Background: an optimization exercise with open tools, aiming at small area and a short achievable clock period. Do not read the settings as production practice.
Where RTL was checked, it was by simulation tests only, not by an equivalence proof against the original.
Some runs may be left out. An edit can pass the tests and still lose a function that they never use.
Only the layout flow was run in runs 3 and 4; the RTL was not checked for function there.

$ cat flow/design.v
`timescale 1ns / 1ps
module core(
    input clk,rst_ni,
    input [31:0] instr,
    input [31:0] data_in,
    output [31:0] out_FU_me,
    output mw_o,
    output [31:0] pc_o,write_data_M
    );
    wire V,Z,C,N;
    wire mw,we,mb,md,mf;
    wire [4:0] rs1,rs2,rd;
    wire [2:0] func3;
    wire func7;
    wire [31:0] imm;
    wire [31:0] pc_plus4;
    wire pc_write;
    wire [31:0] pc_branch;
    wire pc_rs1_sel;
    wire pcSrcE;
    wire flushD,flushE,stallD,stallF; 
        wire [31:0] pc_plus4_id;
        wire [31:0] pc_id;
        reg [31:0] instr_id;
    always @(posedge clk) begin 
        if((~rst_ni)|flushD) begin
            instr_id <= 0;
        end
        else begin
        if(~stallD)
            instr_id <= instr;
        end
    end
    CU control_unit(
    .clk(clk),
    .rst_ni(rst_ni),
    .instr(instr_id),
    .V(V),.Z(Z),.C(C),.N(N),
    .pc_o(pc_o),
    .mw(mw),.we(we),.mb(mb),.md(md),.mf(mf),
    .func3(func3),
    .func7(func7),
   .imm(imm),
   .pc_plus4(pc_plus4),
   .pc_write(pc_write),
   .pc_branch(pc_branch),
   .PC_rs1_sel(pc_rs1_sel),
   .pcSrcE(pcSrcE),
   .stallD(stallD),.stallF(stallF),
   .flushD(flushD),.flushE(flushE)
    );
    Datapath datapath(
    .clk(clk),.rst_ni(rst_ni),
    .instr(instr_id),
    .mw(mw),.we(we),  
    .mb(mb),  
    .func3(func3),
    .select_2(func7), 
    .md(md), 
    .data_in(data_in), .imm_extend(imm),  
    .mf(mf),  
    .out_FU(),
    .out_FU_me_o(out_FU_me),
    .pc_write(pc_write),
    .V(V),.C(C),.Z(Z),.N(N),   
    .pc_plus4(pc_plus4),
    .pc_branch(pc_branch),
    .PC(pc_o),
    .PC_rs1_sel(pc_rs1_sel),
    .pcSrcE(pcSrcE),
    .flushD(flushD),.flushE(flushE),
    .write_data_M_o(write_data_M),
    .mw_me_o(mw_o),
    .stallD(stallD),.stallF(stallF)
    );
endmodule
`timescale 1ns / 1ps
module Datapath(
    input clk,rst_ni,
    input [31:0] instr,
    input mw,we,  
    input mb,  
    input [2:0] func3,
    input select_2, 
    input md, 
    input [31:0] data_in, imm_extend,  
    input mf,  
    input pc_write,
    input [31:0] pc_plus4,
    input [31:0] PC, 
    input [31:0] pc_branch,
    input PC_rs1_sel,
    input pcSrcE,
    output mw_me_o,
    output [31:0] out_FU,write_data_M_o,
    output [31:0] out_FU_me_o,
    output V,C,Z,N,   
    output flushD,flushE,stallD,stallF
    );
    wire [31:0] rf_data_A, rf_data_B;
    wire [31:0] rf_data_in;
    reg [31:0] rf_data_A_ex,rf_data_B_ex,imm_ex; 
    reg [4:0] RF_wr_addr_ex;
    reg mw_ex,we_ex,mb_ex,md_ex,mf_ex,pc_write_ex,PC_rs1_sel_ex;
    reg [31:0] pc_plus4_ex,PC_ex,pc_branch_ex;
    reg [2:0] func3_ex;
    reg select_2_ex;
assign write_data_M_o=write_data_M;
assign mw_me_o = mw_me;
    hazard_unit hu(
    .pcsrcE(pcSrcE),.regwriteW(we_wb),.regwriteM(we_me),
    .resultsrcE0(md_ex),
    .Rs1D(instr[19:15]),.Rs2D(instr[24:20]),.RdE(RF_wr_addr_ex),.Rs2E(RS2E),.Rs1E(RS1E),.RdM(RF_wr_addr_me),.pcplusW(),.RdW(RF_wr_addr_wb),
    .stallF(stallF),.stallD(stallD),.flushD(flushD),.flushE(flushE),
    .forwardAE(forwardAE),.forwardBE(forwardBE)
    );
wire [31:0] alu_i0_temp,alu_i1_temp;
mux_4 forwardA(.i0(rf_data_A_ex),.i1(rf_data_in),.i2(out_FU_me),.i3(),.sel(forwardAE),.o(alu_i0_temp));
mux_4 forwardB(.i0(rf_data_B_ex),.i1(rf_data_in),.i2(out_FU_me),.i3(),.sel(forwardBE),.o(alu_i1_temp));
reg [4:0] RS1E,RS2E,RS1D,RS2D,RDE,RDM,RDW;
wire [1:0] forwardAE,forwardBE;
    always @(posedge clk) begin
        if((~rst_ni)|flushE) begin
            mw_ex <= 0;
            we_ex <= 0;
            mb_ex <= 0;
            md_ex <= 0;
            mf_ex <= 0;
            pc_write_ex <= 0;
            pc_plus4_ex <= 0;
            PC_ex <= 0;
            pc_branch_ex <= 0;
            PC_rs1_sel_ex <= 0; 
            func3_ex <= 0;
            select_2_ex <= 0;
            rf_data_A_ex <= 0;
            rf_data_B_ex <= 0;
            imm_ex<=0;
            RF_wr_addr_ex<=0;
            RS1E <= 0;
            RS2E <= 0;
        end
        else begin
            mw_ex <= mw;
            we_ex <= we;
            mb_ex <= mb;
            md_ex <= md;
            mf_ex <= mf;
            pc_write_ex <= pc_write;
            pc_plus4_ex <= pc_plus4;
            PC_ex <= PC;
            pc_branch_ex <= pc_branch;
            PC_rs1_sel_ex <= PC_rs1_sel;
            func3_ex <= func3;
            select_2_ex <= select_2;
            rf_data_A_ex <= rf_data_A;
            rf_data_B_ex <= rf_data_B;
            imm_ex <= imm_extend;
            RF_wr_addr_ex<= instr[11:7];
            RS1E <= instr[19:15];
            RS2E <= instr[24:20];
        end
    end
    reg mw_me;
    reg we_me;
    reg pc_write_me;
    reg md_me;
    reg [31:0] out_FU_me;
    reg [31:0] pc_plus4_me;
    reg [4:0] RF_wr_addr_me;
    reg [31:0] imm_me;
    reg [31:0] write_data_M;
    always @(posedge clk) begin  
        if(~rst_ni) begin
            we_me <= 0;
            pc_write_me <= 0;
            md_me <= 0;
            mw_me <= 0;
        end
        else begin
            we_me <= we_ex;
            pc_write_me <= pc_write_ex;
            md_me <= md_ex;
            mw_me <= mw_ex;
        end
    end
    always @(posedge clk) begin  
        if(~rst_ni) begin
            out_FU_me <= 0;
            pc_plus4_me <= 0;
            RF_wr_addr_me <= 0;
            imm_me<=0;
            write_data_M<=0;
        end
        else begin
            out_FU_me <= out_FU;
            pc_plus4_me <= pc_plus4_ex;
            RF_wr_addr_me <= RF_wr_addr_ex;
            imm_me <= imm_ex;
            write_data_M<= alu_i1_temp;
        end
    end
    assign out_FU_me_o = out_FU_me;
    reg [31:0] out_FU_wb;
    reg [31:0] mem_read_data_wb;
    reg [31:0] pc_plus4_wb;
    reg we_wb;
    reg pc_write_wb;
    reg [4:0] RF_wr_addr_wb;
    reg md_wb;
    reg [31:0] data_in_wb;
    reg [31:0] imm_wb;
    always @(posedge clk) begin
        if(~rst_ni) begin
            we_wb <= 0;
            md_wb <= 0;
            pc_write_wb <= 0;
            out_FU_wb <= 0;
            mem_read_data_wb <= 0;
            RF_wr_addr_wb <= 0;
            pc_plus4_wb <= 0;
            data_in_wb <= 0;
            imm_wb <= 0;
        end
        else begin
            we_wb <= we_me;
            md_wb <= md_me;
            pc_write_wb <= pc_write_me;
            out_FU_wb <= out_FU_me;
            RF_wr_addr_wb <= RF_wr_addr_me;
            pc_plus4_wb <= pc_plus4_me;
            data_in_wb <= data_in;
            imm_wb <= imm_ex;
        end
    end
    RF#(.DEPTH(32),.WIDTH(32)) RF(
    .clk(clk),
    .rst_ni(rst_ni),
    .rd_addr0(instr[19:15]),
    .wr_addr0(RF_wr_addr_wb),
    .rd_addr1(instr[24:20]),
    .wr_din0(rf_data_in),
    .rd_out0(rf_data_A),
    .rd_out1(rf_data_B),
    .we(we_wb)
    );
    wire [31:0] B_fu;
    wire [31:0] A_fu;
    mux_2 mux_PC_rd1(.i0(alu_i0_temp),.i1(PC_ex),.sel(PC_rs1_sel_ex),.o(A_fu));
    mux_2 mux_MB(.i0(alu_i1_temp),.i1(imm_ex),.sel(mb_ex),.o(B_fu));
    FU FU(
    .A(A_fu),
    .B(B_fu),
    .select(func3_ex),
    .select_2(select_2_ex),
    .select_ALU_Shifter(mf_ex),
    .out_FU(out_FU),
    .V(V),.C(C),.N(N),.Z(Z)
    );
    mux_4 mux_MD(.i0(out_FU_wb),.i1(data_in_wb),.i2(pc_plus4_wb),.i3( imm_wb),.sel({pc_write_wb,md_wb}),.o(rf_data_in));
endmodule
`timescale 1ns / 1ps
module CU( input clk,
    input rst_ni,
    input [31:0] instr,
    input V,Z,C,N,
    input flushD,flushE,stallD,stallF,
    output [31:0] pc_o,
    output pc_write,
    output mw,we,mb,md,mf,
    output [2:0] func3,
    output func7,
    output [31:0] imm,
    output [31:0] pc_plus4,
    output [31:0] pc_branch,
    output PC_rs1_sel,
    output pcSrcE
    );
    wire [31:0] pc;
    wire [2:0] select;
    wire jb,bc;
    wire rf_select;
    wire select2;
    reg [31:0] imm_ex;
    reg jb_ex,bc_ex;
    reg [2:0] branch_sel_ex;
    always @(posedge clk) begin
        if((~rst_ni)|flushE) begin
            imm_ex <= 0;
            jb_ex <= 0;
            bc_ex <= 0;
            branch_sel_ex <= 0;    
        end
        else begin
            imm_ex <= imm;
            jb_ex <= jb;
            bc_ex <= bc;
            branch_sel_ex <= instr[14:12];
        end
    end
    assign func3 = select;
    assign func7 = select2;
    assign pc_o = pc;
    PC program_count(.clk(clk),
    .rst_ni(rst_ni),
    .pc(pc),
    .imm(imm_ex),
    .select(branch_sel_ex),
    .V(V),
    .Z(Z),
    .C(C),
    .N(N),
    .jb(jb_ex),.bc(bc_ex),.rf_select(rf_select),
    .pcSrcE(pcSrcE),
    .pc_o(pc),
    .pc_plus4(pc_plus4),
    .pc_branch(pc_branch),
    .flushD(flushD),.flushE(flushE),.stallD(stallD),.stallF(stallF));
    ID instr_decode(.rst_ni(rst_ni),
    .instr(instr),
    .mw(mw),.we(we),.mb(mb),.md(md),.mf(mf),.bc(bc),.jb(jb),.rf_select(rf_select),
    .select(select),
    .select2(select2),
    .imm(imm),
    .pc_write(pc_write),
    .PC_rs1_sel(PC_rs1_sel));
endmodule
`timescale 1ns / 1ps
module PC(
    input clk, rst_ni,
    input [31:0] pc, imm, register_value_ex,
    input [2:0] select,
    input V,Z,C,N,jb,bc,rf_select,
    output reg [31:0] pc_o,
    output [31:0] pc_plus4,
    output [31:0] pc_branch,
    output pcSrcE,
    input flushD,flushE,stallD,stallF
    );
    wire [31:0] pc_4,pc_b;
    wire pcsel;
    wire [31:0] to_branchadder;
    reg [31:0] pc_id;
    reg [31:0] pc_ex;
    reg rf_select_ex;
    assign pcSrcE = pcsel;
    assign pc_plus4 = pc_4;
    assign pc_branch = pc_b;
    Brach_Controller branch_c(.select(select),.V(V),.Z(Z),.C(C),.N(N),.jb(jb),.bc(bc),.pcsel(pcsel));
    always @(posedge clk) begin  
        if((~rst_ni)|flushD) begin
            pc_id <=0;
        end
        else begin
        if(~stallD)
            pc_id <= pc;
        end
    end
    always @(posedge clk) begin  
        if((~rst_ni)|flushE) begin
            pc_ex <=0;
            rf_select_ex <= 0;
        end
        else begin
            pc_ex <= pc_id;
            rf_select_ex <= rf_select;
        end
    end
    mux_2 branch_input_select(.i0(pc_ex),.i1(register_value_ex),.sel(1'b0),.o(to_branchadder));
    CLA_32 add4(.A(pc),.B(1),.cin(1'b0),.cout(),.sum(pc_4),.V());
    CLA_32 branchadder(.A(to_branchadder),.B({imm>>2}),.cin(1'b0),.cout(),.sum(pc_b),.V());
    always @(posedge clk) begin
        if(~rst_ni) begin
            pc_o <= 0;
        end
        else begin
        if(~stallF)
            pc_o <= pcsel ? pc_b : pc_4;
        end
    end
endmodule
`timescale 1ns / 1ps
module ID(
    input [31:0] instr,
    input rst_ni,
    output reg rf_select,
    output reg [31:0] imm,
    output reg mw,we,mb,md,mf,bc,jb,pc_write,
    output reg [2:0] select,
    output reg select2,
    output reg PC_rs1_sel
    );
    wire [6:0] opcode;
    wire [2:0] func3;
    wire func7;
    assign opcode = instr[6:0];
    assign func3 = instr[14:12];
    assign func7 = instr[30];
    always @(*) begin
        bc <= 0; jb <= 0; select <= 0; select2 <= 0;
        mw <= 0; md <= 0; mf <= 0; mb <= 0; we <= 0;
        imm <= 0; pc_write <= 0; PC_rs1_sel <= 0; rf_select <= 0;
        if(~rst_ni) begin
            bc <= 0;
            jb <= 0;
            select <= func3;
            select2 <= func7;
            mw <= 0;
            md <= 0;
            mf <= (~func3[1])&(func3[0]);
            mb <= 0;
            we <= 1;
            pc_write<=0;
            PC_rs1_sel<=0;
            rf_select <= 0;
        end
        else begin
        case(opcode) 
        7'b0110111: begin   
            bc <= 0;
            jb <= 0;
            select <= 0;
            select2 <= 0;
            mw <= 0;
            md <= 1;
            mf <= 0;
            mb <= 1;
            we <= 1;
            imm <= instr[31:12]<<12;
            pc_write<=1;
            PC_rs1_sel<=1;
            rf_select <= 0;
        end
        7'b0010111: begin   
            bc <= 0;
            jb <= 0;
            select <= 0;
            select2 <=0;
            mw <= 0;
            we <= 1;
            mb <= 1;
            imm <= instr[31:12]<<12;
            pc_write <= 0;
            md <= 0;
            PC_rs1_sel<=1;
            rf_select <= 0;
        end
        7'b1101111: begin   
            bc <= 0;
            jb <= 1;
            select <= 0;
            select2 <= 0;
            mw <=0;
            we <=1;
            mb <=0;
            imm <= {{13{instr[31]}},instr[31],instr[19:12],instr[20],instr[30:21],1'b0};
            pc_write <= 1;
            md <= 0;
            rf_select <= 0;
        end
        7'b1100111: begin   
            bc <= 0;
            jb <= 1;
            select <= 0;
            select2 <= 0;
            mw <=0;
            we <=1;
            mb <=0;
            imm <= instr[31:20];
            pc_write <= 1;
            md <= 0;
            rf_select <= 1;
        end
        7'b1100011: begin   
            bc <= 1;
            jb <= 0;
            select <=0;
            select2 <=1;
            mw <= 0;
            we <= 0;
            mb <= 0;
            imm <= {instr[31],instr[7],instr[30:25],instr[11:8],1'b0};
            pc_write<=0;
            PC_rs1_sel<=0;
            rf_select <= 0;
        end
        7'b0000011: begin   
            bc <= 0;
            jb <= 0;
            mw <= 0;
            mb <= 1;
            mf <= 0;
            we <= 1;
            md <= 1;
            select <= 0;
            select2 <= 0;
            pc_write <= 0;
            PC_rs1_sel<=0;
            imm <= instr[31:20];
        end
        7'b0100011: begin   
            bc <= 0;
            jb <= 0;
            mw <= 1;
            we <= 0;
            mb <= 1;
            mf <= 0;
            select <= 0;
            select2 <= 0;
            md <= 0;
            pc_write <= 0;
            PC_rs1_sel<=0;
            imm <= {instr[31:25],instr[11:7]};
        end
        7'b0010011: begin   
            bc <= 0;
            jb <= 0;
            select <= func3;
            select2 <= func7;
            mw <= 0;
            md <= 0;
            mf <= (~func3[1])&(func3[0]);
            mb <= 1;
            we <= 1;
            imm <= instr[31:20];
            pc_write<=0;
            PC_rs1_sel<=0;
        end
        7'b0110011: begin   
            bc <= 0;
            jb <= 0;
            select <= func3;
            select2 <= func7;
            mw <= 0;
            md <= 0;
            mf <= (~func3[1])&(func3[0]);
            mb <= 0;
            we <= 1;
            pc_write<=0;
            PC_rs1_sel<=0;
        end
        endcase
        end
    end
endmodule
`timescale 1ns / 1ps
module Brach_Controller(
    input [2:0] select,
    input V,Z,N,C,
    input jb,bc,  
    output pcsel
    );
    reg pcsel_temp;
    assign pcsel = (jb | (bc&pcsel_temp));
    always @(*)begin
        case(select) 
            default : begin
                pcsel_temp <= 1'b0;
            end
            3'b000 : begin
                pcsel_temp <= Z;          
            end
            3'b001 : begin
                pcsel_temp <= (~Z);  
            end
            3'b100 : begin
                pcsel_temp <= N^V;  
            end
            3'b101 : begin
                pcsel_temp <= ~(N^V);  
            end
            3'b110 : begin
                pcsel_temp <= ~C;  
            end
            3'b111 : begin
                pcsel_temp <= C;
            end
        endcase
    end
endmodule
`timescale 1ns / 1ps
module hazard_unit(
    input pcsrcE,regwriteW,regwriteM,
    input resultsrcE0,
    input [4:0] Rs1D,Rs2D,RdE,Rs2E,Rs1E,RdM,pcplusW,RdW,
    output wire stallF,stallD,flushD,flushE,
    output reg [1:0] forwardAE,forwardBE
    );
    always @(*) begin 
        if((Rs1E == RdM) & (regwriteM) & (Rs1E != 0)) begin
            forwardAE <= 2'b10;
        end
        else if((Rs1E == RdW) & (regwriteW) & (Rs1E != 0))begin
            forwardAE <= 2'b01;
        end
        else begin
            forwardAE<=0;
        end
        if ((Rs2E == RdM) & (regwriteM) & (Rs2E != 0)) begin
            forwardBE <= 2'b10;  
        end
        else if ((Rs2E == RdW) & (regwriteW) & (Rs2E != 0)) begin
            forwardBE <= 2'b01;  
        end
        else begin
            forwardBE <=0;
        end
    end
    wire lwst;
    assign lwst =  ((RdE == Rs1D) | (RdE == Rs2D)) & (resultsrcE0 == 1);
    assign stallF = lwst;
	assign stallD = lwst;
	assign flushE = 0; 
	assign flushD = 0; 
endmodule
`timescale 1ns / 1ps
module RF#(parameter DEPTH=32,WIDTH=32,initFile="")(
    input clk,rst_ni,
    input [$clog2(WIDTH)-1:0] rd_addr0,wr_addr0,rd_addr1,
    input [WIDTH-1:0]wr_din0,
    output [WIDTH-1:0] rd_out0,rd_out1,
    input we
    );
    reg [WIDTH-1:0] mem [DEPTH-1:0];
assign rd_out0 = mem[rd_addr0];
assign rd_out1 = mem[rd_addr1];
    integer i;
    always @(posedge clk or negedge rst_ni) begin
        if(~rst_ni) begin
            for (i=0;i<=DEPTH;i=i+1) begin
                mem[i]<=0;
            end
        end
        else begin
            if((we==1) & (|wr_addr0)!=0) begin
                mem[wr_addr0] <= wr_din0; 
            end
        end
    end
endmodule
`timescale 1ns / 1ps
module FU(
    input [31:0] A,B,
    input [2:0] select,
    input select_2,
    input select_ALU_Shifter,
    output  [31:0] out_FU,
    output V,C,N,Z
    );
    wire [31:0] result_ALU,result_Shifter;
    ALU ALU(
    .A(A),
    .B(B),
    .select(select),
    .func_7(select_2),
    .result_ALU(result_ALU),
    .V(V),.C(C),.Z(Z),.S(N)
    );
    Shifter Shifter(
    .A(A),
    .B(B),
    .select(select),
    .select_2(select_2),
    .shifter_Res(result_Shifter)
    );
    assign out_FU = select_ALU_Shifter ? result_Shifter:result_ALU;
endmodule
`timescale 1ns / 1ps
module ALU(
    input [31:0] A,
    input [31:0] B,
    input [2:0] select,
    input func_7,
    output reg [31:0] result_ALU,
    output V,C,Z,S
    );
    wire [31:0] add_sub_res;
    wire co;
    add_sub as(.A(A),.B(B),.add_sub_sel(func_7),.add_res(add_sub_res),.V(V),.Z(Z),.C(co),.S(S));
    assign C = co;
    always @ * begin
        case (select) 
            default: begin
                result_ALU <= 0;
            end
            'b000: begin
                result_ALU <= add_sub_res;
            end
            'b100: begin
                result_ALU <= A ^ B;
            end
            'b110: begin
                result_ALU <= A | B;
            end
            'b111: begin
                result_ALU <= A & B;
            end
            'b010: begin
                if(A[31]!=B[31]) result_ALU <= A[31]; 
                else result_ALU <= {S};
            end
            'b011: begin
                if(A[31]!=B[31]) result_ALU <= ~A[31];
                else result_ALU <= {~co};
            end
        endcase 
    end
endmodule
`timescale 1ns / 1ps
module add_sub(
    input [31:0] A,B,
    input add_sub_sel, 
    output [31:0] add_res,
    output V,C,Z,S
    );
    wire [31:0] cla_res;
    CLA_32   cla_32(.A(A),.B(B),
              .cin(add_sub_sel),
              .cout(cout),
              .sum(cla_res),
              .V(V));
    assign add_res = cla_res;
    assign Z = ~(|cla_res);
    assign S = cla_res[31];
    assign C = cout;
    endmodule
module CLA_32(input [31:0] A,B,
              input cin,
              output cout,
              output [31:0] sum,
              output V);
    wire [31:0] B_one_comp;
    assign B_one_comp = B^{32{cin}};
    assign cout = carry_vector[6];
    wire [7:0] carry_vector;
    CLA_4 add0(.x(A[3:0]  ),.y(B_one_comp[3:0]  ),.c0(cin),.sum(sum[3:0]),.V(),.cout(carry_vector[0]));
    CLA_4 add1(.x(A[7:4]  ),.y(B_one_comp[7:4]  ),.c0(carry_vector[0]),.sum(sum[7:4]),.V(),.cout(carry_vector[1]));
    CLA_4 add2(.x(A[11:8] ),.y(B_one_comp[11:8] ),.c0(carry_vector[1]),.sum(sum[11:8]),.V(),.cout(carry_vector[2]));
    CLA_4 add3(.x(A[15:12]),.y(B_one_comp[15:12]),.c0(carry_vector[2]),.sum(sum[15:12]),.V(),.cout(carry_vector[3]));
    CLA_4 add4(.x(A[19:16]),.y(B_one_comp[19:16]),.c0(carry_vector[3]),.sum(sum[19:16]),.V(),.cout(carry_vector[4]));
    CLA_4 add5(.x(A[23:20]),.y(B_one_comp[23:20]),.c0(carry_vector[4]),.sum(sum[23:20]),.V(),.cout(carry_vector[5]));
    CLA_4 add6(.x(A[27:24]),.y(B_one_comp[27:24]),.c0(carry_vector[5]),.sum(sum[27:24]),.V(),.cout(carry_vector[6]));
    CLA_4 add7(.x(A[31:28]),.y(B_one_comp[31:28]),.c0(carry_vector[6]),.sum(sum[31:28]),.V(V),.cout(carry_vector[7]));
endmodule
module CLA_4(input [3:0] x,y,
        input c0,
        output cout,
        output [3:0] sum,
        output V);
        wire [4:0] c_values;
        assign V = c_values[4] ^ c_values[3];  
        assign c_values[0] = c0;
        assign cout = c_values[4];
        genvar i;
        generate
            for (i=0;i<4;i=i+1)begin
                assign c_values[i+1] = (x[i]&y[i])|((x[i]^y[i])&c_values[i]);
                assign sum[i]=x[i]^y[i]^c_values[i];
            end
        endgenerate
endmodule
module HA(input x,y,
          output cout,s);
    assign s = x^y;
    assign c = x&y;
endmodule
module FA(input x,y,ci,
          output cout,s);
    wire c1;
    wire c2;
    wire s1;
    HA ha1(.x(x),.y(y),.cout(c1),.s(s1));
    HA ha2(.x(s1),.y(ci),.cout(c2),.s(s));
    assign cout = c1|c2;
endmodule
`timescale 1ns / 1ps
module Shifter(
    input [31:0] A,
    input [31:0] B,
    input [2:0] select,
    input select_2,
    output reg [31:0] shifter_Res
    ); 
    always @ * begin
        case(select[2])
            'b0: begin
               shifter_Res <= A << B; 
            end
            'b1: begin
                if(select_2) begin
                    shifter_Res <= $signed(A)>>>B;
                end
                else begin
                    shifter_Res <= A>>B;
                end
            end
        endcase
    end    
endmodule
`timescale 1ns / 1ps
module mux_2(
    input [31:0] i0,i1,
    input sel,
    output [31:0] o
    );
    assign o = sel ? i1:i0;
endmodule
`timescale 1ns / 1ps
module mux_4(
    input [31:0] i0,i1,i2,i3,
    input [1:0] sel,
    output [31:0] o
    );
    assign o = sel[1] ? (sel[0] ? i3:i2):(sel[0] ? i1:i0);
endmodule
$ cat flow/constraint.sdc
create_clock -name core_clock -period 22.0 [get_ports {clk}]
set_input_delay 4.4000 -clock core_clock [delete_from_list [all_inputs] [get_ports {clk}]]
set_output_delay 4.4000 -clock core_clock [all_outputs]
set_load 0.01 [all_outputs]
$ cat flow/run.sh
#!/bin/bash
# synth_recipe.tcl (not shown) runs the flow's synth.tcl, then flattens the netlist and writes it again
# the make line also repeats each setting of config.mk as NAME=value (left out here)
make -C /OpenROAD-flow-scripts/flow DESIGN_CONFIG=/design/flow/config.mk WORK_HOME=/design/flow/orfs CLKGATE_MAP_FILE= SYNTH_SCRIPT=/design/flow/synth_recipe.tcl finish
$ cat flow/config.mk
export PLATFORM = sky130hd
export DESIGN_NAME = core
export DESIGN_NICKNAME = core
export VERILOG_FILES = /design/flow/design.v
export SDC_FILE = /design/flow/constraint.sdc
export NUM_CORES = 4
export LEC_CHECK = 0
export CAP_MARGIN = 20
export CORE_MARGIN = 2
export CORE_UTILIZATION = 30
export PLACE_DENSITY = 0.5
export SLEW_MARGIN = 20
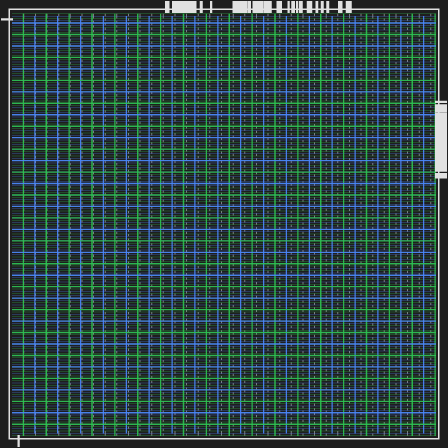
*PDN straps and rails, run 1*
Pins as bars on the die edge. Tap cells in gray.
legend:
  green:
    net: VSS
  blue:
    net: VDD
rows: 184
met5 straps: 36
met4 straps: 37

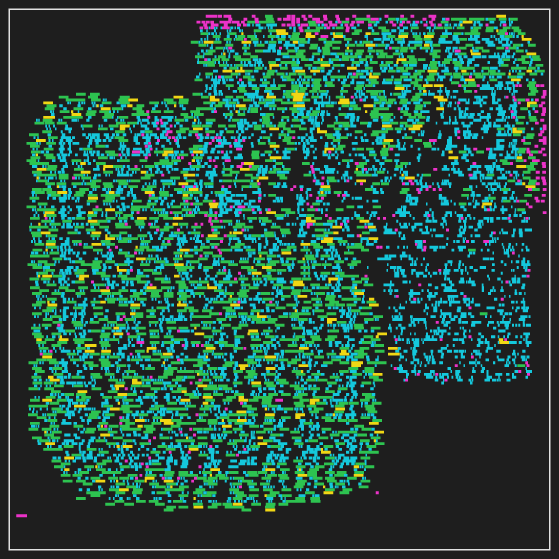
*Cell classes on the final placement, run 1*
legend:
  cyan:
    class: all other logic
    cells: 5985
    share_of_their_area: 44%
  yellow:
    class: clock drivers and dummy loads
    cells: 330
    share_of_their_area: 7.2%
  magenta:
    class: other buffers and delay cells
    cells: 445
    share_of_their_area: 4.5%
  green:
    class: flops
    cells: 1584
    share_of_their_area: 44%
Finished Cell Area: 88100 µm²
final core occ: 35.0%
row cnt: 184

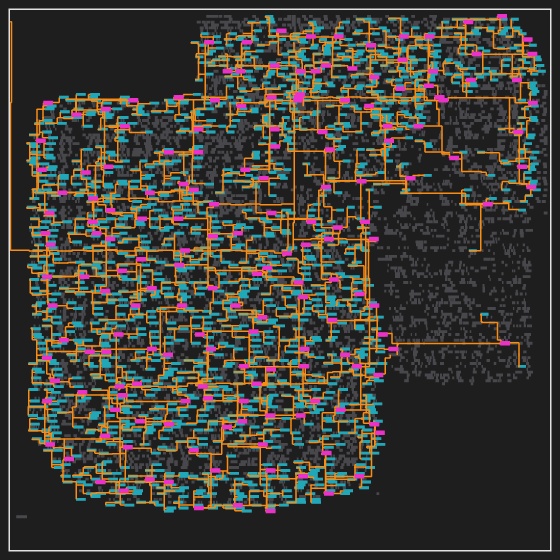
*Clock network drawn from the DEF, run 1*
legend:
  magenta:
    item: cells driving clock nets
    count: 176
  cyan:
    item: flip-flops
    count: 1584
  orange:
    item: clock wires
    length: 22.1 mm
flops lie: spread over the die

[run 1: layer usage]
metal / up-vias / GRT usage, % / share of wire (%) / routed length, µm
li1: 30100 / - / - / -
met1: 36600 / 42.5 / 38 / 171000
met4: 34 / 22.1 / 8.0 / 35600
met3: 1760 / 10.7 / 12 / 53100
met2: 5474 / 49.0 / 42 / 187000
met5: - / 0.0926 / 0.059 / 263
[run 1: through the flow]
step                hold slack [ps]  util [%]  setup WS (ps)
finish                          391      35.0           2070
global route                    398      34.9           1370
CTS                             392      34.9           2150
detailed placement              378      32.5           2160
global placement                375      32.5           2160
floorplan                       412         -           3740
[run 1: cell usage in the layout, fill, tap and decap left out, types with 161 or more instances in the layout]
| master | netlist | routed |
|---|---|---|
| nand3_1 | 206 | 195 |
| dfxtp_1 | 560 | 554 |
| o21ai_0 | 1226 | 1226 |
| and2_1 | 314 | 312 |
| clkbuf_16 | 0 | 180 |
| buf_4 | 14 | 278 |
| dfrtp_1 | 1024 | 1024 |
| nand2_1 | 1300 | 1281 |
| nor2_1 | 290 | 225 |
| a22o_1 | 295 | 295 |
| a22oi_1 | 391 | 391 |
| clkdlybuf4s50_1 | 0 | 161 |
| a221oi_1 | 305 | 305 |
| a21oi_1 | 285 | 285 |
[run 1: worst paths after layout]
path / endpoint / slack [ps]
worst max-delay path: control_unit.program_count.pc_o[13] / 2070
max in group asynchronous: datapath.RF.mem[0][8] / 15600
worst max register to register: control_unit.program_count.pc_o[13] / 2070
min in group asynchronous: datapath.RF.mem[11][24] / 3470
worst min-delay path: datapath.RF.mem[0][13] / 390
worst min register to register: datapath.RF.mem[0][13] / 390
[run 1: cell type report]
type,instances,area share [%]
Antenna cell,35,0.0994
Clock buffer,257,5.90
Clock inverter,73,0.952
Inverter,86,0.369
Multi-Input combinational cell,5899,41.8
Sequential cell,1584,41.8
Tap cell,3348,4.76
Timing Repair Buffer,445,4.33
==> reports/metrics.cfg, run 1 <==
[final_layout]
seq_area_um2=36800
final.fill_count=25700
layout-drive-gt1-share_pct=9.84
largest_reg_flops=1024
num-nets-final=8415
multi_input_area_um2=36800
regMostFlops=datapath.RF.mem
area_growth_pct=15.7

[detailed_routing]
drt_iter0_drc=11200
totalWireLength_um=447000
routed_via_density=6.31
drc=0
antenna_left=0
routed-via-count=74000
drt_pass1_iterations=8

[floorplanning]
start_util_pct=30.2
die-area_um2=258000
chipWidth_um=508
die_h_um=508
core-area_um2=252000
io_pins=163

[hold_path]
hp-class=reg -> reg
whs_path_depth=0
min_from=datapath.RF.mem[0][13]

[run_status]
status=timing/DRC/antenna clean

[global_routing]
track_usage_pct=33.6
grt_pass1_wl_um=603000
antenna_found_initial=51
grt_pass1_vias=69500
grt_max_degree=219

[cts]
tritoncts=yes
ctsResizeCount=0
cts_buffer_depth=3
hold_buffers=0
numCtsBuffers=176
clk_latency_ps=860
clockRootBuffer=clkbuf_16
cts_max_level=4
cts_setup_buffers=0

[sta]
layout_min_cycle_time_ps=19930
finalSetupViolations=0
fmax_ghz=0.0502
finalMaxSlewViolations=0
maxSlewHeadroom_pct=12.9
hold_viol_final=0
fin_crit_sh_pct=90.6
worst_pin_slew_ps=1300
setup_tns_ps=0

[worst_setup_path]
cp.required_ps=22680
critical_path.max_fanout=34
r2r-start=datapath.RS1E[1]
cp_common_cell=fa_1
cp.depth=51
reg2reg_depth=51
startpoint_type=flop
crit_path_top_delay_cell=a31oi_4
crit_type=reg -> reg
arrival_ps=20600
critPathCaptureType=flop
critPathMaxStageDelay_ps=780
crit_start=datapath.RS1E[1]

[yosys]
synth_compound_area_share_pct=25.2
ys_seq_elements=1584
syn-cell-area_um2=76100
synthTopCellsByCount=nand2_1 (1300), o21ai_0 (1226), dfrtp_1 (1024), clkbuf_1 (683), dfxtp_1 (560)
syn_inst=8364
async_reset_ff_share_pct=64.6
synth_nets=8587
synth_edf_count=0
yosysTopAreaCellShare_pct=33.7
synth-simple-area-share_pct=15.5
yosysWarnings=76
synth_top_area_cell=dfrtp_1
synth-xor-area-share_pct=0.736
ys_seq_area_share_pct=48.4
synth_ff_type=dfrtp_1
synthMostInstantiatedCell=nand2_1
ys_types=94
avgSynthCellArea_um2=9.10

[placed_design]
dp_cells=11400

[flow_run]
maxCapViolCount=0

--- run 2 (changed files replaced; the others as in run 1) ---
==> flow/design.v <==
`timescale 1ns / 1ps
module core(
    input clk, rst_ni,
    input [31:0] instr,
    input [31:0] data_in,
    output [31:0] out_FU_me,
    output mw_o,
    output [31:0] pc_o, write_data_M
    );
    integer i;
    reg [31:0] pc_q, instr_id, pc_id;
    wire stall;
    wire pcsel;
    reg [31:0] target_ex;
    wire [31:0] pc_inc = pc_q + 32'd1;
    always @(posedge clk) begin
        if (~rst_ni) begin
            pc_q <= 0;
            instr_id <= 0;
        end else if (~stall) begin
            pc_q <= pcsel ? target_ex : pc_inc;
            instr_id <= instr;
        end
    end
    always @(posedge clk) if (~stall) pc_id <= pc_q;
    assign pc_o = pc_q;
    wire [6:0] opc = instr_id[6:0];
    wire [2:0] f3  = instr_id[14:12];
    wire [4:0] rs1 = instr_id[19:15];
    wire [4:0] rs2 = instr_id[24:20];
    wire [4:0] rd  = instr_id[11:7];
    wire o_lui   = opc == 7'b0110111;
    wire o_auipc = opc == 7'b0010111;
    wire o_jal   = opc == 7'b1101111;
    wire o_jalr  = opc == 7'b1100111;
    wire o_br    = opc == 7'b1100011;
    wire o_ld    = opc == 7'b0000011;
    wire o_st    = opc == 7'b0100011;
    wire o_opi   = opc == 7'b0010011;
    wire o_op    = opc == 7'b0110011;
    wire o_alu   = o_opi | o_op;
    wire d_mb  = o_lui | o_auipc | o_ld | o_st | o_opi;
    wire d_md  = o_lui | o_ld;
    wire d_we  = o_lui | o_auipc | o_jal | o_jalr | o_ld | o_opi | o_op;
    wire d_pcw = o_lui | o_jal | o_jalr;
    wire d_pcs = o_lui | o_auipc;
    wire d_s2  = (o_alu & instr_id[30]) | o_br;
    wire [2:0] d_f3 = o_alu ? f3 : 3'b000;
    reg [31:0] imm;
    always @(*) begin
        imm = 0;
        if (o_lui | o_auipc) imm = {instr_id[31:12], 12'b0};
        if (o_jal)  imm = {{12{instr_id[31]}}, instr_id[19:12], instr_id[20], instr_id[30:21], 1'b0};
        if (o_jalr | o_ld | o_opi) imm = {20'b0, instr_id[31:20]};
        if (o_br)   imm = {19'b0, instr_id[31], instr_id[7], instr_id[30:25], instr_id[11:8], 1'b0};
        if (o_st)   imm = {20'b0, instr_id[31:25], instr_id[11:7]};
    end
    reg [31:0] A_op, B_fwd, imm_ex, link_ex;
    reg [2:0] f3_ex, bf3_ex;
    reg s2_ex, mb_ex, bc_ex, jb_ex, we_ex, md_ex, pcw_ex, mw_ex;
    reg [4:0] rd_ex;
    reg [31:0] fu_me, wd_me, link_me, wb;
    reg mw_me, we_me, md_me, pcw_me, we_wb;
    reg [4:0] rd_me, rd_wb;
    assign out_FU_me = fu_me;
    assign write_data_M = wd_me;
    assign mw_o = mw_me;
    reg [31:0] rf [1:31];
    reg [31:1] valid;
    wire [31:0] oh1 = 32'd1 << rs1;
    wire [31:0] oh2 = 32'd1 << rs2;
    wire [31:0] ohw = 32'd1 << rd_wb;
    wire [31:1] sel1 = valid & oh1[31:1];
    wire [31:1] sel2 = valid & oh2[31:1];
    wire [31:1] wsel = {31{we_wb}} & ohw[31:1];
    wire [31:1] wseln = ~wsel;
    wire [31:0] rdA, rdB;
    wire [31:0] rf_nxt [1:31];
    genvar gr, gb;
    generate for (gb = 0; gb < 32; gb = gb + 1) begin : g_bit
        wire [31:1] q;
        for (gr = 1; gr < 32; gr = gr + 1) begin : g_reg
            assign q[gr] = rf[gr][gb];
            rf_ao22 u_hold(.a1(wsel[gr]), .a2(wb[gb]), .b1(wseln[gr]), .b2(rf[gr][gb]), .y(rf_nxt[gr][gb]));
        end
        rf_rdbit u_ra(.s(sel1), .q(q), .y(rdA[gb]));
        rf_rdbit u_rb(.s(sel2), .q(q), .y(rdB[gb]));
    end endgenerate
    always @(posedge clk)
        for (i = 1; i < 32; i = i + 1) rf[i] <= rf_nxt[i];
    always @(posedge clk or negedge rst_ni) begin
        if (~rst_ni) valid <= 0;
        else valid <= valid | wsel;
    end
    wire [31:0] B = mb_ex ? imm_ex : B_fwd;
    wire [31:0] Bx = B ^ {32{s2_ex}};
    wire [32:0] sum33 = {1'b0, A_op} + {1'b0, Bx} + {32'b0, s2_ex};
    wire [31:0] sum = sum33[31:0];
    wire c28 = sum[28] ^ A_op[28] ^ Bx[28];
    wire c31 = sum[31] ^ A_op[31] ^ Bx[31];
    wire fV = sum33[32] ^ c31;
    wire fZ = ~|sum;
    wire fN = sum[31];
    wire slt  = (A_op[31] != B[31]) ? A_op[31] : fN;
    wire [31:0] sltu = (A_op[31] != B[31]) ? {31'h7fffffff, ~A_op[31]} : {31'b0, ~c28};
    wire sh_left = ~f3_ex[2];
    wire fill = f3_ex[2] & s2_ex & A_op[31];
    reg [31:0] a_rev, r_rev;
    wire [31:0] sh_in = sh_left ? a_rev : A_op;
    wire [32:0] sh_t = $signed({fill, sh_in}) >>> B[4:0];
    wire [31:0] sh_r = (|B[31:5]) ? {32{fill}} : sh_t[31:0];
    always @(*) for (i = 0; i < 32; i = i + 1) begin
        a_rev[i] = A_op[31-i];
        r_rev[i] = sh_r[31-i];
    end
    wire [31:0] shres = sh_left ? r_rev : sh_r;
    reg [31:0] fu;
    always @(*) begin
        case (f3_ex)
            3'b000: fu = sum;
            3'b010: fu = {31'b0, slt};
            3'b011: fu = sltu;
            3'b100: fu = A_op ^ B;
            3'b110: fu = A_op | B;
            3'b111: fu = A_op & B;
            default: fu = shres;
        endcase
    end
    reg cond;
    always @(*) begin
        case (bf3_ex)
            3'b000: cond = fZ;
            3'b001: cond = ~fZ;
            3'b100: cond = fN ^ fV;
            3'b101: cond = ~(fN ^ fV);
            3'b110: cond = ~c28;
            3'b111: cond = c28;
            default: cond = 1'b0;
        endcase
    end
    assign pcsel = jb_ex | (bc_ex & cond);
    assign stall = md_ex & ((rd_ex == rs1) | (rd_ex == rs2));
    wire [31:0] wbval = pcw_me ? (md_me ? imm_ex : link_me) : (md_me ? data_in : fu_me);
    wire fA_m = we_ex & (rd_ex == rs1) & (|rs1);
    wire fA_w = we_me & (rd_me == rs1) & (|rs1);
    wire fB_m = we_ex & (rd_ex == rs2) & (|rs2);
    wire fB_w = we_me & (rd_me == rs2) & (|rs2);
    wire [31:0] a_next = d_pcs ? pc_q : fA_m ? fu : fA_w ? wbval : rdA;
    wire [31:0] b_next = fB_m ? fu : fB_w ? wbval : rdB;
    always @(posedge clk) begin
        if (~rst_ni) begin
            A_op <= 0; B_fwd <= 0;
            f3_ex <= 0; s2_ex <= 0; mb_ex <= 0;
            bc_ex <= 0; jb_ex <= 0; we_ex <= 0; md_ex <= 0; pcw_ex <= 0; mw_ex <= 0;
        end else begin
            A_op <= a_next; B_fwd <= b_next;
            f3_ex <= d_f3; s2_ex <= d_s2; mb_ex <= d_mb;
            bc_ex <= o_br; jb_ex <= o_jal | o_jalr; we_ex <= d_we; md_ex <= d_md;
            pcw_ex <= d_pcw; mw_ex <= o_st;
        end
    end
    always @(posedge clk) begin
        imm_ex <= imm;
        link_ex <= pc_inc;
        target_ex <= pc_id + (imm >> 2);
        bf3_ex <= f3;
        rd_ex <= rd;
    end
    always @(posedge clk) begin
        if (~rst_ni) begin
            fu_me <= 0; wd_me <= 0; mw_me <= 0; we_me <= 0; we_wb <= 0;
        end else begin
            fu_me <= fu; wd_me <= B_fwd; mw_me <= mw_ex; we_me <= we_ex; we_wb <= we_me;
        end
    end
    always @(posedge clk) begin
        md_me <= md_ex; pcw_me <= pcw_ex; rd_me <= rd_ex; link_me <= link_ex;
        wb <= wbval; rd_wb <= rd_me;
    end
endmodule
module rf_aoi222(input a1, a2, b1, b2, c1, c2, output y);
    assign y = ~((a1 & a2) | (b1 & b2) | (c1 & c2));
endmodule
module rf_nand2(input a, b, output y);
    assign y = ~(a & b);
endmodule
module rf_ao22(input a1, a2, b1, b2, output y);
    assign y = (a1 & a2) | (b1 & b2);
endmodule
module rf_rdbit(input [31:1] s, input [31:1] q, output y);
    wire [10:0] g;
    genvar k;
    generate for (k = 0; k < 10; k = k + 1) begin : g3
        rf_aoi222 u(.a1(s[3*k+1]), .a2(q[3*k+1]), .b1(s[3*k+2]), .b2(q[3*k+2]),
                    .c1(s[3*k+3]), .c2(q[3*k+3]), .y(g[k]));
    end endgenerate
    rf_nand2 u10(.a(s[31]), .b(q[31]), .y(g[10]));
    assign y = ~&g;
endmodule
==> flow/config.mk <==
export PLATFORM = sky130hd
export DESIGN_NAME = core
export DESIGN_NICKNAME = core
export VERILOG_FILES = /design/flow/design.v
export SDC_FILE = /design/flow/constraint.sdc
export NUM_CORES = 4
export LEC_CHECK = 0
export CAP_MARGIN = 20
export CORE_MARGIN = 2
export CORE_UTILIZATION = 30
export PLACE_DENSITY = 0.5
export SLEW_MARGIN = 20
export SYNTH_HIERARCHICAL = 1
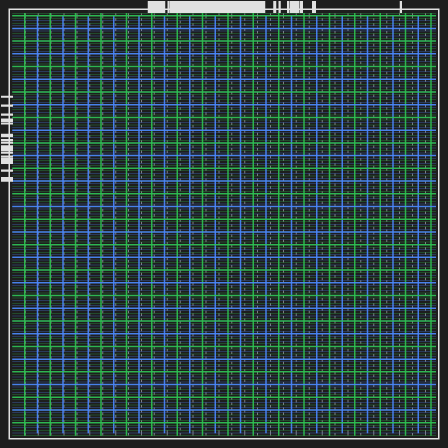
*PDN straps and rails, run 2*
Pins as bars on the die edge. Tap cells in gray.
legend:
  blue:
    net: VDD
  green:
    net: VSS
met4 straps: 33
tap cells: 2688
met5 straps: 33
met1 rails: 167
rows: 166
die height: 458 µm
core area: 205000 µm²
Die W: 458 µm

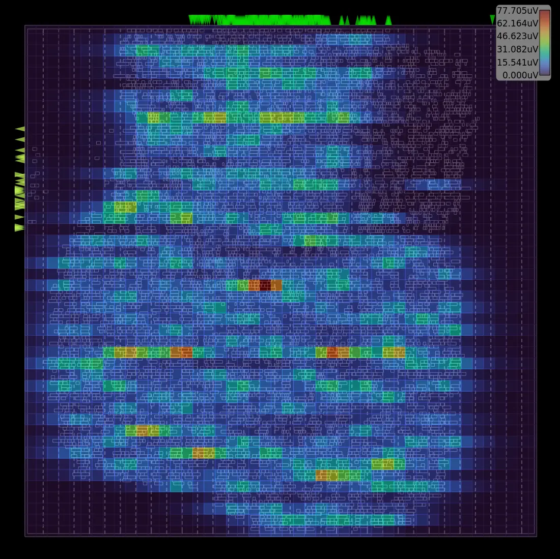
*IR drop over the die, run 2*

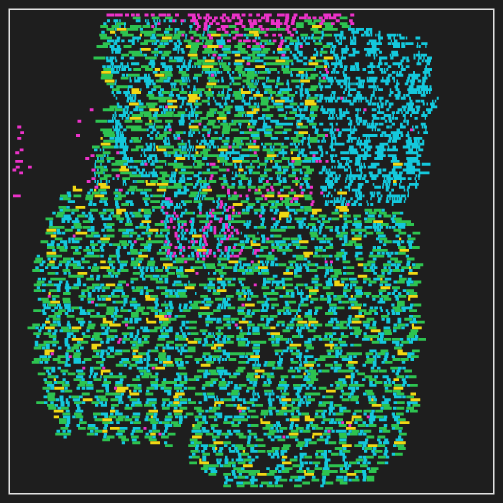
*Cell classes on the final placement, run 2*
Finished Cell Area: 73100 µm²
final core occ: 35.7%
register share of the cell area: 40.1%
row cnt: 166

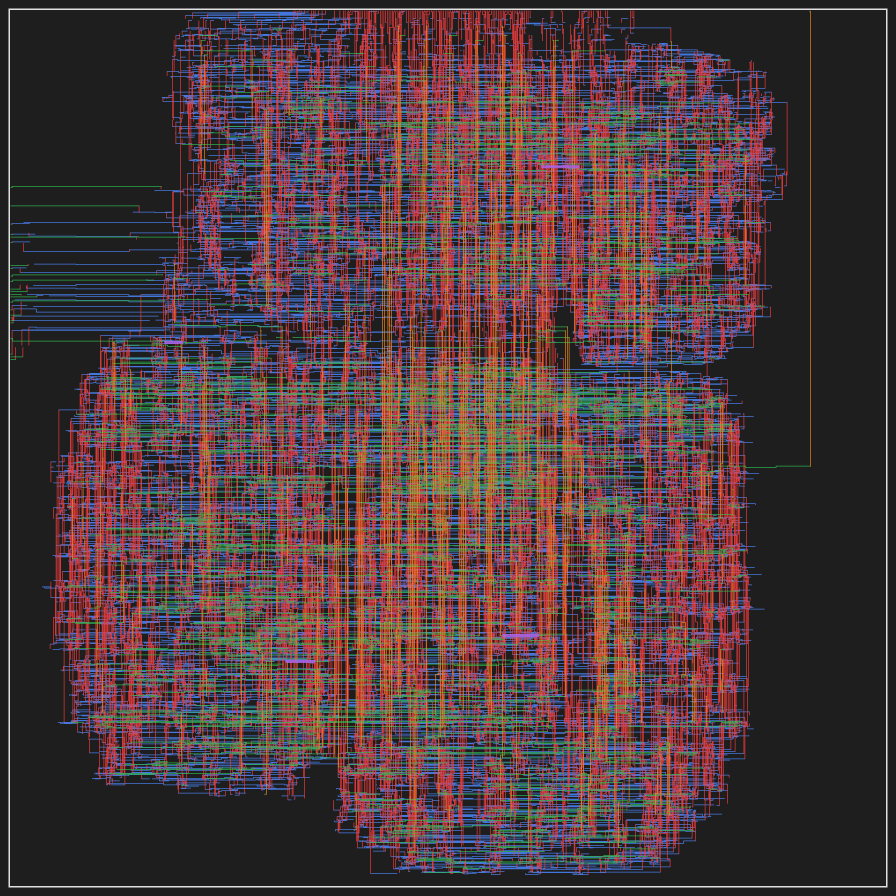
*Routed metal, one color a layer, run 2*
legend:
  purple:
    layer: met5
    wire_length: 58.0 µm
  green:
    layer: met3
    wire_length: 35.7 mm
  red:
    layer: met2
    wire_length: 128 mm
  orange:
    layer: met4
    wire_length: 20.3 mm
  blue:
    layer: met1
    wire_length: 124 mm

==> run 2 against run 1 <==
- maximum frequency grew to 2.6 times the previous value
- core utilization is 0.77 points higher
- worst hold slack worse by 87 ps
- area after synthesis shrank 19%
- die area decreased by 19%
- critical path type unchanged
- critical endpoint is now pc_q[25]
- worst setup slack gained 12000 ps
- clock-buffer cell count decreased by 12
- highest routed layer unchanged
==> reports/metrics.cfg, run 2 <==
[sta]
setup_tns_ps=0  ; unchanged
fin_crit_sh_pct=34.7  ; -56 points
fmax_ghz=0.131  ; +160%
worst_pin_slew_ps=1150  ; -148 ps
rsz0062_at_grt=no
hold_viol_final=0  ; unchanged
finalClockSkew_ps=57.9
finalSetupViolations=0  ; unchanged
layout_min_cycle_time_ps=7620  ; -12300 ps
fin_ws_ps=14380  ; +12300 ps
maxSlewHeadroom_pct=23.2  ; +10 points
finalMaxSlewViolations=0  ; unchanged

[floorplanning]
io_pins=163  ; unchanged
start_util_pct=30.2  ; -0.062 points
die-area_um2=209000  ; -19%

[yosys]
avgSynthCellArea_um2=10.7  ; +18%
synth_top_area_cell=dfxtp_1
syn_inst=5748  ; -31%
synth.top_cells.by_area=dfxtp_1 (45%), a22o_1 (14%), a222oi_1 (10%), mux2i_1 (2.6%), ha_1 (2.6%)
synth_edf_count=32  ; +32
ys_seq_elements=1441  ; -9.0%
yosysTopAreaCellShare_pct=44.7  ; +11 points
yosysWarnings=9  ; -88%
synthMostInstantiatedCell=dfxtp_1
synth_ff_type=dfxtp_1
synthTopCellsByCount=dfxtp_1 (1378), a22o_1 (1005), a222oi_1 (641), nand2_1 (389), nor2_1 (220)
ys_types=82  ; -13%
async_reset_ff_share_pct=2.15  ; -62 points
syn-cell-area_um2=61700  ; -19%
synth_nets=5944  ; -31%
ys_seq_area_share_pct=47.5  ; -0.87 points

[cts]
cts_setup_buffers=0  ; unchanged
path_clk_slew_ps=60
cts_max_level=4  ; unchanged
hold_buffers=0  ; unchanged
cts_sinks=1441
clockRootBuffer=clkbuf_16
ctsResizeCount=0  ; unchanged
cts_buffer_depth=3  ; unchanged
numCtsBuffers=155  ; -12%
tritoncts=yes
clk_latency_ps=860  ; about the same

[global_routing]
grt_overflow=0
grt_pass1_vias=54500  ; -22%
antenna_found_initial=26  ; -49%
grt_max_degree=77  ; -65%
grt_pass1_wl_um=425000  ; -30%
track_usage_pct=28.0  ; -5.6 points

[final_layout]
num-nets-final=6292  ; -25%
regMostFlops=rf
final_cell_mix=dfxtp_1 (1373), a22o_1 (1005), a222oi_1 (641)
layout_commonest_cell=dfxtp_1
largest_reg_flops=992  ; -3.1%
area_growth_pct=18.5
layout-drive-gt1-share_pct=10.1  ; +0.23 points

[worst_setup_path]
cp.required_ps=22730  ; +50 ps
crit_type=reg -> reg
arrival_ps=8350  ; -12250 ps
cp_common_cell=buf_4
critical_path.max_fanout=36  ; +5.9%
crit_chain=buf_4, mux2i_4, inv_2, mux2_2, fa_1, a21o_1, a22o_1, o2111ai_1, a21oi_1, o41ai_1, xnor2_1, nor4_1, and4b_1, nand4_1, o31a_1, o31a_1, a221oi_4, buf_4, o21ai_1, buf_4, o22ai_1
startpoint_type=flop
critPathCaptureType=flop
crit_path_top_delay_cell=mux2i_4
critPathMaxStageDelay_ps=770  ; about the same

[flow_run]
maxCapViolCount=0  ; unchanged

[detailed_routing]
drc=0  ; unchanged
drt_iter0_drc=10600  ; -5.6%
totalWireLength_um=308000  ; -31%
antenna_left=0  ; unchanged
wl_per_cell_um=34.5
drt_pass1_iterations=11  ; +3
routed_via_density=6.57  ; +4.1%
routed-via-count=58600  ; -21%

[placed_design]
postPlaceCellArea_um2=67700
hpwl_um=195000
dp_slack_ps=14550  ; +12390 ps
routabilityCongestion=0.977
place.port_buffers=162

[hold_path]
hp-class=reg -> reg

[run_status]
status=timing/DRC/antenna clean

[run 2: final cells by class]
| type | count | area [µm²] |
|---|---|---|
| Timing Repair Buffer | 357 | 3080 |
| Fill cell | 20200 | 131000 |
| Inverter | 122 | 460 |
| Tap cell | 2688 | 3360 |
| Multi-Input combinational cell | 4019 | 31500 |
| Antenna cell | 9 | 22.5 |
| Clock buffer | 245 | 4750 |
| Sequential cell | 1441 | 29300 |
| Clock inverter | 42 | 614 |
[run 2: final timing paths]
path	from	end	slack, ps	depth (start not counted)
worst max-delay path	mb_ex	pc_q[25]	14380	21
worst min-delay path	link_ex[2]	link_me[2]	300	0
worst max register to register	mb_ex	pc_q[25]	14380	21
worst min register to register	link_ex[2]	link_me[2]	300	0
max in group asynchronous	rst_ni	valid[15]	17920	1
min in group asynchronous	rst_ni	valid[2]	3610	1
[run 2: logic make-up after synthesis]
group | Yosys count | share of synthesized area, %
AOI/OAI and AO/OA | 2231 | 30.6
xor gates and xnor gates | 137 | 1.94
adders and majority gates | 130 | 2.66
buffers and inverters | 288 | 1.79
DFF | 1441 | 47.5
muxes | 245 | 5.31
and+or+nand+nor | 1276 | 10.2
[run 2: worst max-delay path: cells and delay by family (launching register included)]
kind / cells / cell delay [ps]
AOI/OAI and AO/OA: 10 / 2850
buffers and inverters: 4 / 1820
muxes: 2 / 1190
and+or+nand+nor: 3 / 720
adders and majority gates: 1 / 400
DFF: 1 / 310
xor gates and xnor gates: 1 / 160
[run 2: per-layer routing]
layer / up-vias / track usage [%] / part of all wire (%)
met1: 29100 / 37.5 / 40
li1: 24600 / - / -
met3: 773 / 7.06 / 12
met2: 4137 / 40.7 / 41
met4: 8 / 16.1 / 6.6
met5: - / 0 / 0.019
[run 2: modules after synthesis, one instance, submodules excluded]
module     cells inside  times used  flip-flops and latches  cell area, µm²
rf_nand2              1          64                       0            3.75
rf_rdbit              4          64                       0            23.8
core               3796           1                    1441           44900
rf_aoi222             1         640                       0            10.0
rf_ao22               1         992                       0            8.76
[run 2: per-stage QoR]
stage / instances / hold WS [ps]
after floorplan: 5748 / 310
after global placement: 8627 / 312
after detailed placement: 8627 / 312
after CTS: 8914 / 318
after global routing: 8915 / 329
final: 8923 / 303
--- run 3 (changed files replaced; the others as in run 2) ---
==> flow/design.v <==
`timescale 1ns / 1ps
module core(
    input clk, rst_ni,
    input [31:0] instr,
    input [31:0] data_in,
    output [31:0] out_FU_me,
    output mw_o,
    output [31:0] pc_o, write_data_M
    );
    integer i;
    reg [31:0] pc_q, instr_id, pc_id;
    wire stall;
    wire pcsel;
    reg [31:0] target_ex;
    wire [31:0] pc_inc = pc_q + 32'd1;
    wire [31:0] pc_hold = stall ? pc_q : pc_inc;
    always @(posedge clk) begin
        pc_q <= {32{rst_ni}} & (pcsel ? target_ex : pc_hold);
        if (~rst_ni) instr_id <= 0;
        else if (~stall) instr_id <= instr;
    end
    always @(posedge clk) if (~stall) pc_id <= pc_q;
    assign pc_o = pc_q;
    wire [6:0] opc = instr_id[6:0];
    wire [2:0] f3  = instr_id[14:12];
    wire [4:0] rs1 = instr_id[19:15];
    wire [4:0] rs2 = instr_id[24:20];
    wire [4:0] rd  = instr_id[11:7];
    wire o_lui   = opc == 7'b0110111;
    wire o_auipc = opc == 7'b0010111;
    wire o_jal   = opc == 7'b1101111;
    wire o_jalr  = opc == 7'b1100111;
    wire o_br    = opc == 7'b1100011;
    wire o_ld    = opc == 7'b0000011;
    wire o_st    = opc == 7'b0100011;
    wire o_opi   = opc == 7'b0010011;
    wire o_op    = opc == 7'b0110011;
    wire o_alu   = o_opi | o_op;
    wire d_mb  = o_lui | o_auipc | o_ld | o_st | o_opi;
    wire d_md  = o_lui | o_ld;
    wire d_we  = o_lui | o_auipc | o_jal | o_jalr | o_ld | o_opi | o_op;
    wire d_pcw = o_lui | o_jal | o_jalr;
    wire d_pcs = o_lui | o_auipc;
    wire d_s2  = (o_alu & instr_id[30]) | o_br;
    wire [2:0] d_f3 = o_alu ? f3 : 3'b000;
    reg [31:0] imm;
    always @(*) begin
        imm = 0;
        if (o_lui | o_auipc) imm = {instr_id[31:12], 12'b0};
        if (o_jal)  imm = {{12{instr_id[31]}}, instr_id[19:12], instr_id[20], instr_id[30:21], 1'b0};
        if (o_jalr | o_ld | o_opi) imm = {20'b0, instr_id[31:20]};
        if (o_br)   imm = {19'b0, instr_id[31], instr_id[7], instr_id[30:25], instr_id[11:8], 1'b0};
        if (o_st)   imm = {20'b0, instr_id[31:25], instr_id[11:7]};
    end
    reg [31:0] A_op, B_fwd, imm_ex, link_ex;
    reg [2:0] f3_ex, bf3_ex;
    reg s2_ex, mb_ex, bc_ex, jb_ex, we_ex, md_ex, pcw_ex, mw_ex;
    reg [4:0] rd_ex;
    reg [31:0] fu_me, wd_me, link_me, wb;
    reg mw_me, we_me, md_me, pcw_me, we_wb;
    reg [4:0] rd_me, rd_wb;
    assign out_FU_me = fu_me;
    assign write_data_M = wd_me;
    assign mw_o = mw_me;
    assign stall = md_ex & ((rd_ex == rs1) | (rd_ex == rs2));
    wire [31:0] wbval = pcw_me ? (md_me ? imm_ex : link_me) : (md_me ? data_in : fu_me);
    wire fA_m = we_ex & (rd_ex == rs1) & (|rs1);
    wire fA_w = we_me & (rd_me == rs1) & (|rs1);
    wire fB_m = we_ex & (rd_ex == rs2) & (|rs2);
    wire fB_w = we_me & (rd_me == rs2) & (|rs2);
    wire [31:0] fu;
    ex_alu u_alu(.A_op(A_op), .B_fwd(B_fwd), .imm_ex(imm_ex), .mb_ex(mb_ex), .s2_ex(s2_ex),
                 .f3_ex(f3_ex), .fu(fu));
    ex_br u_br(.A_op(A_op), .B_fwd(B_fwd), .bf3_ex(bf3_ex), .bc_ex(bc_ex), .jb_ex(jb_ex),
               .pcsel(pcsel));
    reg [31:0] rf [1:31];
    reg [31:1] valid;
    wire [31:0] oh1 = 32'd1 << rs1;
    wire [31:0] oh2 = 32'd1 << rs2;
    wire [31:0] ohw = 32'd1 << rd_wb;
    wire [31:1] sel1 = valid & oh1[31:1] & {31{~(fA_m | fA_w | d_pcs)}};
    wire [31:1] sel2 = valid & oh2[31:1] & {31{~(fB_m | fB_w)}};
    wire sA_pc = d_pcs;
    wire sA_fu = ~d_pcs & fA_m;
    wire sA_wb = ~d_pcs & ~fA_m & fA_w;
    wire sB_fu = fB_m;
    wire sB_wb = ~fB_m & fB_w;
    wire [31:1] wsel = {31{we_wb}} & ohw[31:1];
    wire [31:1] wseln = ~wsel;
    wire [31:0] a_next, b_next;
    wire [31:0] rf_nxt [1:31];
    genvar gr, gb;
    generate for (gb = 0; gb < 32; gb = gb + 1) begin : g_bit
        wire [31:1] q;
        for (gr = 1; gr < 32; gr = gr + 1) begin : g_reg
            assign q[gr] = rf[gr][gb];
            rf_ao22 u_hold(.a1(wsel[gr]), .a2(wb[gb]), .b1(wseln[gr]), .b2(rf[gr][gb]), .y(rf_nxt[gr][gb]));
        end
        rf_rd34 u_ra(.s({sA_pc, sA_fu, sA_wb, sel1}), .q({pc_q[gb], fu[gb], wbval[gb], q}),
                     .rst_ni(rst_ni), .y(a_next[gb]));
        rf_rd33 u_rb(.s({sB_fu, sB_wb, sel2}), .q({fu[gb], wbval[gb], q}),
                     .rst_ni(rst_ni), .y(b_next[gb]));
    end endgenerate
    always @(posedge clk)
        for (i = 1; i < 32; i = i + 1) rf[i] <= rf_nxt[i];
    always @(posedge clk or negedge rst_ni) begin
        if (~rst_ni) valid <= 0;
        else valid <= valid | wsel;
    end
    always @(posedge clk) begin
        if (~rst_ni) begin
            f3_ex <= 0; s2_ex <= 0; mb_ex <= 0;
            bc_ex <= 0; jb_ex <= 0; we_ex <= 0; md_ex <= 0; pcw_ex <= 0; mw_ex <= 0;
        end else begin
            f3_ex <= d_f3; s2_ex <= d_s2; mb_ex <= d_mb;
            bc_ex <= o_br; jb_ex <= o_jal | o_jalr; we_ex <= d_we; md_ex <= d_md;
            pcw_ex <= d_pcw; mw_ex <= o_st;
        end
    end
    always @(posedge clk) begin
        A_op <= a_next;      
        B_fwd <= b_next;
        imm_ex <= imm;
        link_ex <= pc_inc;
        target_ex <= pc_id + (imm >> 2);
        bf3_ex <= f3;
        rd_ex <= rd;
    end
    always @(posedge clk) begin
        if (~rst_ni) begin
            fu_me <= 0; wd_me <= 0; mw_me <= 0; we_me <= 0; we_wb <= 0;
        end else begin
            fu_me <= fu; wd_me <= B_fwd; mw_me <= mw_ex; we_me <= we_ex; we_wb <= we_me;
        end
    end
    always @(posedge clk) begin
        md_me <= md_ex; pcw_me <= pcw_ex; rd_me <= rd_ex; link_me <= link_ex;
        wb <= wbval; rd_wb <= rd_me;
    end
endmodule
module rf_aoi222(input a1, a2, b1, b2, c1, c2, output y);
    assign y = ~((a1 & a2) | (b1 & b2) | (c1 & c2));
endmodule
module rf_nand2(input a, b, output y);
    assign y = ~(a & b);
endmodule
module rf_ao22(input a1, a2, b1, b2, output y);
    assign y = (a1 & a2) | (b1 & b2);
endmodule
module rf_rd34(input [33:0] s, input [33:0] q, input rst_ni, output y);
    wire [11:0] g;
    genvar k;
    generate for (k = 0; k < 11; k = k + 1) begin : g3
        rf_aoi222 u(.a1(s[3*k]), .a2(q[3*k]), .b1(s[3*k+1]), .b2(q[3*k+1]),
                    .c1(s[3*k+2]), .c2(q[3*k+2]), .y(g[k]));
    end endgenerate
    rf_nand2 u11(.a(s[33]), .b(q[33]), .y(g[11]));
    assign y = rst_ni & ~&g;
endmodule
module rf_rd33(input [32:0] s, input [32:0] q, input rst_ni, output y);
    wire [10:0] g;
    genvar k;
    generate for (k = 0; k < 11; k = k + 1) begin : g3
        rf_aoi222 u(.a1(s[3*k]), .a2(q[3*k]), .b1(s[3*k+1]), .b2(q[3*k+1]),
                    .c1(s[3*k+2]), .c2(q[3*k+2]), .y(g[k]));
    end endgenerate
    assign y = rst_ni & ~&g;
endmodule
module ex_alu(input [31:0] A_op, B_fwd, imm_ex, input mb_ex, s2_ex, input [2:0] f3_ex,
              output [31:0] fu);
    integer i;
    wire [31:0] B = mb_ex ? imm_ex : B_fwd;
    wire [31:0] Bx = B ^ {32{s2_ex}};
    wire [33:0] sum34 = {1'b0, A_op, 1'b1} + {1'b0, Bx, s2_ex};
    wire [31:0] sum = sum34[32:1];
    wire c28 = sum[28] ^ A_op[28] ^ Bx[28];
    wire sgn_d = A_op[31] ^ B[31];
    wire slt  = sgn_d ? A_op[31] : sum[31];
    wire sltu0 = sgn_d ? ~A_op[31] : ~c28;
    wire [31:0] S = A_op ^ B;
    wire [31:0] C = A_op & B;
    wire fill = f3_ex[2] & s2_ex & A_op[31];
    reg [31:0] a_rev, r_rev;
    always @(*) for (i = 0; i < 32; i = i + 1) a_rev[i] = A_op[31-i];
    wire [31:0] sh_in = f3_ex[2] ? A_op : a_rev;
    wire [32:0] sh_t = $signed({fill, sh_in}) >>> B[4:0];
    wire [31:0] sh_r = (|B[31:5]) ? {32{fill}} : sh_t[31:0];
    always @(*) for (i = 0; i < 32; i = i + 1) r_rev[i] = sh_r[31-i];
    wire s_add = f3_ex == 3'b000;
    wire s_sll = f3_ex == 3'b001;
    wire s_slt = f3_ex == 3'b010;
    wire s_sltu = f3_ex == 3'b011;
    wire s_xor = f3_ex == 3'b100;
    wire s_srl = f3_ex == 3'b101;
    wire s_or  = f3_ex == 3'b110;
    wire s_and = f3_ex == 3'b111;
    wire [31:0] lo = {31'b0, (s_slt & slt) | (s_sltu & sltu0)};
    wire [31:0] hi = {{31{s_sltu & sgn_d}}, 1'b0};
    assign fu = ({32{s_add}} & sum) | ({32{s_xor | s_or}} & S) | ({32{s_and | s_or}} & C)
              | ({32{s_sll}} & r_rev) | ({32{s_srl}} & sh_r) | lo | hi;
endmodule
module ex_br(input [31:0] A_op, B_fwd, input [2:0] bf3_ex, input bc_ex, jb_ex, output pcsel);
    wire br_eq = A_op == B_fwd;
    wire br_lt28 = A_op[27:0] < B_fwd[27:0];
    wire br_hi_eq = A_op[30:28] == B_fwd[30:28];
    wire br_hi_lt = A_op[30:28] < B_fwd[30:28];
    wire br_ltu31 = br_hi_lt | (br_hi_eq & br_lt28);
    wire br_lts = (A_op[31] ^ B_fwd[31]) ? A_op[31] : br_ltu31;
    reg cond;
    always @(*) begin
        case (bf3_ex)
            3'b000: cond = br_eq;
            3'b001: cond = ~br_eq;
            3'b100: cond = br_lts;
            3'b101: cond = ~br_lts;
            3'b110: cond = br_lt28;
            3'b111: cond = ~br_lt28;
            default: cond = 1'b0;
        endcase
    end
    assign pcsel = jb_ex | (bc_ex & cond);
endmodule
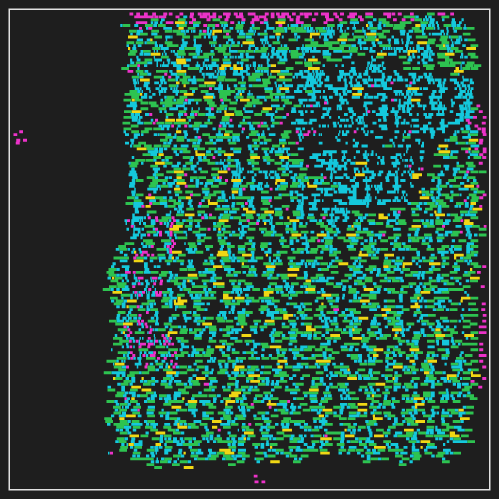
*Cell classes on the final placement, run 3*
legend:
  cyan:
    class: all other logic
    cells: 3794
    share_of_their_area: 45%
  magenta:
    class: other buffers and delay cells
    cells: 350
    share_of_their_area: 4.4%
  green:
    class: flops
    cells: 1441
    share_of_their_area: 43%
  yellow:
    class: clock drivers and dummy loads
    cells: 288
    share_of_their_area: 7.8%

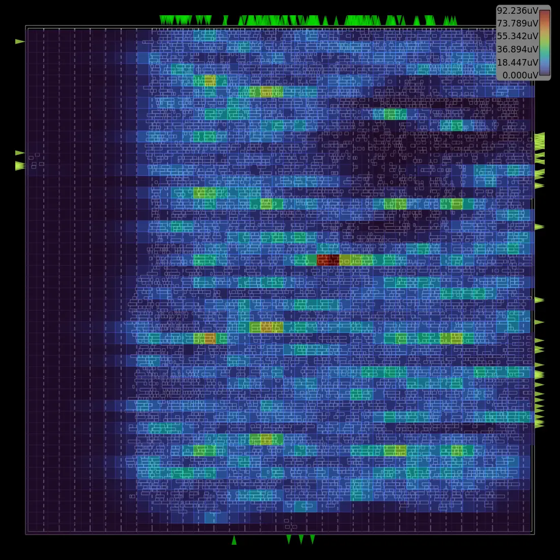
*IR drop over the die, run 3*

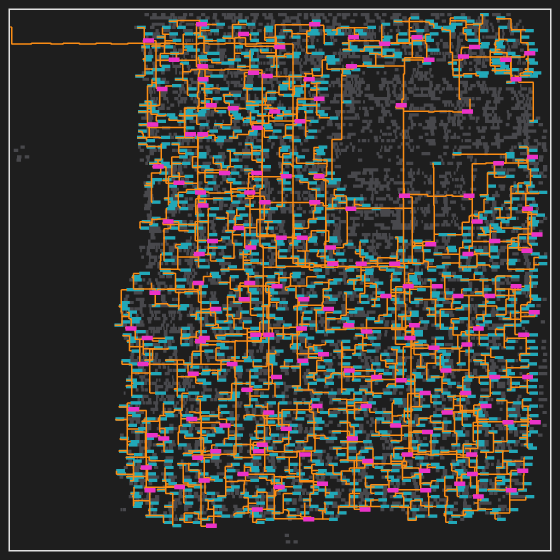
*Clock network drawn from the DEF, run 3*
legend:
  magenta:
    item: cells driving clock nets
    count: 155
  orange:
    item: clock wires
    length: 19300 µm
  cyan:
    item: flip-flops
    count: 1441
flops lie: spread over the die
Setup Skew: 45.7 ps
clock latency on the worst-skew pair: 830 ps

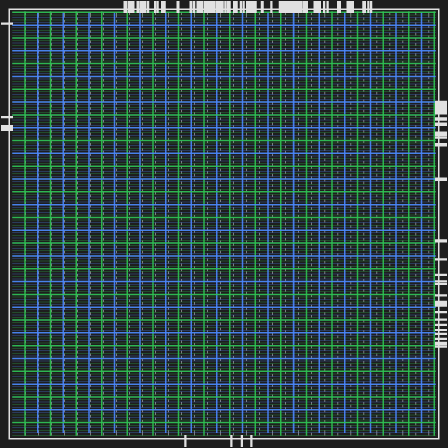
*PDN straps and rails, run 3*
Pins as bars on the die edge. Tap cells in gray.
legend:
  blue:
    net: VDD
  green:
    net: VSS
met1 rails: 166
met4 straps: 33
met5 straps: 33
Die W: 454 µm
core area: 202000 µm²
die height: 454 µm

==> run 3 against run 2 <==
- cell count down 4.1%
- die area down 1.6%
- area after synthesis down 1.6%
- critical endpoint is now write_data_M[1]
==> reports/metrics.cfg, run 3 <==
[yosys]
ys_seq_area_share_pct=48.3  ; +0.77 points
avgSynthCellArea_um2=11.4  ; +5.8%
ys_types=102  ; +24%
synth_edf_count=32  ; unchanged
synth_ff_type=dfxtp_1
yosysTopAreaCellShare_pct=45.4  ; +0.72 points
syn_inst=5349  ; -6.9%
synth_top_area_cell=dfxtp_1
async_reset_ff_share_pct=2.15  ; unchanged
synthTopCellsByCount=dfxtp_1 (1378), a22o_1 (996), a222oi_1 (704), nand2_1 (240), nand4_1 (174)
syn-cell-area_um2=60700  ; -1.6%
ys_seq_elements=1441  ; unchanged
synthMostInstantiatedCell=dfxtp_1
synth.top_cells.by_area=dfxtp_1 (45%), a22o_1 (14%), a222oi_1 (12%), ha_1 (2.7%), mux4_2 (2.3%)
synth_nets=5549  ; -6.6%
yosysWarnings=11  ; +2

[global_routing]
track_usage_pct=29.5  ; +1.5 points
grt_overflow=0  ; unchanged
grt_pass1_wl_um=436000  ; +2.7%
grt_pass1_vias=53800  ; -1.2%
grt_max_degree=116  ; +51%
antenna_found_initial=23  ; -12%

[worst_setup_path]
cp.required_ps=17600  ; -5130 ps
startpoint_type=flop
critPathMaxStageDelay_ps=650  ; -120 ps
crit_path_top_delay_cell=clkdlybuf4s50_1
path_buf_inv=1  ; -3
critical_path.top_delay_family=buffers and inverters
crit_type=reg -> out
crit_chain=clkdlybuf4s50_1
critPathCaptureType=output pin
reg2reg_depth=18  ; -14%
arrival_ps=2090  ; -6260 ps
cp.depth=1  ; -95%
critical_path.max_fanout=1  ; -97%

[detailed_routing]
routed-via-count=57600  ; -1.8%
wl_per_cell_um=37.1  ; +7.7%
wl_met1_um=121000  ; -2.6%
met2_length_um=136000  ; +6.4%
routed_via_density=6.73  ; +2.4%
drt_iter0_drc=11100  ; +5.3%
totalWireLength_um=318000  ; +3.3%
drc=0  ; unchanged
route.met3.wl_um=36200  ; +1.5%
drt_pass1_iterations=14  ; +3
antenna_left=0  ; unchanged
top_layer_used=met5

[cts]
cts_setup_buffers=0  ; unchanged
cts_buffer_depth=3  ; unchanged
hold_buffers=0  ; unchanged
tritoncts=yes
cts_sinks=1441  ; unchanged
numCtsBuffers=155  ; unchanged
cts_max_level=4  ; unchanged
ctsResizeCount=0  ; unchanged
path_clk_slew_ps=60  ; about the same
clockRootBuffer=clkbuf_16

[floorplanning]
die-area_um2=206000  ; -1.6%
start_util_pct=30.1  ; -0.054 points
rows=165  ; -0.60%
io_pins=163  ; unchanged

[sta]
finalSetupViolations=0  ; unchanged
maxSlewHeadroom_pct=16.3  ; -6.9 points
finalMaxSlewViolations=0  ; unchanged
layout_min_cycle_time_ps=6490  ; -1130 ps
fmax_ghz=0.154  ; +17%
fin_crit_sh_pct=29.5  ; -5.1 points
setup_tns_ps=0  ; unchanged
hold_viol_final=0  ; unchanged
worst_pin_slew_ps=1260  ; +107 ps
rsz0062_at_grt=no

[placed_design]
routabilityCongestion=0.988  ; +1.1%
hpwl_um=205000  ; +5.4%
postPlaceCellArea_um2=66800  ; -1.4%
place.port_buffers=162  ; unchanged

[final_layout]
largest_reg_flops=992  ; unchanged
layout-drive-gt1-share_pct=10.5  ; +0.44 points
final.fill_count=19800  ; -2.0%
layout_commonest_cell=dfxtp_1
seq_area_um2=29300  ; unchanged
multi_input_area_um2=30700  ; -2.7%
regMostFlops=rf
area_growth_pct=18.8
final_cell_area_um2=72200  ; -1.3%
num-nets-final=5942  ; -5.6%
finish.utilization_pct=35.8  ; about the same
final_cell_mix=dfxtp_1 (1371), a22o_1 (996), a222oi_1 (704)

[hold_path]
hp-class=reg -> reg
whs_path_depth=0  ; unchanged

[flow_run]
maxCapViolCount=0  ; unchanged

[run_status]
status=timing/DRC/antenna clean

run 3: layer usage:
| layer | up-vias | GRT usage (%) |
|---|---|---|
| met5 | - | 0 |
| met4 | 14 | 19.5 |
| met3 | 838 | 6.52 |
| met2 | 4275 | 44.2 |
| met1 | 28700 | 37.9 |
| li1 | 23700 | - |
run 3: layout make-up:
type,instances,share of cell area [%]
clock buffers,232,6.47
well taps,2672,4.63
inverters,102,0.536
repair buffers,350,4.21
diodes,11,0.0381
flip-flops and latches,1441,40.6
clock inverters,56,0.971
multi-input cells,3692,42.5
run 3: final timing paths:
path / start / end / slack, ps
max: wd_me[1] / write_data_M[1] / 15510
min: link_ex[29] / link_me[29] / 320
max reg2reg: mb_ex / A_op[0] / 16010
min reg2reg: link_ex[29] / link_me[29] / 320
max in group asynchronous: rst_ni / valid[12] / 16760
min in group asynchronous: rst_ni / valid[6] / 3580
run 3: cells by family after synthesis:
logic type      Yosys count  synth area share, %
flops                  1441                 48.3
fa+ha+maj               134                 2.77
compound gates         2211                 31.9
buf+inv                 216                 1.44
simple gates            994                 8.85
xor+xnor                178                 2.57
mux                     175                 4.24
run 3: per-module statistics from Yosys, one instance, submodules excluded:
module,cell area [µm²],copies in the design,flops+latches,cells inside
rf_nand2,3.75,32,0,1
rf_rd34,27.5,32,0,4
rf_rd33,26.3,32,0,4
rf_ao22,8.76,992,0,1
core,36100,1,1441,2441
ex_br,866,1,0,123
ex_alu,6190,1,0,801
rf_aoi222,10.0,704,0,1
run 3: through the flow:
step | cells | hold slack (ps) | setup WS (ps)
after detailed placement | 8257 | 312 | 15490
after floorplan | 5349 | 310 | 16470
after CTS | 8545 | 324 | 15460
final | 8556 | 324 | 15510
after global placement | 8254 | 310 | 15410
after global routing | 8545 | 330 | 15430
==> inputs of run 4 (changes only) <==
--- a/flow/config.mk
+++ b/flow/config.mk
@@ -9,4 +9,5 @@
 export CORE_MARGIN = 2
-export CORE_UTILIZATION = 30
-export PLACE_DENSITY = 0.5
+export CORE_UTILIZATION = 55
+export CTS_BUF_LIST = sky130_fd_sc_hd__clkbuf_8
+export PLACE_DENSITY = 0.65
 export SLEW_MARGIN = 20
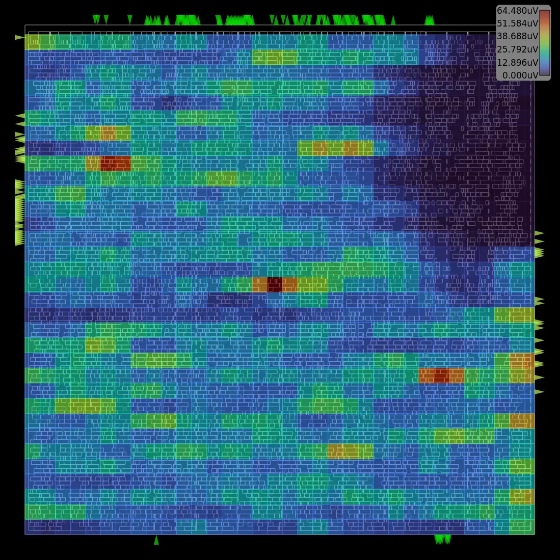
*IR drop over the die, run 4*

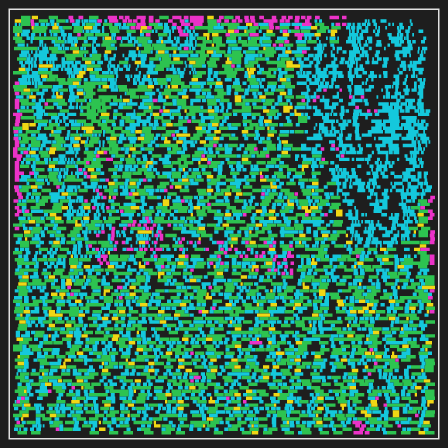
*Cell classes on the final placement, run 4*
core area: 109000 µm²
row cnt: 121
Finished Cell Area: 70000 µm²
final core occ: 64.1%
register share of the cell area: 41.9%

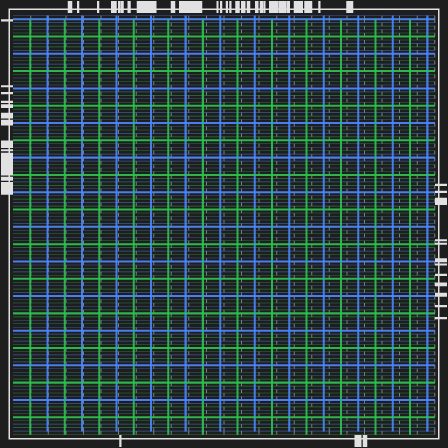
*PDN straps and rails, run 4*
Pins as bars on the die edge. Tap cells in gray.
legend:
  blue:
    net: VDD
  green:
    net: VSS
rows: 121
met4 straps: 24
tap cells: 1476
met5 straps: 24
die height: 336 µm

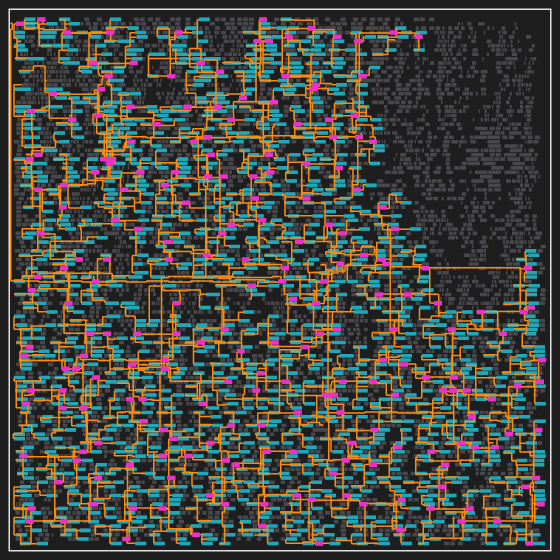
*Clock network drawn from the DEF, run 4*
legend:
  cyan:
    item: flip-flops
    count: 1441
  orange:
    item: clock wires
    length: 17300 µm
  magenta:
    item: cells driving clock nets
    count: 226
flops lie: spread over the die
routed clock nets: 227
clock latency on the worst-skew pair: 920 ps

==> run 4 against run 3 <==
- synthesized cell count stayed put
- first-iteration DRC count grew 20%
- still clean
- die area shrank 45%
- clock-buffer cell count grew 60
- global-route usage grew 20 points
- flip-flop and latch count is the same
- critical endpoint is now pc_o[22]
- via count grew 2.4%
- final area decreased by 3.0%
==> reports/metrics.cfg, run 4 <==
[sta]
finalSetupViolations=0  ; unchanged
finalMaxSlewViolations=0  ; unchanged
rsz0062_at_grt=no
fin_crit_sh_pct=30.0  ; +0.53 points
setup_tns_ps=0  ; unchanged
layout_min_cycle_time_ps=6610  ; +117 ps
whs_ps=315  ; -9.20 ps
fin_ws_ps=15390  ; -117 ps
finalClockSkew_ps=60.9  ; +15.3 ps
worst_pin_slew_ps=1390  ; +133 ps

[worst_setup_path]
critical_path.max_fanout=9  ; +8
r2r-start=mb_ex
crit_chain=clkdlybuf4s50_1
path_buf_inv=1  ; unchanged
arrival_ps=2210  ; +120 ps
critical_path.top_delay_family=flip-flops
r2r_slack_ps=16070  ; +60 ps
crit_type=reg -> out
critPathMaxStageDelay_ps=650  ; about the same

[global_routing]
grt_max_degree=101  ; -13%
use_met2_pct=65.2  ; +21 points
grt_busiest_layer=met2
grt_overflow=0  ; unchanged
grt_pass1_vias=52700  ; -2.2%
groute.layer.met1.usage_pct=61.6  ; +24 points

[yosys]
synth.top_cells.by_area=dfxtp_1 (45%), a22o_1 (14%), a222oi_1 (12%), ha_1 (2.7%), mux4_2 (2.3%)
yosysWarnings=11  ; unchanged
avgSynthCellArea_um2=11.4  ; unchanged
synth_nets=5549  ; unchanged
synthMostInstantiatedCell=dfxtp_1
syn_inst=5349  ; unchanged
synth_top_area_cell=dfxtp_1
ys_types=102  ; unchanged
async_reset_ff_share_pct=2.15  ; unchanged
ys_seq_area_share_pct=48.3  ; unchanged
synth_edf_count=32  ; unchanged
syn-cell-area_um2=60700  ; unchanged

[detailed_routing]
totalWireLength_um=294000  ; -7.5%
routed-via-count=58900  ; +2.4%
met2_length_um=112000  ; -17%
routed_via_density=7.88  ; +17%
drc=0  ; unchanged
top_layer_used=met5
drt_pass1_iterations=15  ; +1
antenna_left=0  ; unchanged
wl_per_cell_um=39.3  ; +5.9%

[final_layout]
layout-drive-gt1-share_pct=11.4  ; +0.92 points
final.fill_count=8802  ; -55%
area_growth_pct=15.2
layout_commonest_cell=dfxtp_1
regMostFlops=rf
final_cell_mix=dfxtp_1 (1357), a22o_1 (996), a222oi_1 (704)
num-nets-final=5999  ; +0.96%

[placed_design]
dp_slack_ps=15780  ; +286 ps
place.port_buffers=162  ; unchanged
routabilityCongestion=1.06  ; +7.0%

[cts]
ctsResizeCount=0  ; unchanged
hold_buffers=0  ; unchanged
clockRootBuffer=clkbuf_8
tritoncts=yes
cts_setup_buffers=0  ; unchanged
path_clk_slew_ps=70  ; about the same

[run_status]
status=timing/DRC/antenna clean

[floorplanning]
start_util_pct=55.6  ; +26 points
io_pins=163  ; unchanged

[hold_path]
hp-class=reg -> reg
min_from=link_ex[20]

[flow_run]
maxCapViolCount=0  ; unchanged

run 4: cell count changes in the layout (fill, tap and decap cells not counted), moves of 5 or more:
cell / delta
and3_1: -7
and3_2: +7
buf_4: -22
bufinv_16: -6
clkbuf_1: -34
clkbuf_16: -161
clkbuf_4: +8
clkbuf_8: +254
clkinv_1: +5
dfxtp_1: -14
dfxtp_2: +14
diode_2: +5
inv_1: +95
inv_2: -19
run 4: modules after synthesis (local to each module, per instance):
module | cell area [µm²] | copies in the design
ex_br | 866 | 1
ex_alu | 6190 | 1
core | 36100 | 1
rf_ao22 | 8.76 | 992
rf_rd33 | 26.3 | 32
rf_aoi222 | 10.0 | 704
rf_rd34 | 27.5 | 32
rf_nand2 | 3.75 | 32
run 4: through the flow:
step / util, % / cells
floorplan: - / 5349
global placement: 59.6 / 7036
detailed placement: 59.7 / 7038
CTS: 64.0 / 7453
global route: 64.1 / 7465
finish: 64.1 / 7478
run 4: worst paths after layout:
| check | depth (start not counted) | end |
|---|---|---|
| max in group asynchronous | 2 | valid[11] |
| max | 1 | pc_o[22] |
| min reg2reg | 0 | link_me[20] |
| max reg2reg | 17 | B_fwd[0] |
| min | 0 | link_me[20] |
| min in group asynchronous | 1 | valid[7] |
run 4: logic make-up (layout without fill, tap and decap cells):
group                    Yosys count  count (layout)  synth area share, %
AO/OA/AOI/OAI                   2211            2211                 31.9
flip-flops                      1441            1441                 48.3
AND/OR/NAND/NOR                  994             994                 8.85
buffers and inverters            216             853                 1.44
XOR/XNOR                         178             178                 2.57
multiplexers                     175             175                 4.24
adder cells (fa/ha/maj)          134             134                 2.77
other                              0              16                    0
run 4: final cells by class:
type	instances	area share, %
clock inverter	123	1.04
antenna	16	0.0572
sequential	1441	41.9
timing repair buffer	336	4.22
clock buffer	292	5.74
tap	1476	2.64
inverter	102	0.551
multi-input combinational	3692	43.8
==> inputs of run 5 (changes only) <==
--- a/flow/design.v
+++ b/flow/design.v
@@ -18,4 +18,3 @@
         pc_q <= {32{rst_ni}} & (pcsel ? target_ex : pc_hold);
-        if (~rst_ni) instr_id <= 0;
-        else if (~stall) instr_id <= instr;
+        if (~stall) instr_id <= instr;
     end
@@ -23,3 +22,5 @@
     assign pc_o = pc_q;
-    wire [6:0] opc = instr_id[6:0];
+    reg rst_d;
+    always @(posedge clk) rst_d <= ~rst_ni;
+    wire [6:0] opc = instr_id[6:0] & {7{~rst_d}};
     wire [2:0] f3  = instr_id[14:12];
@@ -54,3 +55,3 @@
     end
-    reg [31:0] A_op, B_fwd, imm_ex, link_ex;
+    reg [31:0] A_op, B_fwd, link_ex;
     reg [2:0] f3_ex, bf3_ex;
@@ -58,2 +59,3 @@
     reg [4:0] rd_ex;
+    reg [31:0] B_op;     
     reg [31:0] fu_me, wd_me, link_me, wb;
@@ -65,3 +67,3 @@
     assign stall = md_ex & ((rd_ex == rs1) | (rd_ex == rs2));
-    wire [31:0] wbval = pcw_me ? (md_me ? imm_ex : link_me) : (md_me ? data_in : fu_me);
+    wire [31:0] wbval = pcw_me ? link_me : (md_me ? data_in : fu_me);
     wire fA_m = we_ex & (rd_ex == rs1) & (|rs1);
@@ -71,3 +73,3 @@
     wire [31:0] fu;
-    ex_alu u_alu(.A_op(A_op), .B_fwd(B_fwd), .imm_ex(imm_ex), .mb_ex(mb_ex), .s2_ex(s2_ex),
+    ex_alu u_alu(.A_op(A_op), .B(B_op), .s2_ex(s2_ex),
                  .f3_ex(f3_ex), .fu(fu));
@@ -80,4 +82,4 @@
     wire [31:0] ohw = 32'd1 << rd_wb;
-    wire [31:1] sel1 = valid & oh1[31:1] & {31{~(fA_m | fA_w | d_pcs)}};
-    wire [31:1] sel2 = valid & oh2[31:1] & {31{~(fB_m | fB_w)}};
+    wire [31:1] sel1 = valid & oh1[31:1];
+    wire [31:1] sel2 = valid & oh2[31:1];
     wire sA_pc = d_pcs;
@@ -85,4 +87,7 @@
     wire sA_wb = ~d_pcs & ~fA_m & fA_w;
+    wire sA_rf = ~(d_pcs | fA_m | fA_w);
     wire sB_fu = fB_m;
     wire sB_wb = ~fB_m & fB_w;
+    wire sB_rf = ~(fB_m | fB_w);
+    wire [31:0] rdA, rdB;
     wire [31:1] wsel = {31{we_wb}} & ohw[31:1];
@@ -98,7 +103,8 @@
         end
-        rf_rd34 u_ra(.s({sA_pc, sA_fu, sA_wb, sel1}), .q({pc_q[gb], fu[gb], wbval[gb], q}),
-                     .rst_ni(rst_ni), .y(a_next[gb]));
-        rf_rd33 u_rb(.s({sB_fu, sB_wb, sel2}), .q({fu[gb], wbval[gb], q}),
-                     .rst_ni(rst_ni), .y(b_next[gb]));
+        rf_rd31 u_ra(.s(sel1), .q(q), .y(rdA[gb]));
+        rf_rd31 u_rb(.s(sel2), .q(q), .y(rdB[gb]));
     end endgenerate
+    assign a_next = ({32{sA_pc}} & pc_q) | ({32{sA_fu}} & fu) | ({32{sA_wb}} & wbval)
+                  | ({32{sA_rf}} & rdA);
+    assign b_next = ({32{sB_fu}} & fu) | ({32{sB_wb}} & wbval) | ({32{sB_rf}} & rdB);
     always @(posedge clk)
@@ -120,5 +126,5 @@
     always @(posedge clk) begin
-        A_op <= a_next;      
+        A_op <= a_next;
         B_fwd <= b_next;
-        imm_ex <= imm;
+        B_op <= d_mb ? imm : b_next;
         link_ex <= pc_inc;
@@ -132,3 +138,5 @@
         end else begin
-            fu_me <= fu; wd_me <= B_fwd; mw_me <= mw_ex; we_me <= we_ex; we_wb <= we_me;
+            fu_me <= rst_d ? 32'd0 : fu;
+            wd_me <= rst_d ? 32'd0 : B_fwd;
+            mw_me <= mw_ex; we_me <= we_ex; we_wb <= we_me;
         end
@@ -136,3 +144,3 @@
     always @(posedge clk) begin
-        md_me <= md_ex; pcw_me <= pcw_ex; rd_me <= rd_ex; link_me <= link_ex;
+        md_me <= md_ex; pcw_me <= pcw_ex; rd_me <= rd_ex; link_me <= (pcw_ex & md_ex) ? imm : link_ex;
         wb <= wbval; rd_wb <= rd_me;
@@ -149,25 +157,15 @@
 endmodule
-module rf_rd34(input [33:0] s, input [33:0] q, input rst_ni, output y);
-    wire [11:0] g;
-    genvar k;
-    generate for (k = 0; k < 11; k = k + 1) begin : g3
-        rf_aoi222 u(.a1(s[3*k]), .a2(q[3*k]), .b1(s[3*k+1]), .b2(q[3*k+1]),
-                    .c1(s[3*k+2]), .c2(q[3*k+2]), .y(g[k]));
-    end endgenerate
-    rf_nand2 u11(.a(s[33]), .b(q[33]), .y(g[11]));
-    assign y = rst_ni & ~&g;
-endmodule
-module rf_rd33(input [32:0] s, input [32:0] q, input rst_ni, output y);
+module rf_rd31(input [31:1] s, input [31:1] q, output y);
     wire [10:0] g;
     genvar k;
-    generate for (k = 0; k < 11; k = k + 1) begin : g3
-        rf_aoi222 u(.a1(s[3*k]), .a2(q[3*k]), .b1(s[3*k+1]), .b2(q[3*k+1]),
-                    .c1(s[3*k+2]), .c2(q[3*k+2]), .y(g[k]));
+    generate for (k = 0; k < 10; k = k + 1) begin : g3
+        rf_aoi222 u(.a1(s[3*k+1]), .a2(q[3*k+1]), .b1(s[3*k+2]), .b2(q[3*k+2]),
+                    .c1(s[3*k+3]), .c2(q[3*k+3]), .y(g[k]));
     end endgenerate
-    assign y = rst_ni & ~&g;
-endmodule
-module ex_alu(input [31:0] A_op, B_fwd, imm_ex, input mb_ex, s2_ex, input [2:0] f3_ex,
+    rf_nand2 u10(.a(s[31]), .b(q[31]), .y(g[10]));
+    assign y = ~&g;
+endmodule
+module ex_alu(input [31:0] A_op, B, input s2_ex, input [2:0] f3_ex,
               output [31:0] fu);
     integer i;
-    wire [31:0] B = mb_ex ? imm_ex : B_fwd;
     wire [31:0] Bx = B ^ {32{s2_ex}};
==> flow/flow/run.sh (new file) <==
#!/bin/bash
# The standard layout, with two changes:
#  - the ports are buffered with plain buffers instead of delay cells;
#  - clock tree synthesis clusters up to 20 flip-flops per leaf buffer and
#    inserts no dummy loads.
export BUFFER_PORTS_ARGS="-buffer_cell sky130_fd_sc_hd__buf_2"
export CTS_ARGS="-sink_clustering_enable -repair_clock_nets -dont_use_dummy_load -sink_clustering_size 20 -sink_clustering_max_diameter 80"
bash standard.sh > standard.log 2>&1
==> flow/standard.sh (new file) <==
#!/bin/bash
# synth_recipe.tcl (not shown) runs the flow's synth.tcl, then flattens the netlist and writes it again
# the make line also repeats each setting of config.mk as NAME=value (left out here)
make -C /OpenROAD-flow-scripts/flow DESIGN_CONFIG=/design/flow/config.mk WORK_HOME=/design/flow/orfs CLKGATE_MAP_FILE= SYNTH_SCRIPT=/design/flow/synth_recipe.tcl "${@:-finish}"
--- a/flow/config.mk
+++ b/flow/config.mk
@@ -9,5 +9,4 @@
 export CORE_MARGIN = 2
-export CORE_UTILIZATION = 55
-export CTS_BUF_LIST = sky130_fd_sc_hd__clkbuf_8
-export PLACE_DENSITY = 0.65
+export CORE_UTILIZATION = 35
+export PLACE_DENSITY = 0.55
 export SLEW_MARGIN = 20
removed: flow/run.sh
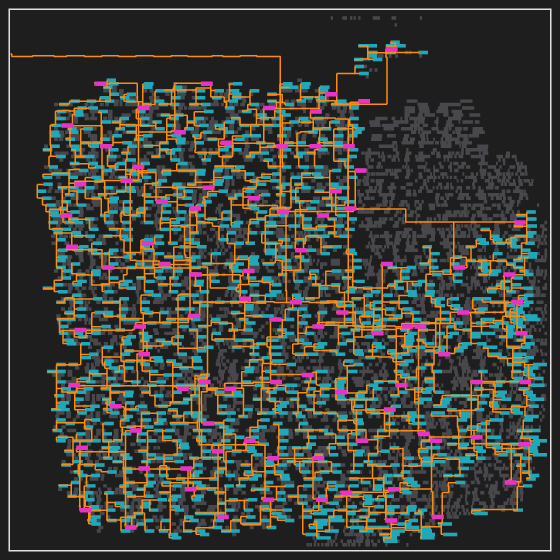
*Clock network drawn from the DEF, run 5*
legend:
  cyan:
    item: flip-flops
    count: 1441
  orange:
    item: clock wires
    length: 17000 µm
  magenta:
    item: cells driving clock nets
    count: 92
routed clock nets: 93
Setup Skew: 122 ps

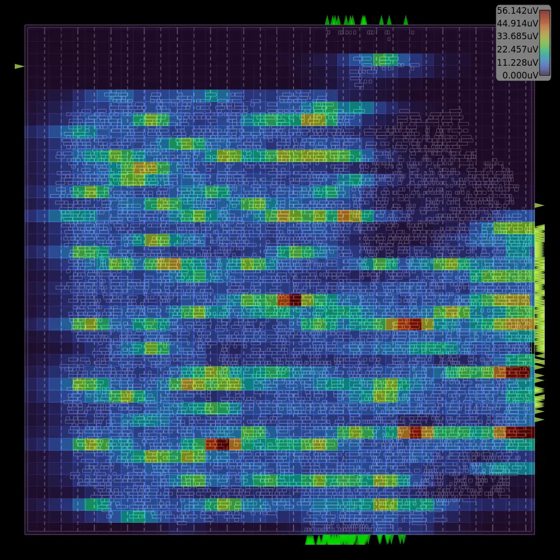
*IR drop over the die, run 5*

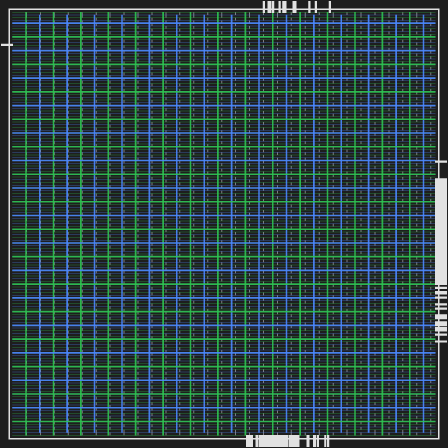
*PDN straps and rails, run 5*
Pins as bars on the die edge. Tap cells in gray.
legend:
  green:
    net: VSS
  blue:
    net: VDD
met1 rails: 155
signal pins: 163
met4 straps: 30

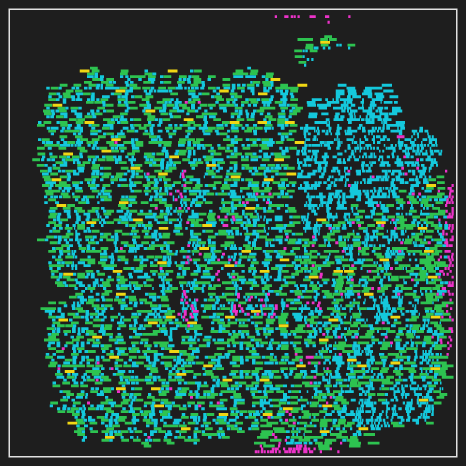
*Cell classes on the final placement, run 5*
row cnt: 154
core area: 176000 µm²

==> run 5 against run 4 <==
- area after synthesis increased by 1.5%
- worst setup slack better by 170 ps
- worst hold slack better by 34 ps
- critical path depth increased by 6
- clock skew rose by 61 ps
- register-to-register slack better by 1000 ps
- largest cell class unchanged
==> reports/metrics.cfg, run 5 <==
[global_routing]
grt_pass1_vias=53400  ; +1.3%
grt_overflow=0  ; unchanged
grt_max_degree=67  ; -34%
antenna_found_initial=10
track_usage_pct=31.0
grt_pass1_wl_um=408000

[floorplanning]
die_h_um=424  ; +26%
die-area_um2=180000
io_pins=163  ; unchanged
start_util_pct=35.1  ; -21 points
chipWidth_um=424

[sta]
setup_tns_ps=0  ; unchanged
hold_viol_final=0
finalSetupViolations=0  ; unchanged
fin_crit_sh_pct=29.3  ; -0.75 points
fmax_ghz=0.155
worst_pin_slew_ps=1280  ; -107 ps
rsz0062_at_grt=no
maxSlewHeadroom_pct=13.6
layout_min_cycle_time_ps=6440  ; -166 ps
finalMaxSlewViolations=0  ; unchanged

[final_layout]
final.fill_count=17000  ; +93%
layout_commonest_cell=dfxtp_1
regMostFlops=rf
area_growth_pct=10.8
finish.utilization_pct=38.9  ; -25 points
num-nets-final=6053  ; +0.90%
final_cell_mix=dfxtp_1 (1340), a22o_1 (1034), a222oi_1 (663)
layout-drive-gt1-share_pct=10.1  ; -1.3 points
largest_reg_flops=992

[yosys]
ys_types=107  ; +4.9%
avgSynthCellArea_um2=11.0  ; -2.9%
synthTopCellsByCount=dfxtp_1 (1346), a22o_1 (1034), a222oi_1 (663), nand2_1 (276), a21oi_1 (173)
yosysWarnings=11  ; unchanged
ys_seq_area_share_pct=48.1  ; -0.20 points
async_reset_ff_share_pct=2.15  ; unchanged
synth_top_area_cell=dfxtp_1
syn_inst=5595  ; +4.6%
synth_edf_count=64  ; +100%
synth_ff_type=dfxtp_1
synthMostInstantiatedCell=dfxtp_1
synth_nets=5796  ; +4.5%
synth.top_cells.by_area=dfxtp_1 (44%), a22o_1 (15%), a222oi_1 (11%), edfxtp_1 (3.1%), ha_1 (2.7%)
ys_seq_elements=1441
syn-cell-area_um2=61700  ; +1.5%
yosysTopAreaCellShare_pct=43.7

[hold_path]
hp-class=reg -> reg

[cts]
clockRootBuffer=clkbuf_16
tritoncts=yes
path_clk_slew_ps=80  ; about the same
cts_sinks=1441
numCtsBuffers=92
clk_latency_ps=760  ; -160 ps
cts_setup_buffers=0  ; unchanged
cts_buffer_depth=3
cts_max_level=3
hold_buffers=0  ; unchanged
ctsResizeCount=0  ; unchanged

[worst_setup_path]
path_buf_inv=4  ; +3
crit_type=in -> reg
crit_path_top_delay_cell=inv_1
critical_path.max_fanout=55  ; +46
critPathCaptureType=flop
startpoint_type=input port
cp_common_cell=buf_4
critical_path.top_delay_family=buffers and inverters
crit_chain=buf_2, buf_4, inv_1, nor2_4, buf_4, and3_1, and2_1
cp.required_ps=22680
arrival_ps=7130  ; +4920 ps
critPathMaxStageDelay_ps=640  ; about the same

[run_status]
status=timing/DRC/antenna clean

[placed_design]
hpwl_um=187000
routabilityCongestion=1.05  ; -0.77%
place.port_buffers=162  ; unchanged

[detailed_routing]
drc=0  ; unchanged
totalWireLength_um=294000  ; +0.11%
routed_via_density=7.03  ; -11%
routed-via-count=57600  ; -2.3%
wl_per_cell_um=35.9  ; -8.7%
antenna_left=0  ; unchanged
drt_pass1_iterations=14  ; -1
drt_iter0_drc=11400

[flow_run]
maxCapViolCount=0  ; unchanged

run 5: kinds of logic (layout without fill, tap and decap cells):
group                      Yosys count  count (layout)  synth area share (%)
AOI/OAI and AO/OA                 2348            2348                  32.4
DFF                               1441            1441                  48.1
buffers and inverters              279             534                  1.93
xor gates and xnor gates           163             163                  2.32
adders and majority gates          135             135                  2.75
and+or+nand+nor                   1083            1083                  9.39
other                                0               6                     0
muxes                              146             146                  3.17
run 5: final timing paths:
| path | from | end | slack (ps) | depth (start not counted) |
|---|---|---|---|---|
| worst max register to register | s2_ex | A_op[20] | 17100 | 12 |
| worst min register to register | pcw_ex | pcw_me | 350 | 0 |
| worst max-delay path | rst_ni | f3_ex[2] | 15560 | 7 |
| max in group asynchronous | rst_ni | valid[30] | 17550 | 2 |
| worst min-delay path | pcw_ex | pcw_me | 350 | 0 |
| min in group asynchronous | rst_ni | valid[4] | 3840 | 2 |
run 5: through the flow:
step	instance area, µm²	setup slack, ps	instances	hold WS [ps]
after floorplan	61700	16680	5595	331
after detailed placement	66000	14750	8097	335
after CTS	68300	15520	8189	350
final	68400	15560	8196	349
after global routing	68300	15350	8190	356
after global placement	66000	14810	8097	336
run 5: routing by layer:
| metal | track usage [%] | vias to the layer above | share of wire [%] |
|---|---|---|---|
| met2 | 46.4 | 4348 | 42 |
| li1 | - | 24100 | - |
| met3 | 8.08 | 860 | 13 |
| met4 | 19.8 | 8 | 7.6 |
| met1 | 39.6 | 28300 | 37 |
| met5 | 0 | - | 0.077 |
run 5: final cells by class:
| type | instances | area, µm² | share of cell area (%) |
|---|---|---|---|
| multi-input cells | 3875 | 31000 | 45.3 |
| repair buffers | 327 | 2060 | 3.02 |
| flip-flops and latches | 1441 | 29700 | 43.4 |
| diodes | 6 | 15.0 | 0.0220 |
| clock buffers | 92 | 2300 | 3.37 |
| inverters | 115 | 432 | 0.631 |
| well taps | 2340 | 2930 | 4.28 |
==> inputs of run 6 (changes only) <==
==> flow/run.sh (new file) <==
#!/bin/bash
# synth_recipe.tcl (not shown) runs the flow's synth.tcl, then flattens the netlist and writes it again
# the make line also repeats each setting of config.mk as NAME=value (left out here)
make -C /OpenROAD-flow-scripts/flow DESIGN_CONFIG=/design/flow/config.mk WORK_HOME=/design/flow/orfs CLKGATE_MAP_FILE= SYNTH_SCRIPT=/design/flow/synth_recipe.tcl finish
--- a/flow/config.mk
+++ b/flow/config.mk
@@ -10,2 +10,4 @@
 export CORE_UTILIZATION = 35
+export CTS_CLUSTER_DIAMETER = 80
+export CTS_CLUSTER_SIZE = 20
 export PLACE_DENSITY = 0.55
removed: flow/flow/run.sh
removed: flow/standard.sh
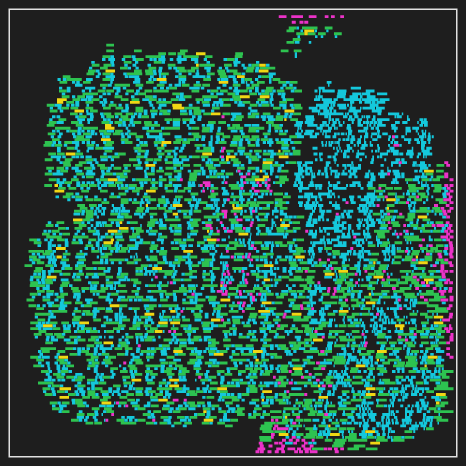
*Cell classes on the final placement, run 6*
legend:
  green:
    class: flops
    cells: 1441
    share_of_their_area: 44%
  yellow:
    class: clock drivers and dummy loads
    cells: 135
    share_of_their_area: 4.1%
  cyan:
    class: all other logic
    cells: 3990
    share_of_their_area: 47%
  magenta:
    class: other buffers and delay cells
    cells: 336
    share_of_their_area: 4.4%

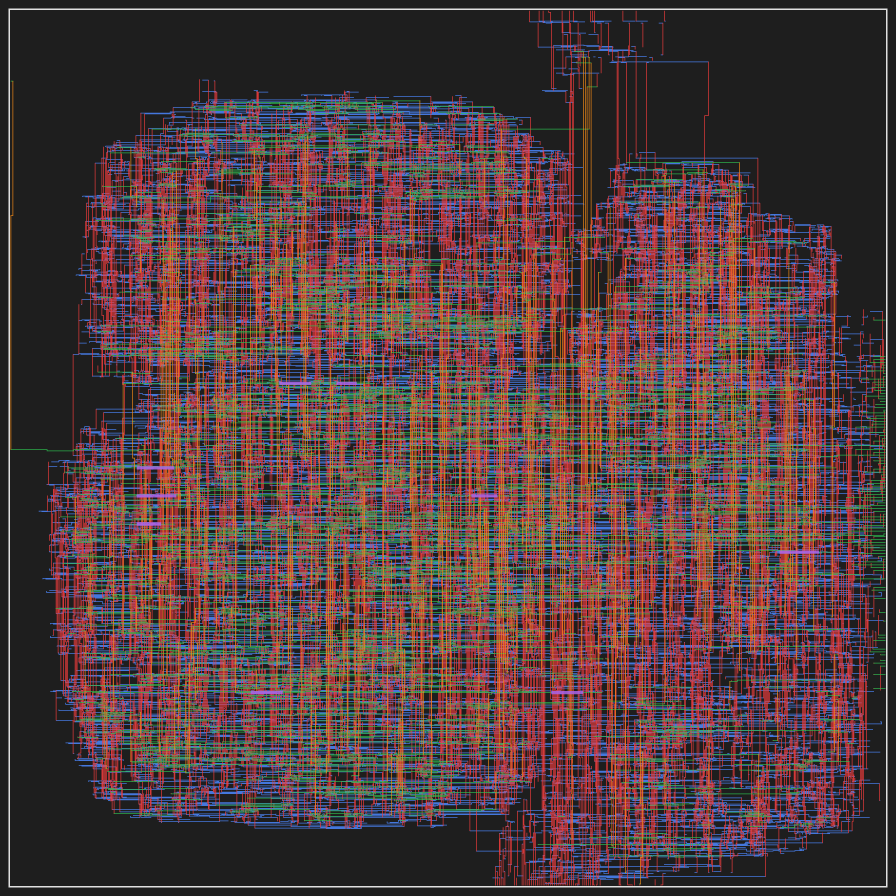
*Routed metal, one color a layer, run 6*
legend:
  blue:
    layer: met1
    wire_length: 113 mm
  orange:
    layer: met4
    wire_length: 22.7 mm
  purple:
    layer: met5
    wire_length: 122 µm
  green:
    layer: met3
    wire_length: 37.7 mm
  red:
    layer: met2
    wire_length: 129 mm

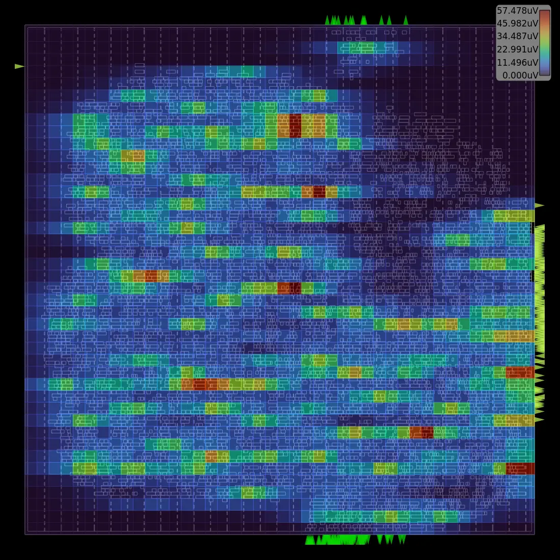
*IR drop over the die, run 6*

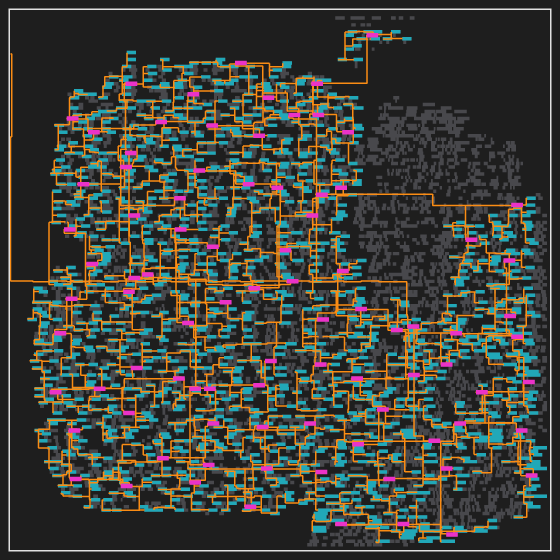
*Clock network drawn from the DEF, run 6*
legend:
  magenta:
    item: cells driving clock nets
    count: 88
  cyan:
    item: flip-flops
    count: 1441
  orange:
    item: clock wires
    length: 17000 µm
routed clock nets: 89
flops lie: spread over the die

==> run 6 against run 5 <==
- global-route usage is 0.92 points higher
- core utilization increased by 0.74 points
- die area did not move
- first-iteration DRC count up 5.5%
- clock-buffer cell count rose by 18
- synthesized cell count is the same
- maximum frequency fell by 2.0%
- cell count is 0.72% higher
==> reports/metrics.cfg, run 6 <==
[placed_design]
dp_slack_ps=14610  ; -138 ps
routabilityCongestion=1.02  ; -2.3%
postPlaceCellArea_um2=66900  ; +1.3%
hpwl_um=194000  ; +3.3%
place.port_buffers=162  ; unchanged

[floorplanning]
io_pins=163  ; unchanged
die-area_um2=180000  ; unchanged
die_h_um=424  ; unchanged
start_util_pct=35.1  ; unchanged
core-area_um2=176000  ; unchanged
rows=154  ; unchanged

[sta]
setup_tns_ps=0  ; unchanged
finalSetupViolations=0  ; unchanged
fmax_ghz=0.152  ; -2.0%
fin_crit_sh_pct=29.9  ; +0.61 points
finalClockSkew_ps=45.7  ; -76.0 ps
layout_min_cycle_time_ps=6580  ; +134 ps
fin_ws_ps=15420  ; -134 ps
worst_pin_slew_ps=1240  ; -37.2 ps
finalMaxSlewViolations=0  ; unchanged

[final_layout]
layout_commonest_cell=dfxtp_1
layout-drive-gt1-share_pct=7.88  ; -2.2 points
regMostFlops=rf
largest_reg_flops=992  ; unchanged
area_growth_pct=13.0
final.fill_count=16900  ; -0.14%
multi_input_area_um2=31000  ; about the same
num-nets-final=6058  ; +0.083%

[worst_setup_path]
path_buf_inv=1  ; -3
reg2reg_depth=13  ; +1
timing.rr.end=pc_q[11]
r2r_slack_ps=16730  ; -370 ps
crit_chain=clkdlybuf4s50_1
crit_path_top_delay_cell=dfxtp_1
critical_path.max_fanout=7  ; -87%
arrival_ps=2180  ; -4950 ps
critical_path.top_delay_family=flip-flops
cp.depth=1  ; -6
startpoint_type=flop
critPathCaptureType=output pin
cp.required_ps=17600  ; -5080 ps
crit_type=reg -> out

[yosys]
synth_edf_count=64  ; unchanged
synth.top_cells.by_area=dfxtp_1 (44%), a22o_1 (15%), a222oi_1 (11%), edfxtp_1 (3.1%), ha_1 (2.7%)
ys_types=107  ; unchanged
syn-cell-area_um2=61700  ; unchanged
synthTopCellsByCount=dfxtp_1 (1346), a22o_1 (1034), a222oi_1 (663), nand2_1 (276), a21oi_1 (173)
ys_seq_elements=1441  ; unchanged
yosysWarnings=11  ; unchanged
syn_inst=5595  ; unchanged
synth_nets=5796  ; unchanged
synth_top_area_cell=dfxtp_1
async_reset_ff_share_pct=2.15  ; unchanged
synthMostInstantiatedCell=dfxtp_1
ys_seq_area_share_pct=48.1  ; unchanged

[global_routing]
grt_pass1_vias=54400  ; +1.9%
antenna_found_initial=27  ; +17
track_usage_pct=31.9  ; +0.92 points
grt_overflow=0  ; unchanged

[detailed_routing]
totalWireLength_um=302000  ; +2.6%
wl_per_cell_um=36.6  ; +1.9%
antenna_left=0  ; unchanged
drt_pass1_iterations=14  ; unchanged
routed_via_density=7.04  ; +0.22%
routed-via-count=58100  ; +0.94%
drc=0  ; unchanged

[flow_run]
maxCapViolCount=0  ; unchanged

[cts]
hold_buffers=0  ; unchanged
path_clk_slew_ps=80  ; about the same
clk_latency_ps=770  ; about the same
cts_setup_buffers=0  ; unchanged
tritoncts=yes
clockRootBuffer=clkbuf_16
cts_buffer_depth=3  ; unchanged
numCtsBuffers=88  ; -4.3%
cts_max_level=3  ; unchanged
cts_sinks=1441  ; unchanged

[hold_path]
whs_path_depth=0  ; unchanged
min_from=pcw_ex
hp-class=reg -> reg
holdPathEnd=pcw_me

[run_status]
status=timing/DRC/antenna clean

run 6: area by class of cell:
type	instances	area share, %
tap	2340	4.20
multi-input combinational	3875	44.4
antenna	13	0.0467
clock buffer	110	3.44
inverter	115	0.620
sequential	1441	42.6
timing repair buffer	336	4.21
clock inverter	25	0.462
run 6: modules after synthesis, one instance, submodules excluded:
module / flops+latches / cells / times used
rf_ao22: 0 / 1 / 992
rf_nand2: 0 / 1 / 64
ex_br: 0 / 123 / 1
rf_rd31: 0 / 4 / 64
rf_aoi222: 0 / 1 / 640
core: 1441 / 2746 / 1
ex_alu: 0 / 774 / 1
run 6: kinds of logic after synthesis:
family | Yosys count | share of synthesized area (%)
adders and majority gates | 135 | 2.75
xor gates and xnor gates | 163 | 2.32
buffers and inverters | 279 | 1.93
DFF | 1441 | 48.1
and+or+nand+nor | 1083 | 9.39
AOI/OAI and AO/OA | 2348 | 32.4
muxes | 146 | 3.17
run 6: worst max path at each step:
stage / from / slack, ps / end
2_1_floorplan: data_in[11] / 16680 / B_op[11]
3_3_place_gp: rst_ni / 14700 / f3_ex[2]
3_5_place_dp: rst_ni / 14610 / f3_ex[2]
4_1_cts: pc_q[18] / 15400 / pc_o[18]
5_1_grt: rst_ni / 15220 / f3_ex[2]
6_report: pc_q[18] / 15420 / pc_o[18]
run 6: through the flow:
| step | cells | hold WS, ps | utilization, % |
|---|---|---|---|
| floorplan | 5595 | 331 | - |
| global placement | 8106 | 337 | 38.1 |
| detailed placement | 8106 | 335 | 38.1 |
| global route | 8243 | 348 | 39.7 |
| finish | 8255 | 349 | 39.7 |
| CTS | 8241 | 346 | 39.7 |
run 6: routing by layer:
layer,share of wire (%),vias up,track usage (%)
met2,43,4208,47.7
met4,7.5,18,21.4
met3,12,895,9.14
met5,0.040,-,0
li1,-,24100,-
met1,37,28900,39.9
==> inputs of run 7 (changes only) <==
--- a/flow/design.v
+++ b/flow/design.v
@@ -16,4 +16,6 @@
     wire [31:0] pc_hold = stall ? pc_q : pc_inc;
-    always @(posedge clk) begin
-        pc_q <= {32{rst_ni}} & (pcsel ? target_ex : pc_hold);
+    wire [31:0] pc_d;
+    clr32 u_clr_pc(.d(pcsel ? target_ex : pc_hold), .en(rst_ni), .q(pc_d));
+    always @(posedge clk) begin
+        pc_q <= pc_d;
         if (~stall) instr_id <= instr;
@@ -46,2 +48,5 @@
     wire [2:0] d_f3 = o_alu ? f3 : 3'b000;
+    wire [31:0] imm_t = instr_id[3] ? {{12{instr_id[31]}}, instr_id[19:12], instr_id[20], instr_id[30:21], 1'b0}
+                      : instr_id[2] ? {20'b0, instr_id[31:20]}
+                      : {19'b0, instr_id[31], instr_id[7], instr_id[30:25], instr_id[11:8], 1'b0};
     reg [31:0] imm;
@@ -115,12 +120,7 @@
     end
-    always @(posedge clk) begin
-        if (~rst_ni) begin
-            f3_ex <= 0; s2_ex <= 0; mb_ex <= 0;
-            bc_ex <= 0; jb_ex <= 0; we_ex <= 0; md_ex <= 0; pcw_ex <= 0; mw_ex <= 0;
-        end else begin
-            f3_ex <= d_f3; s2_ex <= d_s2; mb_ex <= d_mb;
-            bc_ex <= o_br; jb_ex <= o_jal | o_jalr; we_ex <= d_we; md_ex <= d_md;
-            pcw_ex <= d_pcw; mw_ex <= o_st;
-        end
-    end
+    wire [10:0] ctl_d;
+    clr11 u_clr_ctl(.d({d_f3, d_s2, d_mb, o_br, o_jal | o_jalr, d_we, d_md, d_pcw, o_st}),
+                    .en(rst_ni), .q(ctl_d));
+    always @(posedge clk)
+        {f3_ex, s2_ex, mb_ex, bc_ex, jb_ex, we_ex, md_ex, pcw_ex, mw_ex} <= ctl_d;
     always @(posedge clk) begin
@@ -130,3 +130,3 @@
         link_ex <= pc_inc;
-        target_ex <= pc_id + (imm >> 2);
+        target_ex <= pc_id + (imm_t >> 2);
         bf3_ex <= f3;
@@ -134,10 +134,10 @@
     end
-    always @(posedge clk) begin
-        if (~rst_ni) begin
-            fu_me <= 0; wd_me <= 0; mw_me <= 0; we_me <= 0; we_wb <= 0;
-        end else begin
-            fu_me <= rst_d ? 32'd0 : fu;
-            wd_me <= rst_d ? 32'd0 : B_fwd;
-            mw_me <= mw_ex; we_me <= we_ex; we_wb <= we_me;
-        end
+    wire [31:0] fu_d, wd_d;
+    wire [2:0] mctl_d;
+    clr32 u_clr_fu(.d(fu & {32{~rst_d}}), .en(rst_ni), .q(fu_d));
+    clr32 u_clr_wd(.d(B_fwd & {32{~rst_d}}), .en(rst_ni), .q(wd_d));
+    clr3 u_clr_mctl(.d({mw_ex, we_ex, we_me}), .en(rst_ni), .q(mctl_d));
+    always @(posedge clk) begin
+        fu_me <= fu_d; wd_me <= wd_d;
+        {mw_me, we_me, we_wb} <= mctl_d;
     end
@@ -220 +220,10 @@
 endmodule
+module clr32(input [31:0] d, input en, output [31:0] q);
+    assign q = d & {32{en}};
+endmodule
+module clr11(input [10:0] d, input en, output [10:0] q);
+    assign q = d & {11{en}};
+endmodule
+module clr3(input [2:0] d, input en, output [2:0] q);
+    assign q = d & {3{en}};
+endmodule
==> flow/flow/run.sh (new file) <==
#!/bin/bash
# The standard layout, with two changes:
#  - the ports are buffered with plain buffers instead of delay cells;
#  - clock tree synthesis clusters up to 20 flip-flops per leaf buffer and
#    inserts no dummy loads.
export BUFFER_PORTS_ARGS="-buffer_cell sky130_fd_sc_hd__buf_2"
export CTS_ARGS="-sink_clustering_enable -repair_clock_nets -dont_use_dummy_load -sink_clustering_size 20 -sink_clustering_max_diameter 80"
bash standard.sh > standard.log 2>&1
==> flow/standard.sh (new file) <==
#!/bin/bash
# synth_recipe.tcl (not shown) runs the flow's synth.tcl, then flattens the netlist and writes it again
# the make line also repeats each setting of config.mk as NAME=value (left out here)
make -C /OpenROAD-flow-scripts/flow DESIGN_CONFIG=/design/flow/config.mk WORK_HOME=/design/flow/orfs CLKGATE_MAP_FILE= SYNTH_SCRIPT=/design/flow/synth_recipe.tcl "${@:-finish}"
--- a/flow/config.mk
+++ b/flow/config.mk
@@ -10,4 +10,2 @@
 export CORE_UTILIZATION = 35
-export CTS_CLUSTER_DIAMETER = 80
-export CTS_CLUSTER_SIZE = 20
 export PLACE_DENSITY = 0.55
removed: flow/run.sh
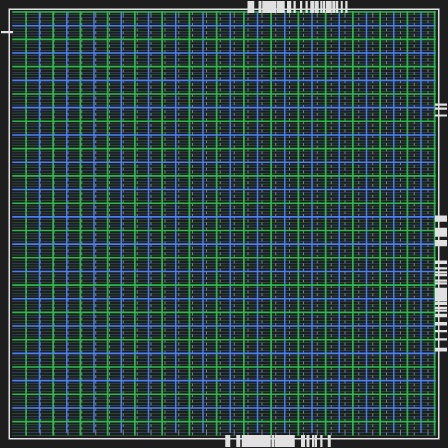
*PDN straps and rails, run 7*
Pins as bars on the die edge. Tap cells in gray.
legend:
  green:
    net: VSS
  blue:
    net: VDD
met1 rails: 156
tap cells: 2355
die height: 426 µm
core area: 178000 µm²

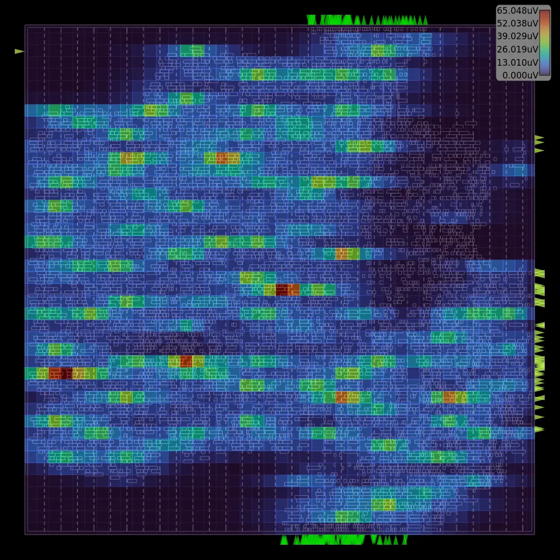
*IR drop over the die, run 7*

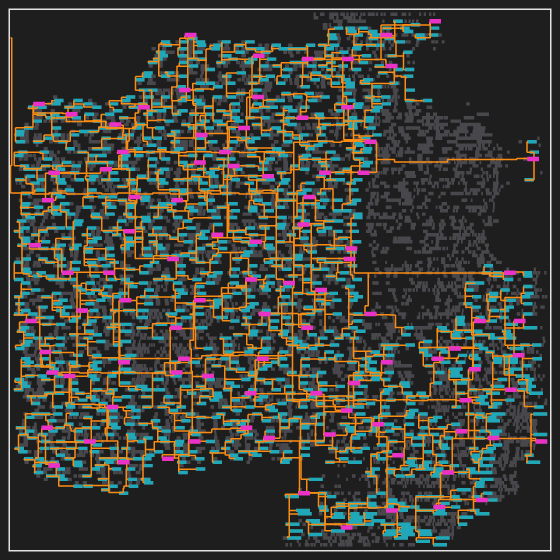
*Clock network drawn from the DEF, run 7*
Setup Skew: 86.5 ps
clock latency on the worst-skew pair: 780 ps

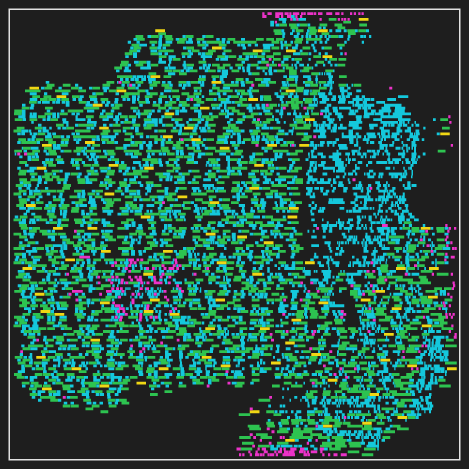
*Cell classes on the final placement, run 7*
legend:
  green:
    class: flops
    cells: 1441
    share_of_their_area: 45%
  cyan:
    class: all other logic
    cells: 4139
    share_of_their_area: 48%
  yellow:
    class: cells driving clock nets
    cells: 96
    share_of_their_area: 3.6%
  magenta:
    class: other buffers and delay cells
    cells: 343
    share_of_their_area: 3.3%

==> run 7 against run 6 <==
- still clean on timing, DRC and antenna
- synthesized cell count increased by 2.8%
- worst setup slack improved by 530 ps
- maximum frequency increased by 8.8%
- cell count increased by 1.8%
- clock-buffer cell count decreased by 14
- core utilization decreased by 0.69 points
- first-iteration DRC count decreased by 2.6%
- critical path type unchanged
- highest routed layer unchanged
==> reports/metrics.cfg, run 7 <==
[sta]
finalSetupViolations=0  ; unchanged
fin_crit_sh_pct=27.5  ; -2.4 points
whs_ps=364  ; +14.5 ps
setup_tns_ps=0  ; unchanged
fin_ws_ps=15950  ; +530 ps
layout_min_cycle_time_ps=6050  ; -530 ps
worst_pin_slew_ps=1240  ; -4.11 ps
fmax_ghz=0.165  ; +8.8%

[global_routing]
grt_overflow=0  ; unchanged
track_usage_pct=32.8  ; +0.85 points
grt_pass1_vias=54700  ; +0.60%

[worst_setup_path]
critical_path.top_delay_family=flip-flops
timing.rr.end=B_op[0]
crit_chain=buf_2
cp.required_ps=17600  ; about the same
arrival_ps=1650  ; -530 ps
r2r_slack_ps=16890  ; +160 ps
critPathCaptureType=output pin
path_buf_inv=1  ; unchanged
reg2reg_depth=12  ; -1
crit_path_top_delay_cell=dfxtp_1

[flow_run]
maxCapViolCount=0  ; unchanged

[detailed_routing]
totalWireLength_um=312000  ; +3.4%
routed_via_density=7.01  ; -0.48%
drt_pass1_iterations=14  ; unchanged
drc=0  ; unchanged
antenna_left=0  ; unchanged
wl_per_cell_um=37.1  ; +1.5%

[final_layout]
area_growth_pct=11.1
num-nets-final=6221  ; +2.7%
largest_reg_flops=992  ; unchanged
layout-drive-gt1-share_pct=11.1  ; +3.3 points
layout_commonest_cell=dfxtp_1
regMostFlops=rf

[placed_design]
dp_slack_ps=15810  ; +1200 ps
hpwl_um=198000  ; +2.5%
place.port_buffers=162  ; unchanged

[hold_path]
holdPathEnd=pcw_me
whs_path_depth=0  ; unchanged
min_from=pcw_ex
hp-class=reg -> reg

[cts]
tritoncts=yes
cts_setup_buffers=0  ; unchanged
numCtsBuffers=96  ; +9.1%
cts_buffer_depth=3  ; unchanged
clockRootBuffer=clkbuf_16
hold_buffers=0  ; unchanged
cts_max_level=3  ; unchanged

[run_status]
status=timing/DRC/antenna clean

[yosys]
synth_nets=5954  ; +2.7%
yosysWarnings=11  ; unchanged
syn-cell-area_um2=62400  ; +1.3%

[floorplanning]
rows=155  ; +0.65%
start_util_pct=35.1  ; about the same
io_pins=163  ; unchanged

run 7: worst max path at each step:
stage                start       end  slack, ps  cells past startpoint
4_1_cts            pc_q[8]   pc_o[8]      15930                      1
5_1_grt            pc_q[5]   pc_o[5]      15910                      1
3_5_place_dp        rst_ni  pc_q[17]      15810                      3
6_report           pc_q[8]   pc_o[8]      15950                      1
3_3_place_gp        rst_ni  pc_q[20]      15830                      3
2_1_floorplan  data_in[23]  B_op[23]      16640                      6
run 7: stage by stage:
stage / utilization (%) / instance area [µm²] / std cells
2_1_floorplan: - / 62400 / 5754
3_3_place_gp: 37.6 / 66800 / 8276
3_5_place_dp: 37.6 / 66900 / 8277
4_1_cts: 38.9 / 69300 / 8373
5_1_grt: 39.0 / 69300 / 8395
6_report: 39.0 / 69400 / 8405
run 7: metal layers:
layer  vias to the layer above  wire (µm)  part of all wire, %  track usage (%)
met3                       982      39300                   13             9.69
met4                        24      26500                  8.5             22.8
met5                         -        160                0.051            0.132
met2                      4371     131000                   42             48.5
li1                      24400          -                    -                -
met1                     29100     115000                   37             40.9
run 7: layout make-up:
type,count,area [µm²],share of cell area (%)
Antenna cell,31,77.6,0.112
Clock buffer,96,2400,3.46
Inverter,118,444,0.640
Multi-Input combinational cell,4021,31600,45.6
Sequential cell,1441,29700,42.8
Tap cell,2355,2950,4.25
Timing Repair Buffer,343,2210,3.19

==> gallery <==
Routed metal, one color a layer.
image #1
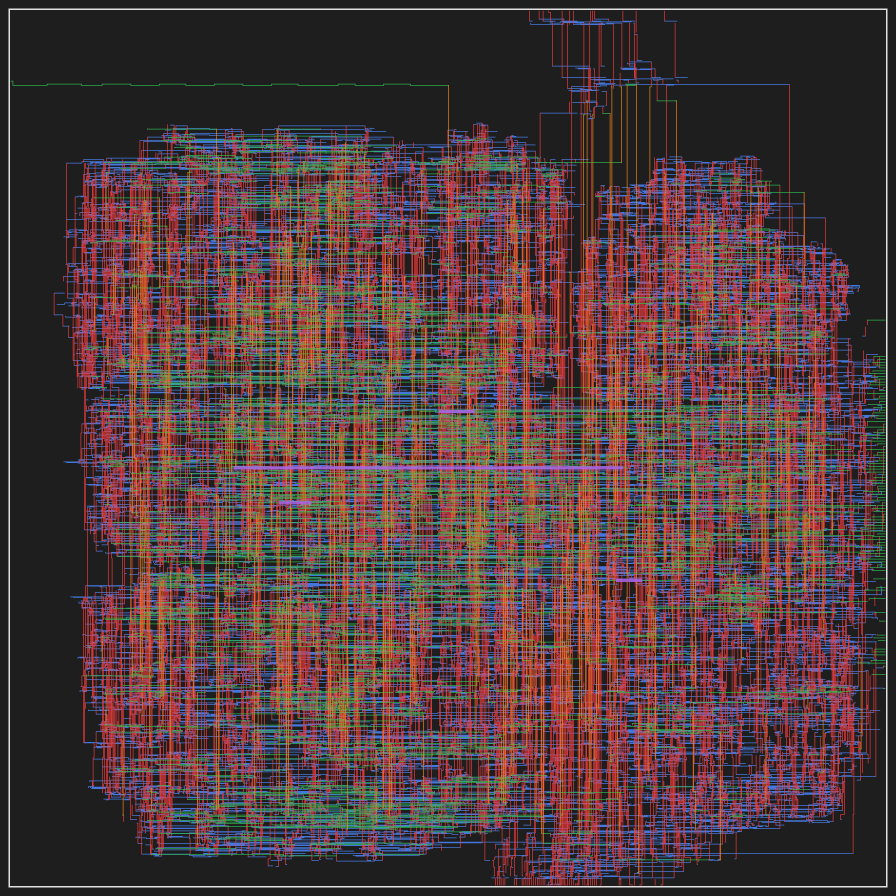
image #2
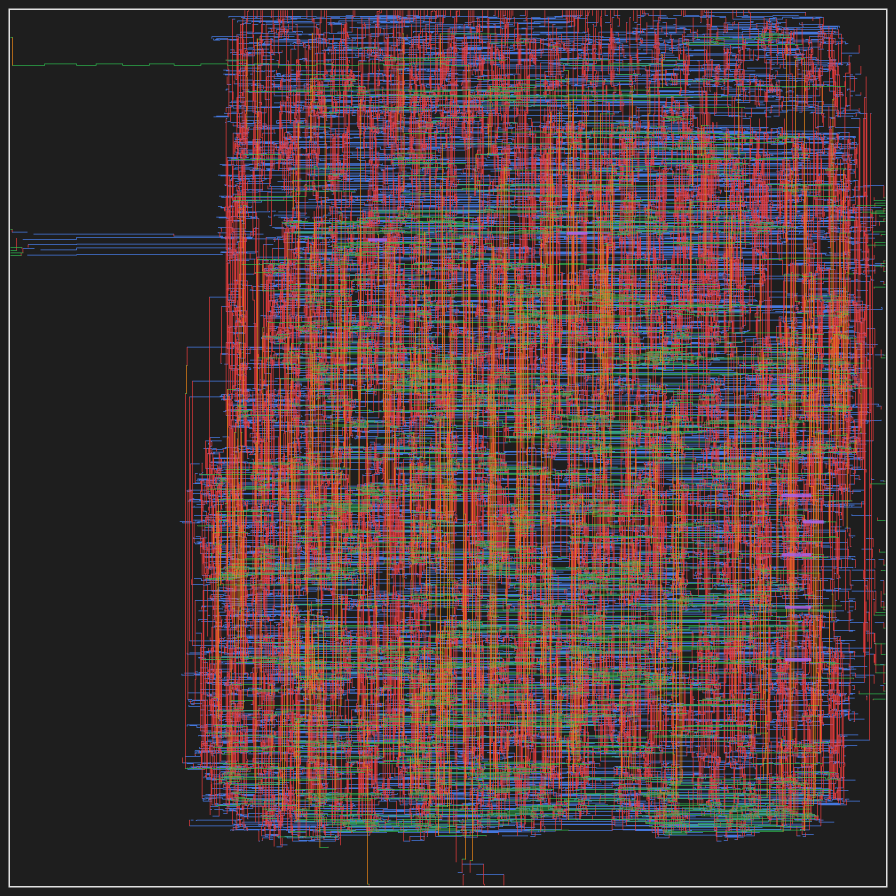
image #3
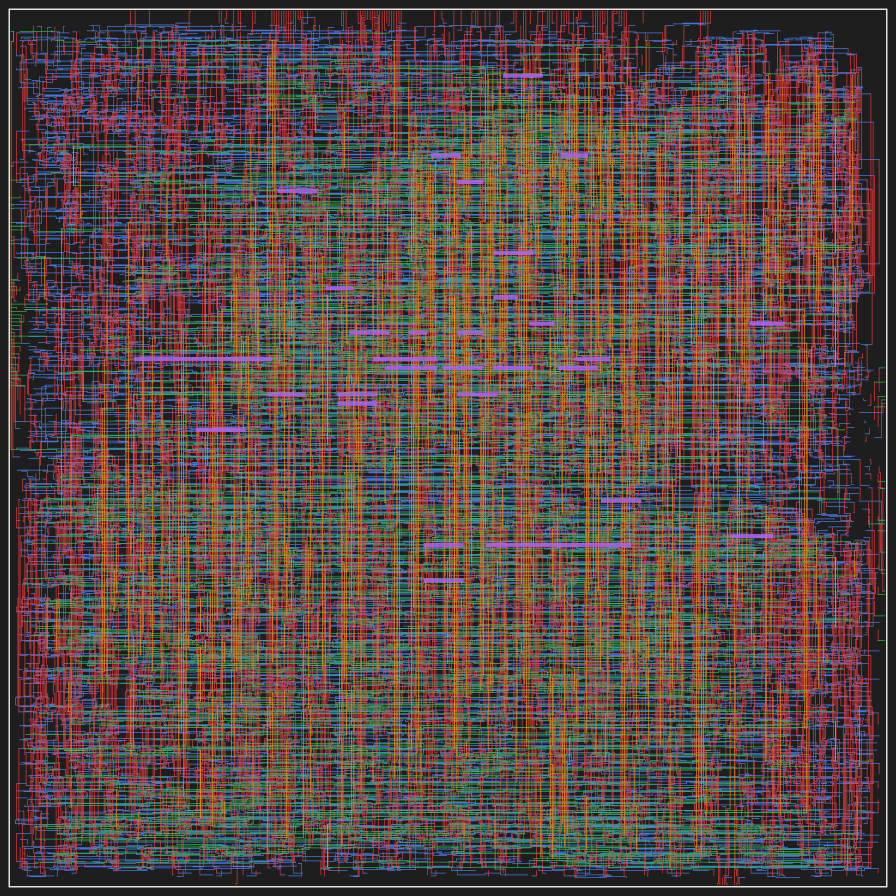
| picture | from |
|---|---|
| image #3 | run 4 |
| image #1 | run 5 |
| image #2 | run 3 |

Key to image #3:
legend:
  purple:
    layer: met5
    wire_length: 463 µm
  blue:
    layer: met1
    wire_length: 102 mm
  green:
    layer: met3
    wire_length: 54.5 mm
  red:
    layer: met2
    wire_length: 112 mm
  orange:
    layer: met4
    wire_length: 24.4 mm

-- afterwards: timing with drivers on the ports --
How much do the figures lean on ideal ports? The routed layouts below were timed once more, with nothing changed but the port constraints. Step 1, drivers: a clkbuf_16 drives clk and a buf_2 each remaining input, both assumed. Step 2 also shifts input and output timing later by t, the mid clock arrival at the registers, as if the neighbouring blocks saw the same clock. Slacks: no drivers / after step 1 / after step 2; pairs: no drivers / after step 1.
run | t, ns | slack for setup (ns) | worst data-port slew with drivers (ns)
run 1 | 0.922 | 2.073 / 2.073 / 2.073 | 0.09
run 2 | 0.921 | 14.377 / 14.377 / 14.377 | 0.09
run 3 | 0.907 | 15.508 / 15.409 / 15.357 | 0.11
run 4 | 0.976 | 15.390 / 15.315 / 15.517 | 0.14
run 5 | 0.791 | 15.556 / 15.617 / 14.826 | 0.04
run 6 | 0.823 | 15.422 / 15.341 / 14.729 | 0.09
run 7 | 0.824 | 15.952 / 15.862 / 15.850 | 0.06
After both steps every run listed still meets setup and hold. For run 5, which loses most, drivers alone change the setup slack by +0.061 ns; drivers and shift together by -0.730 ns.
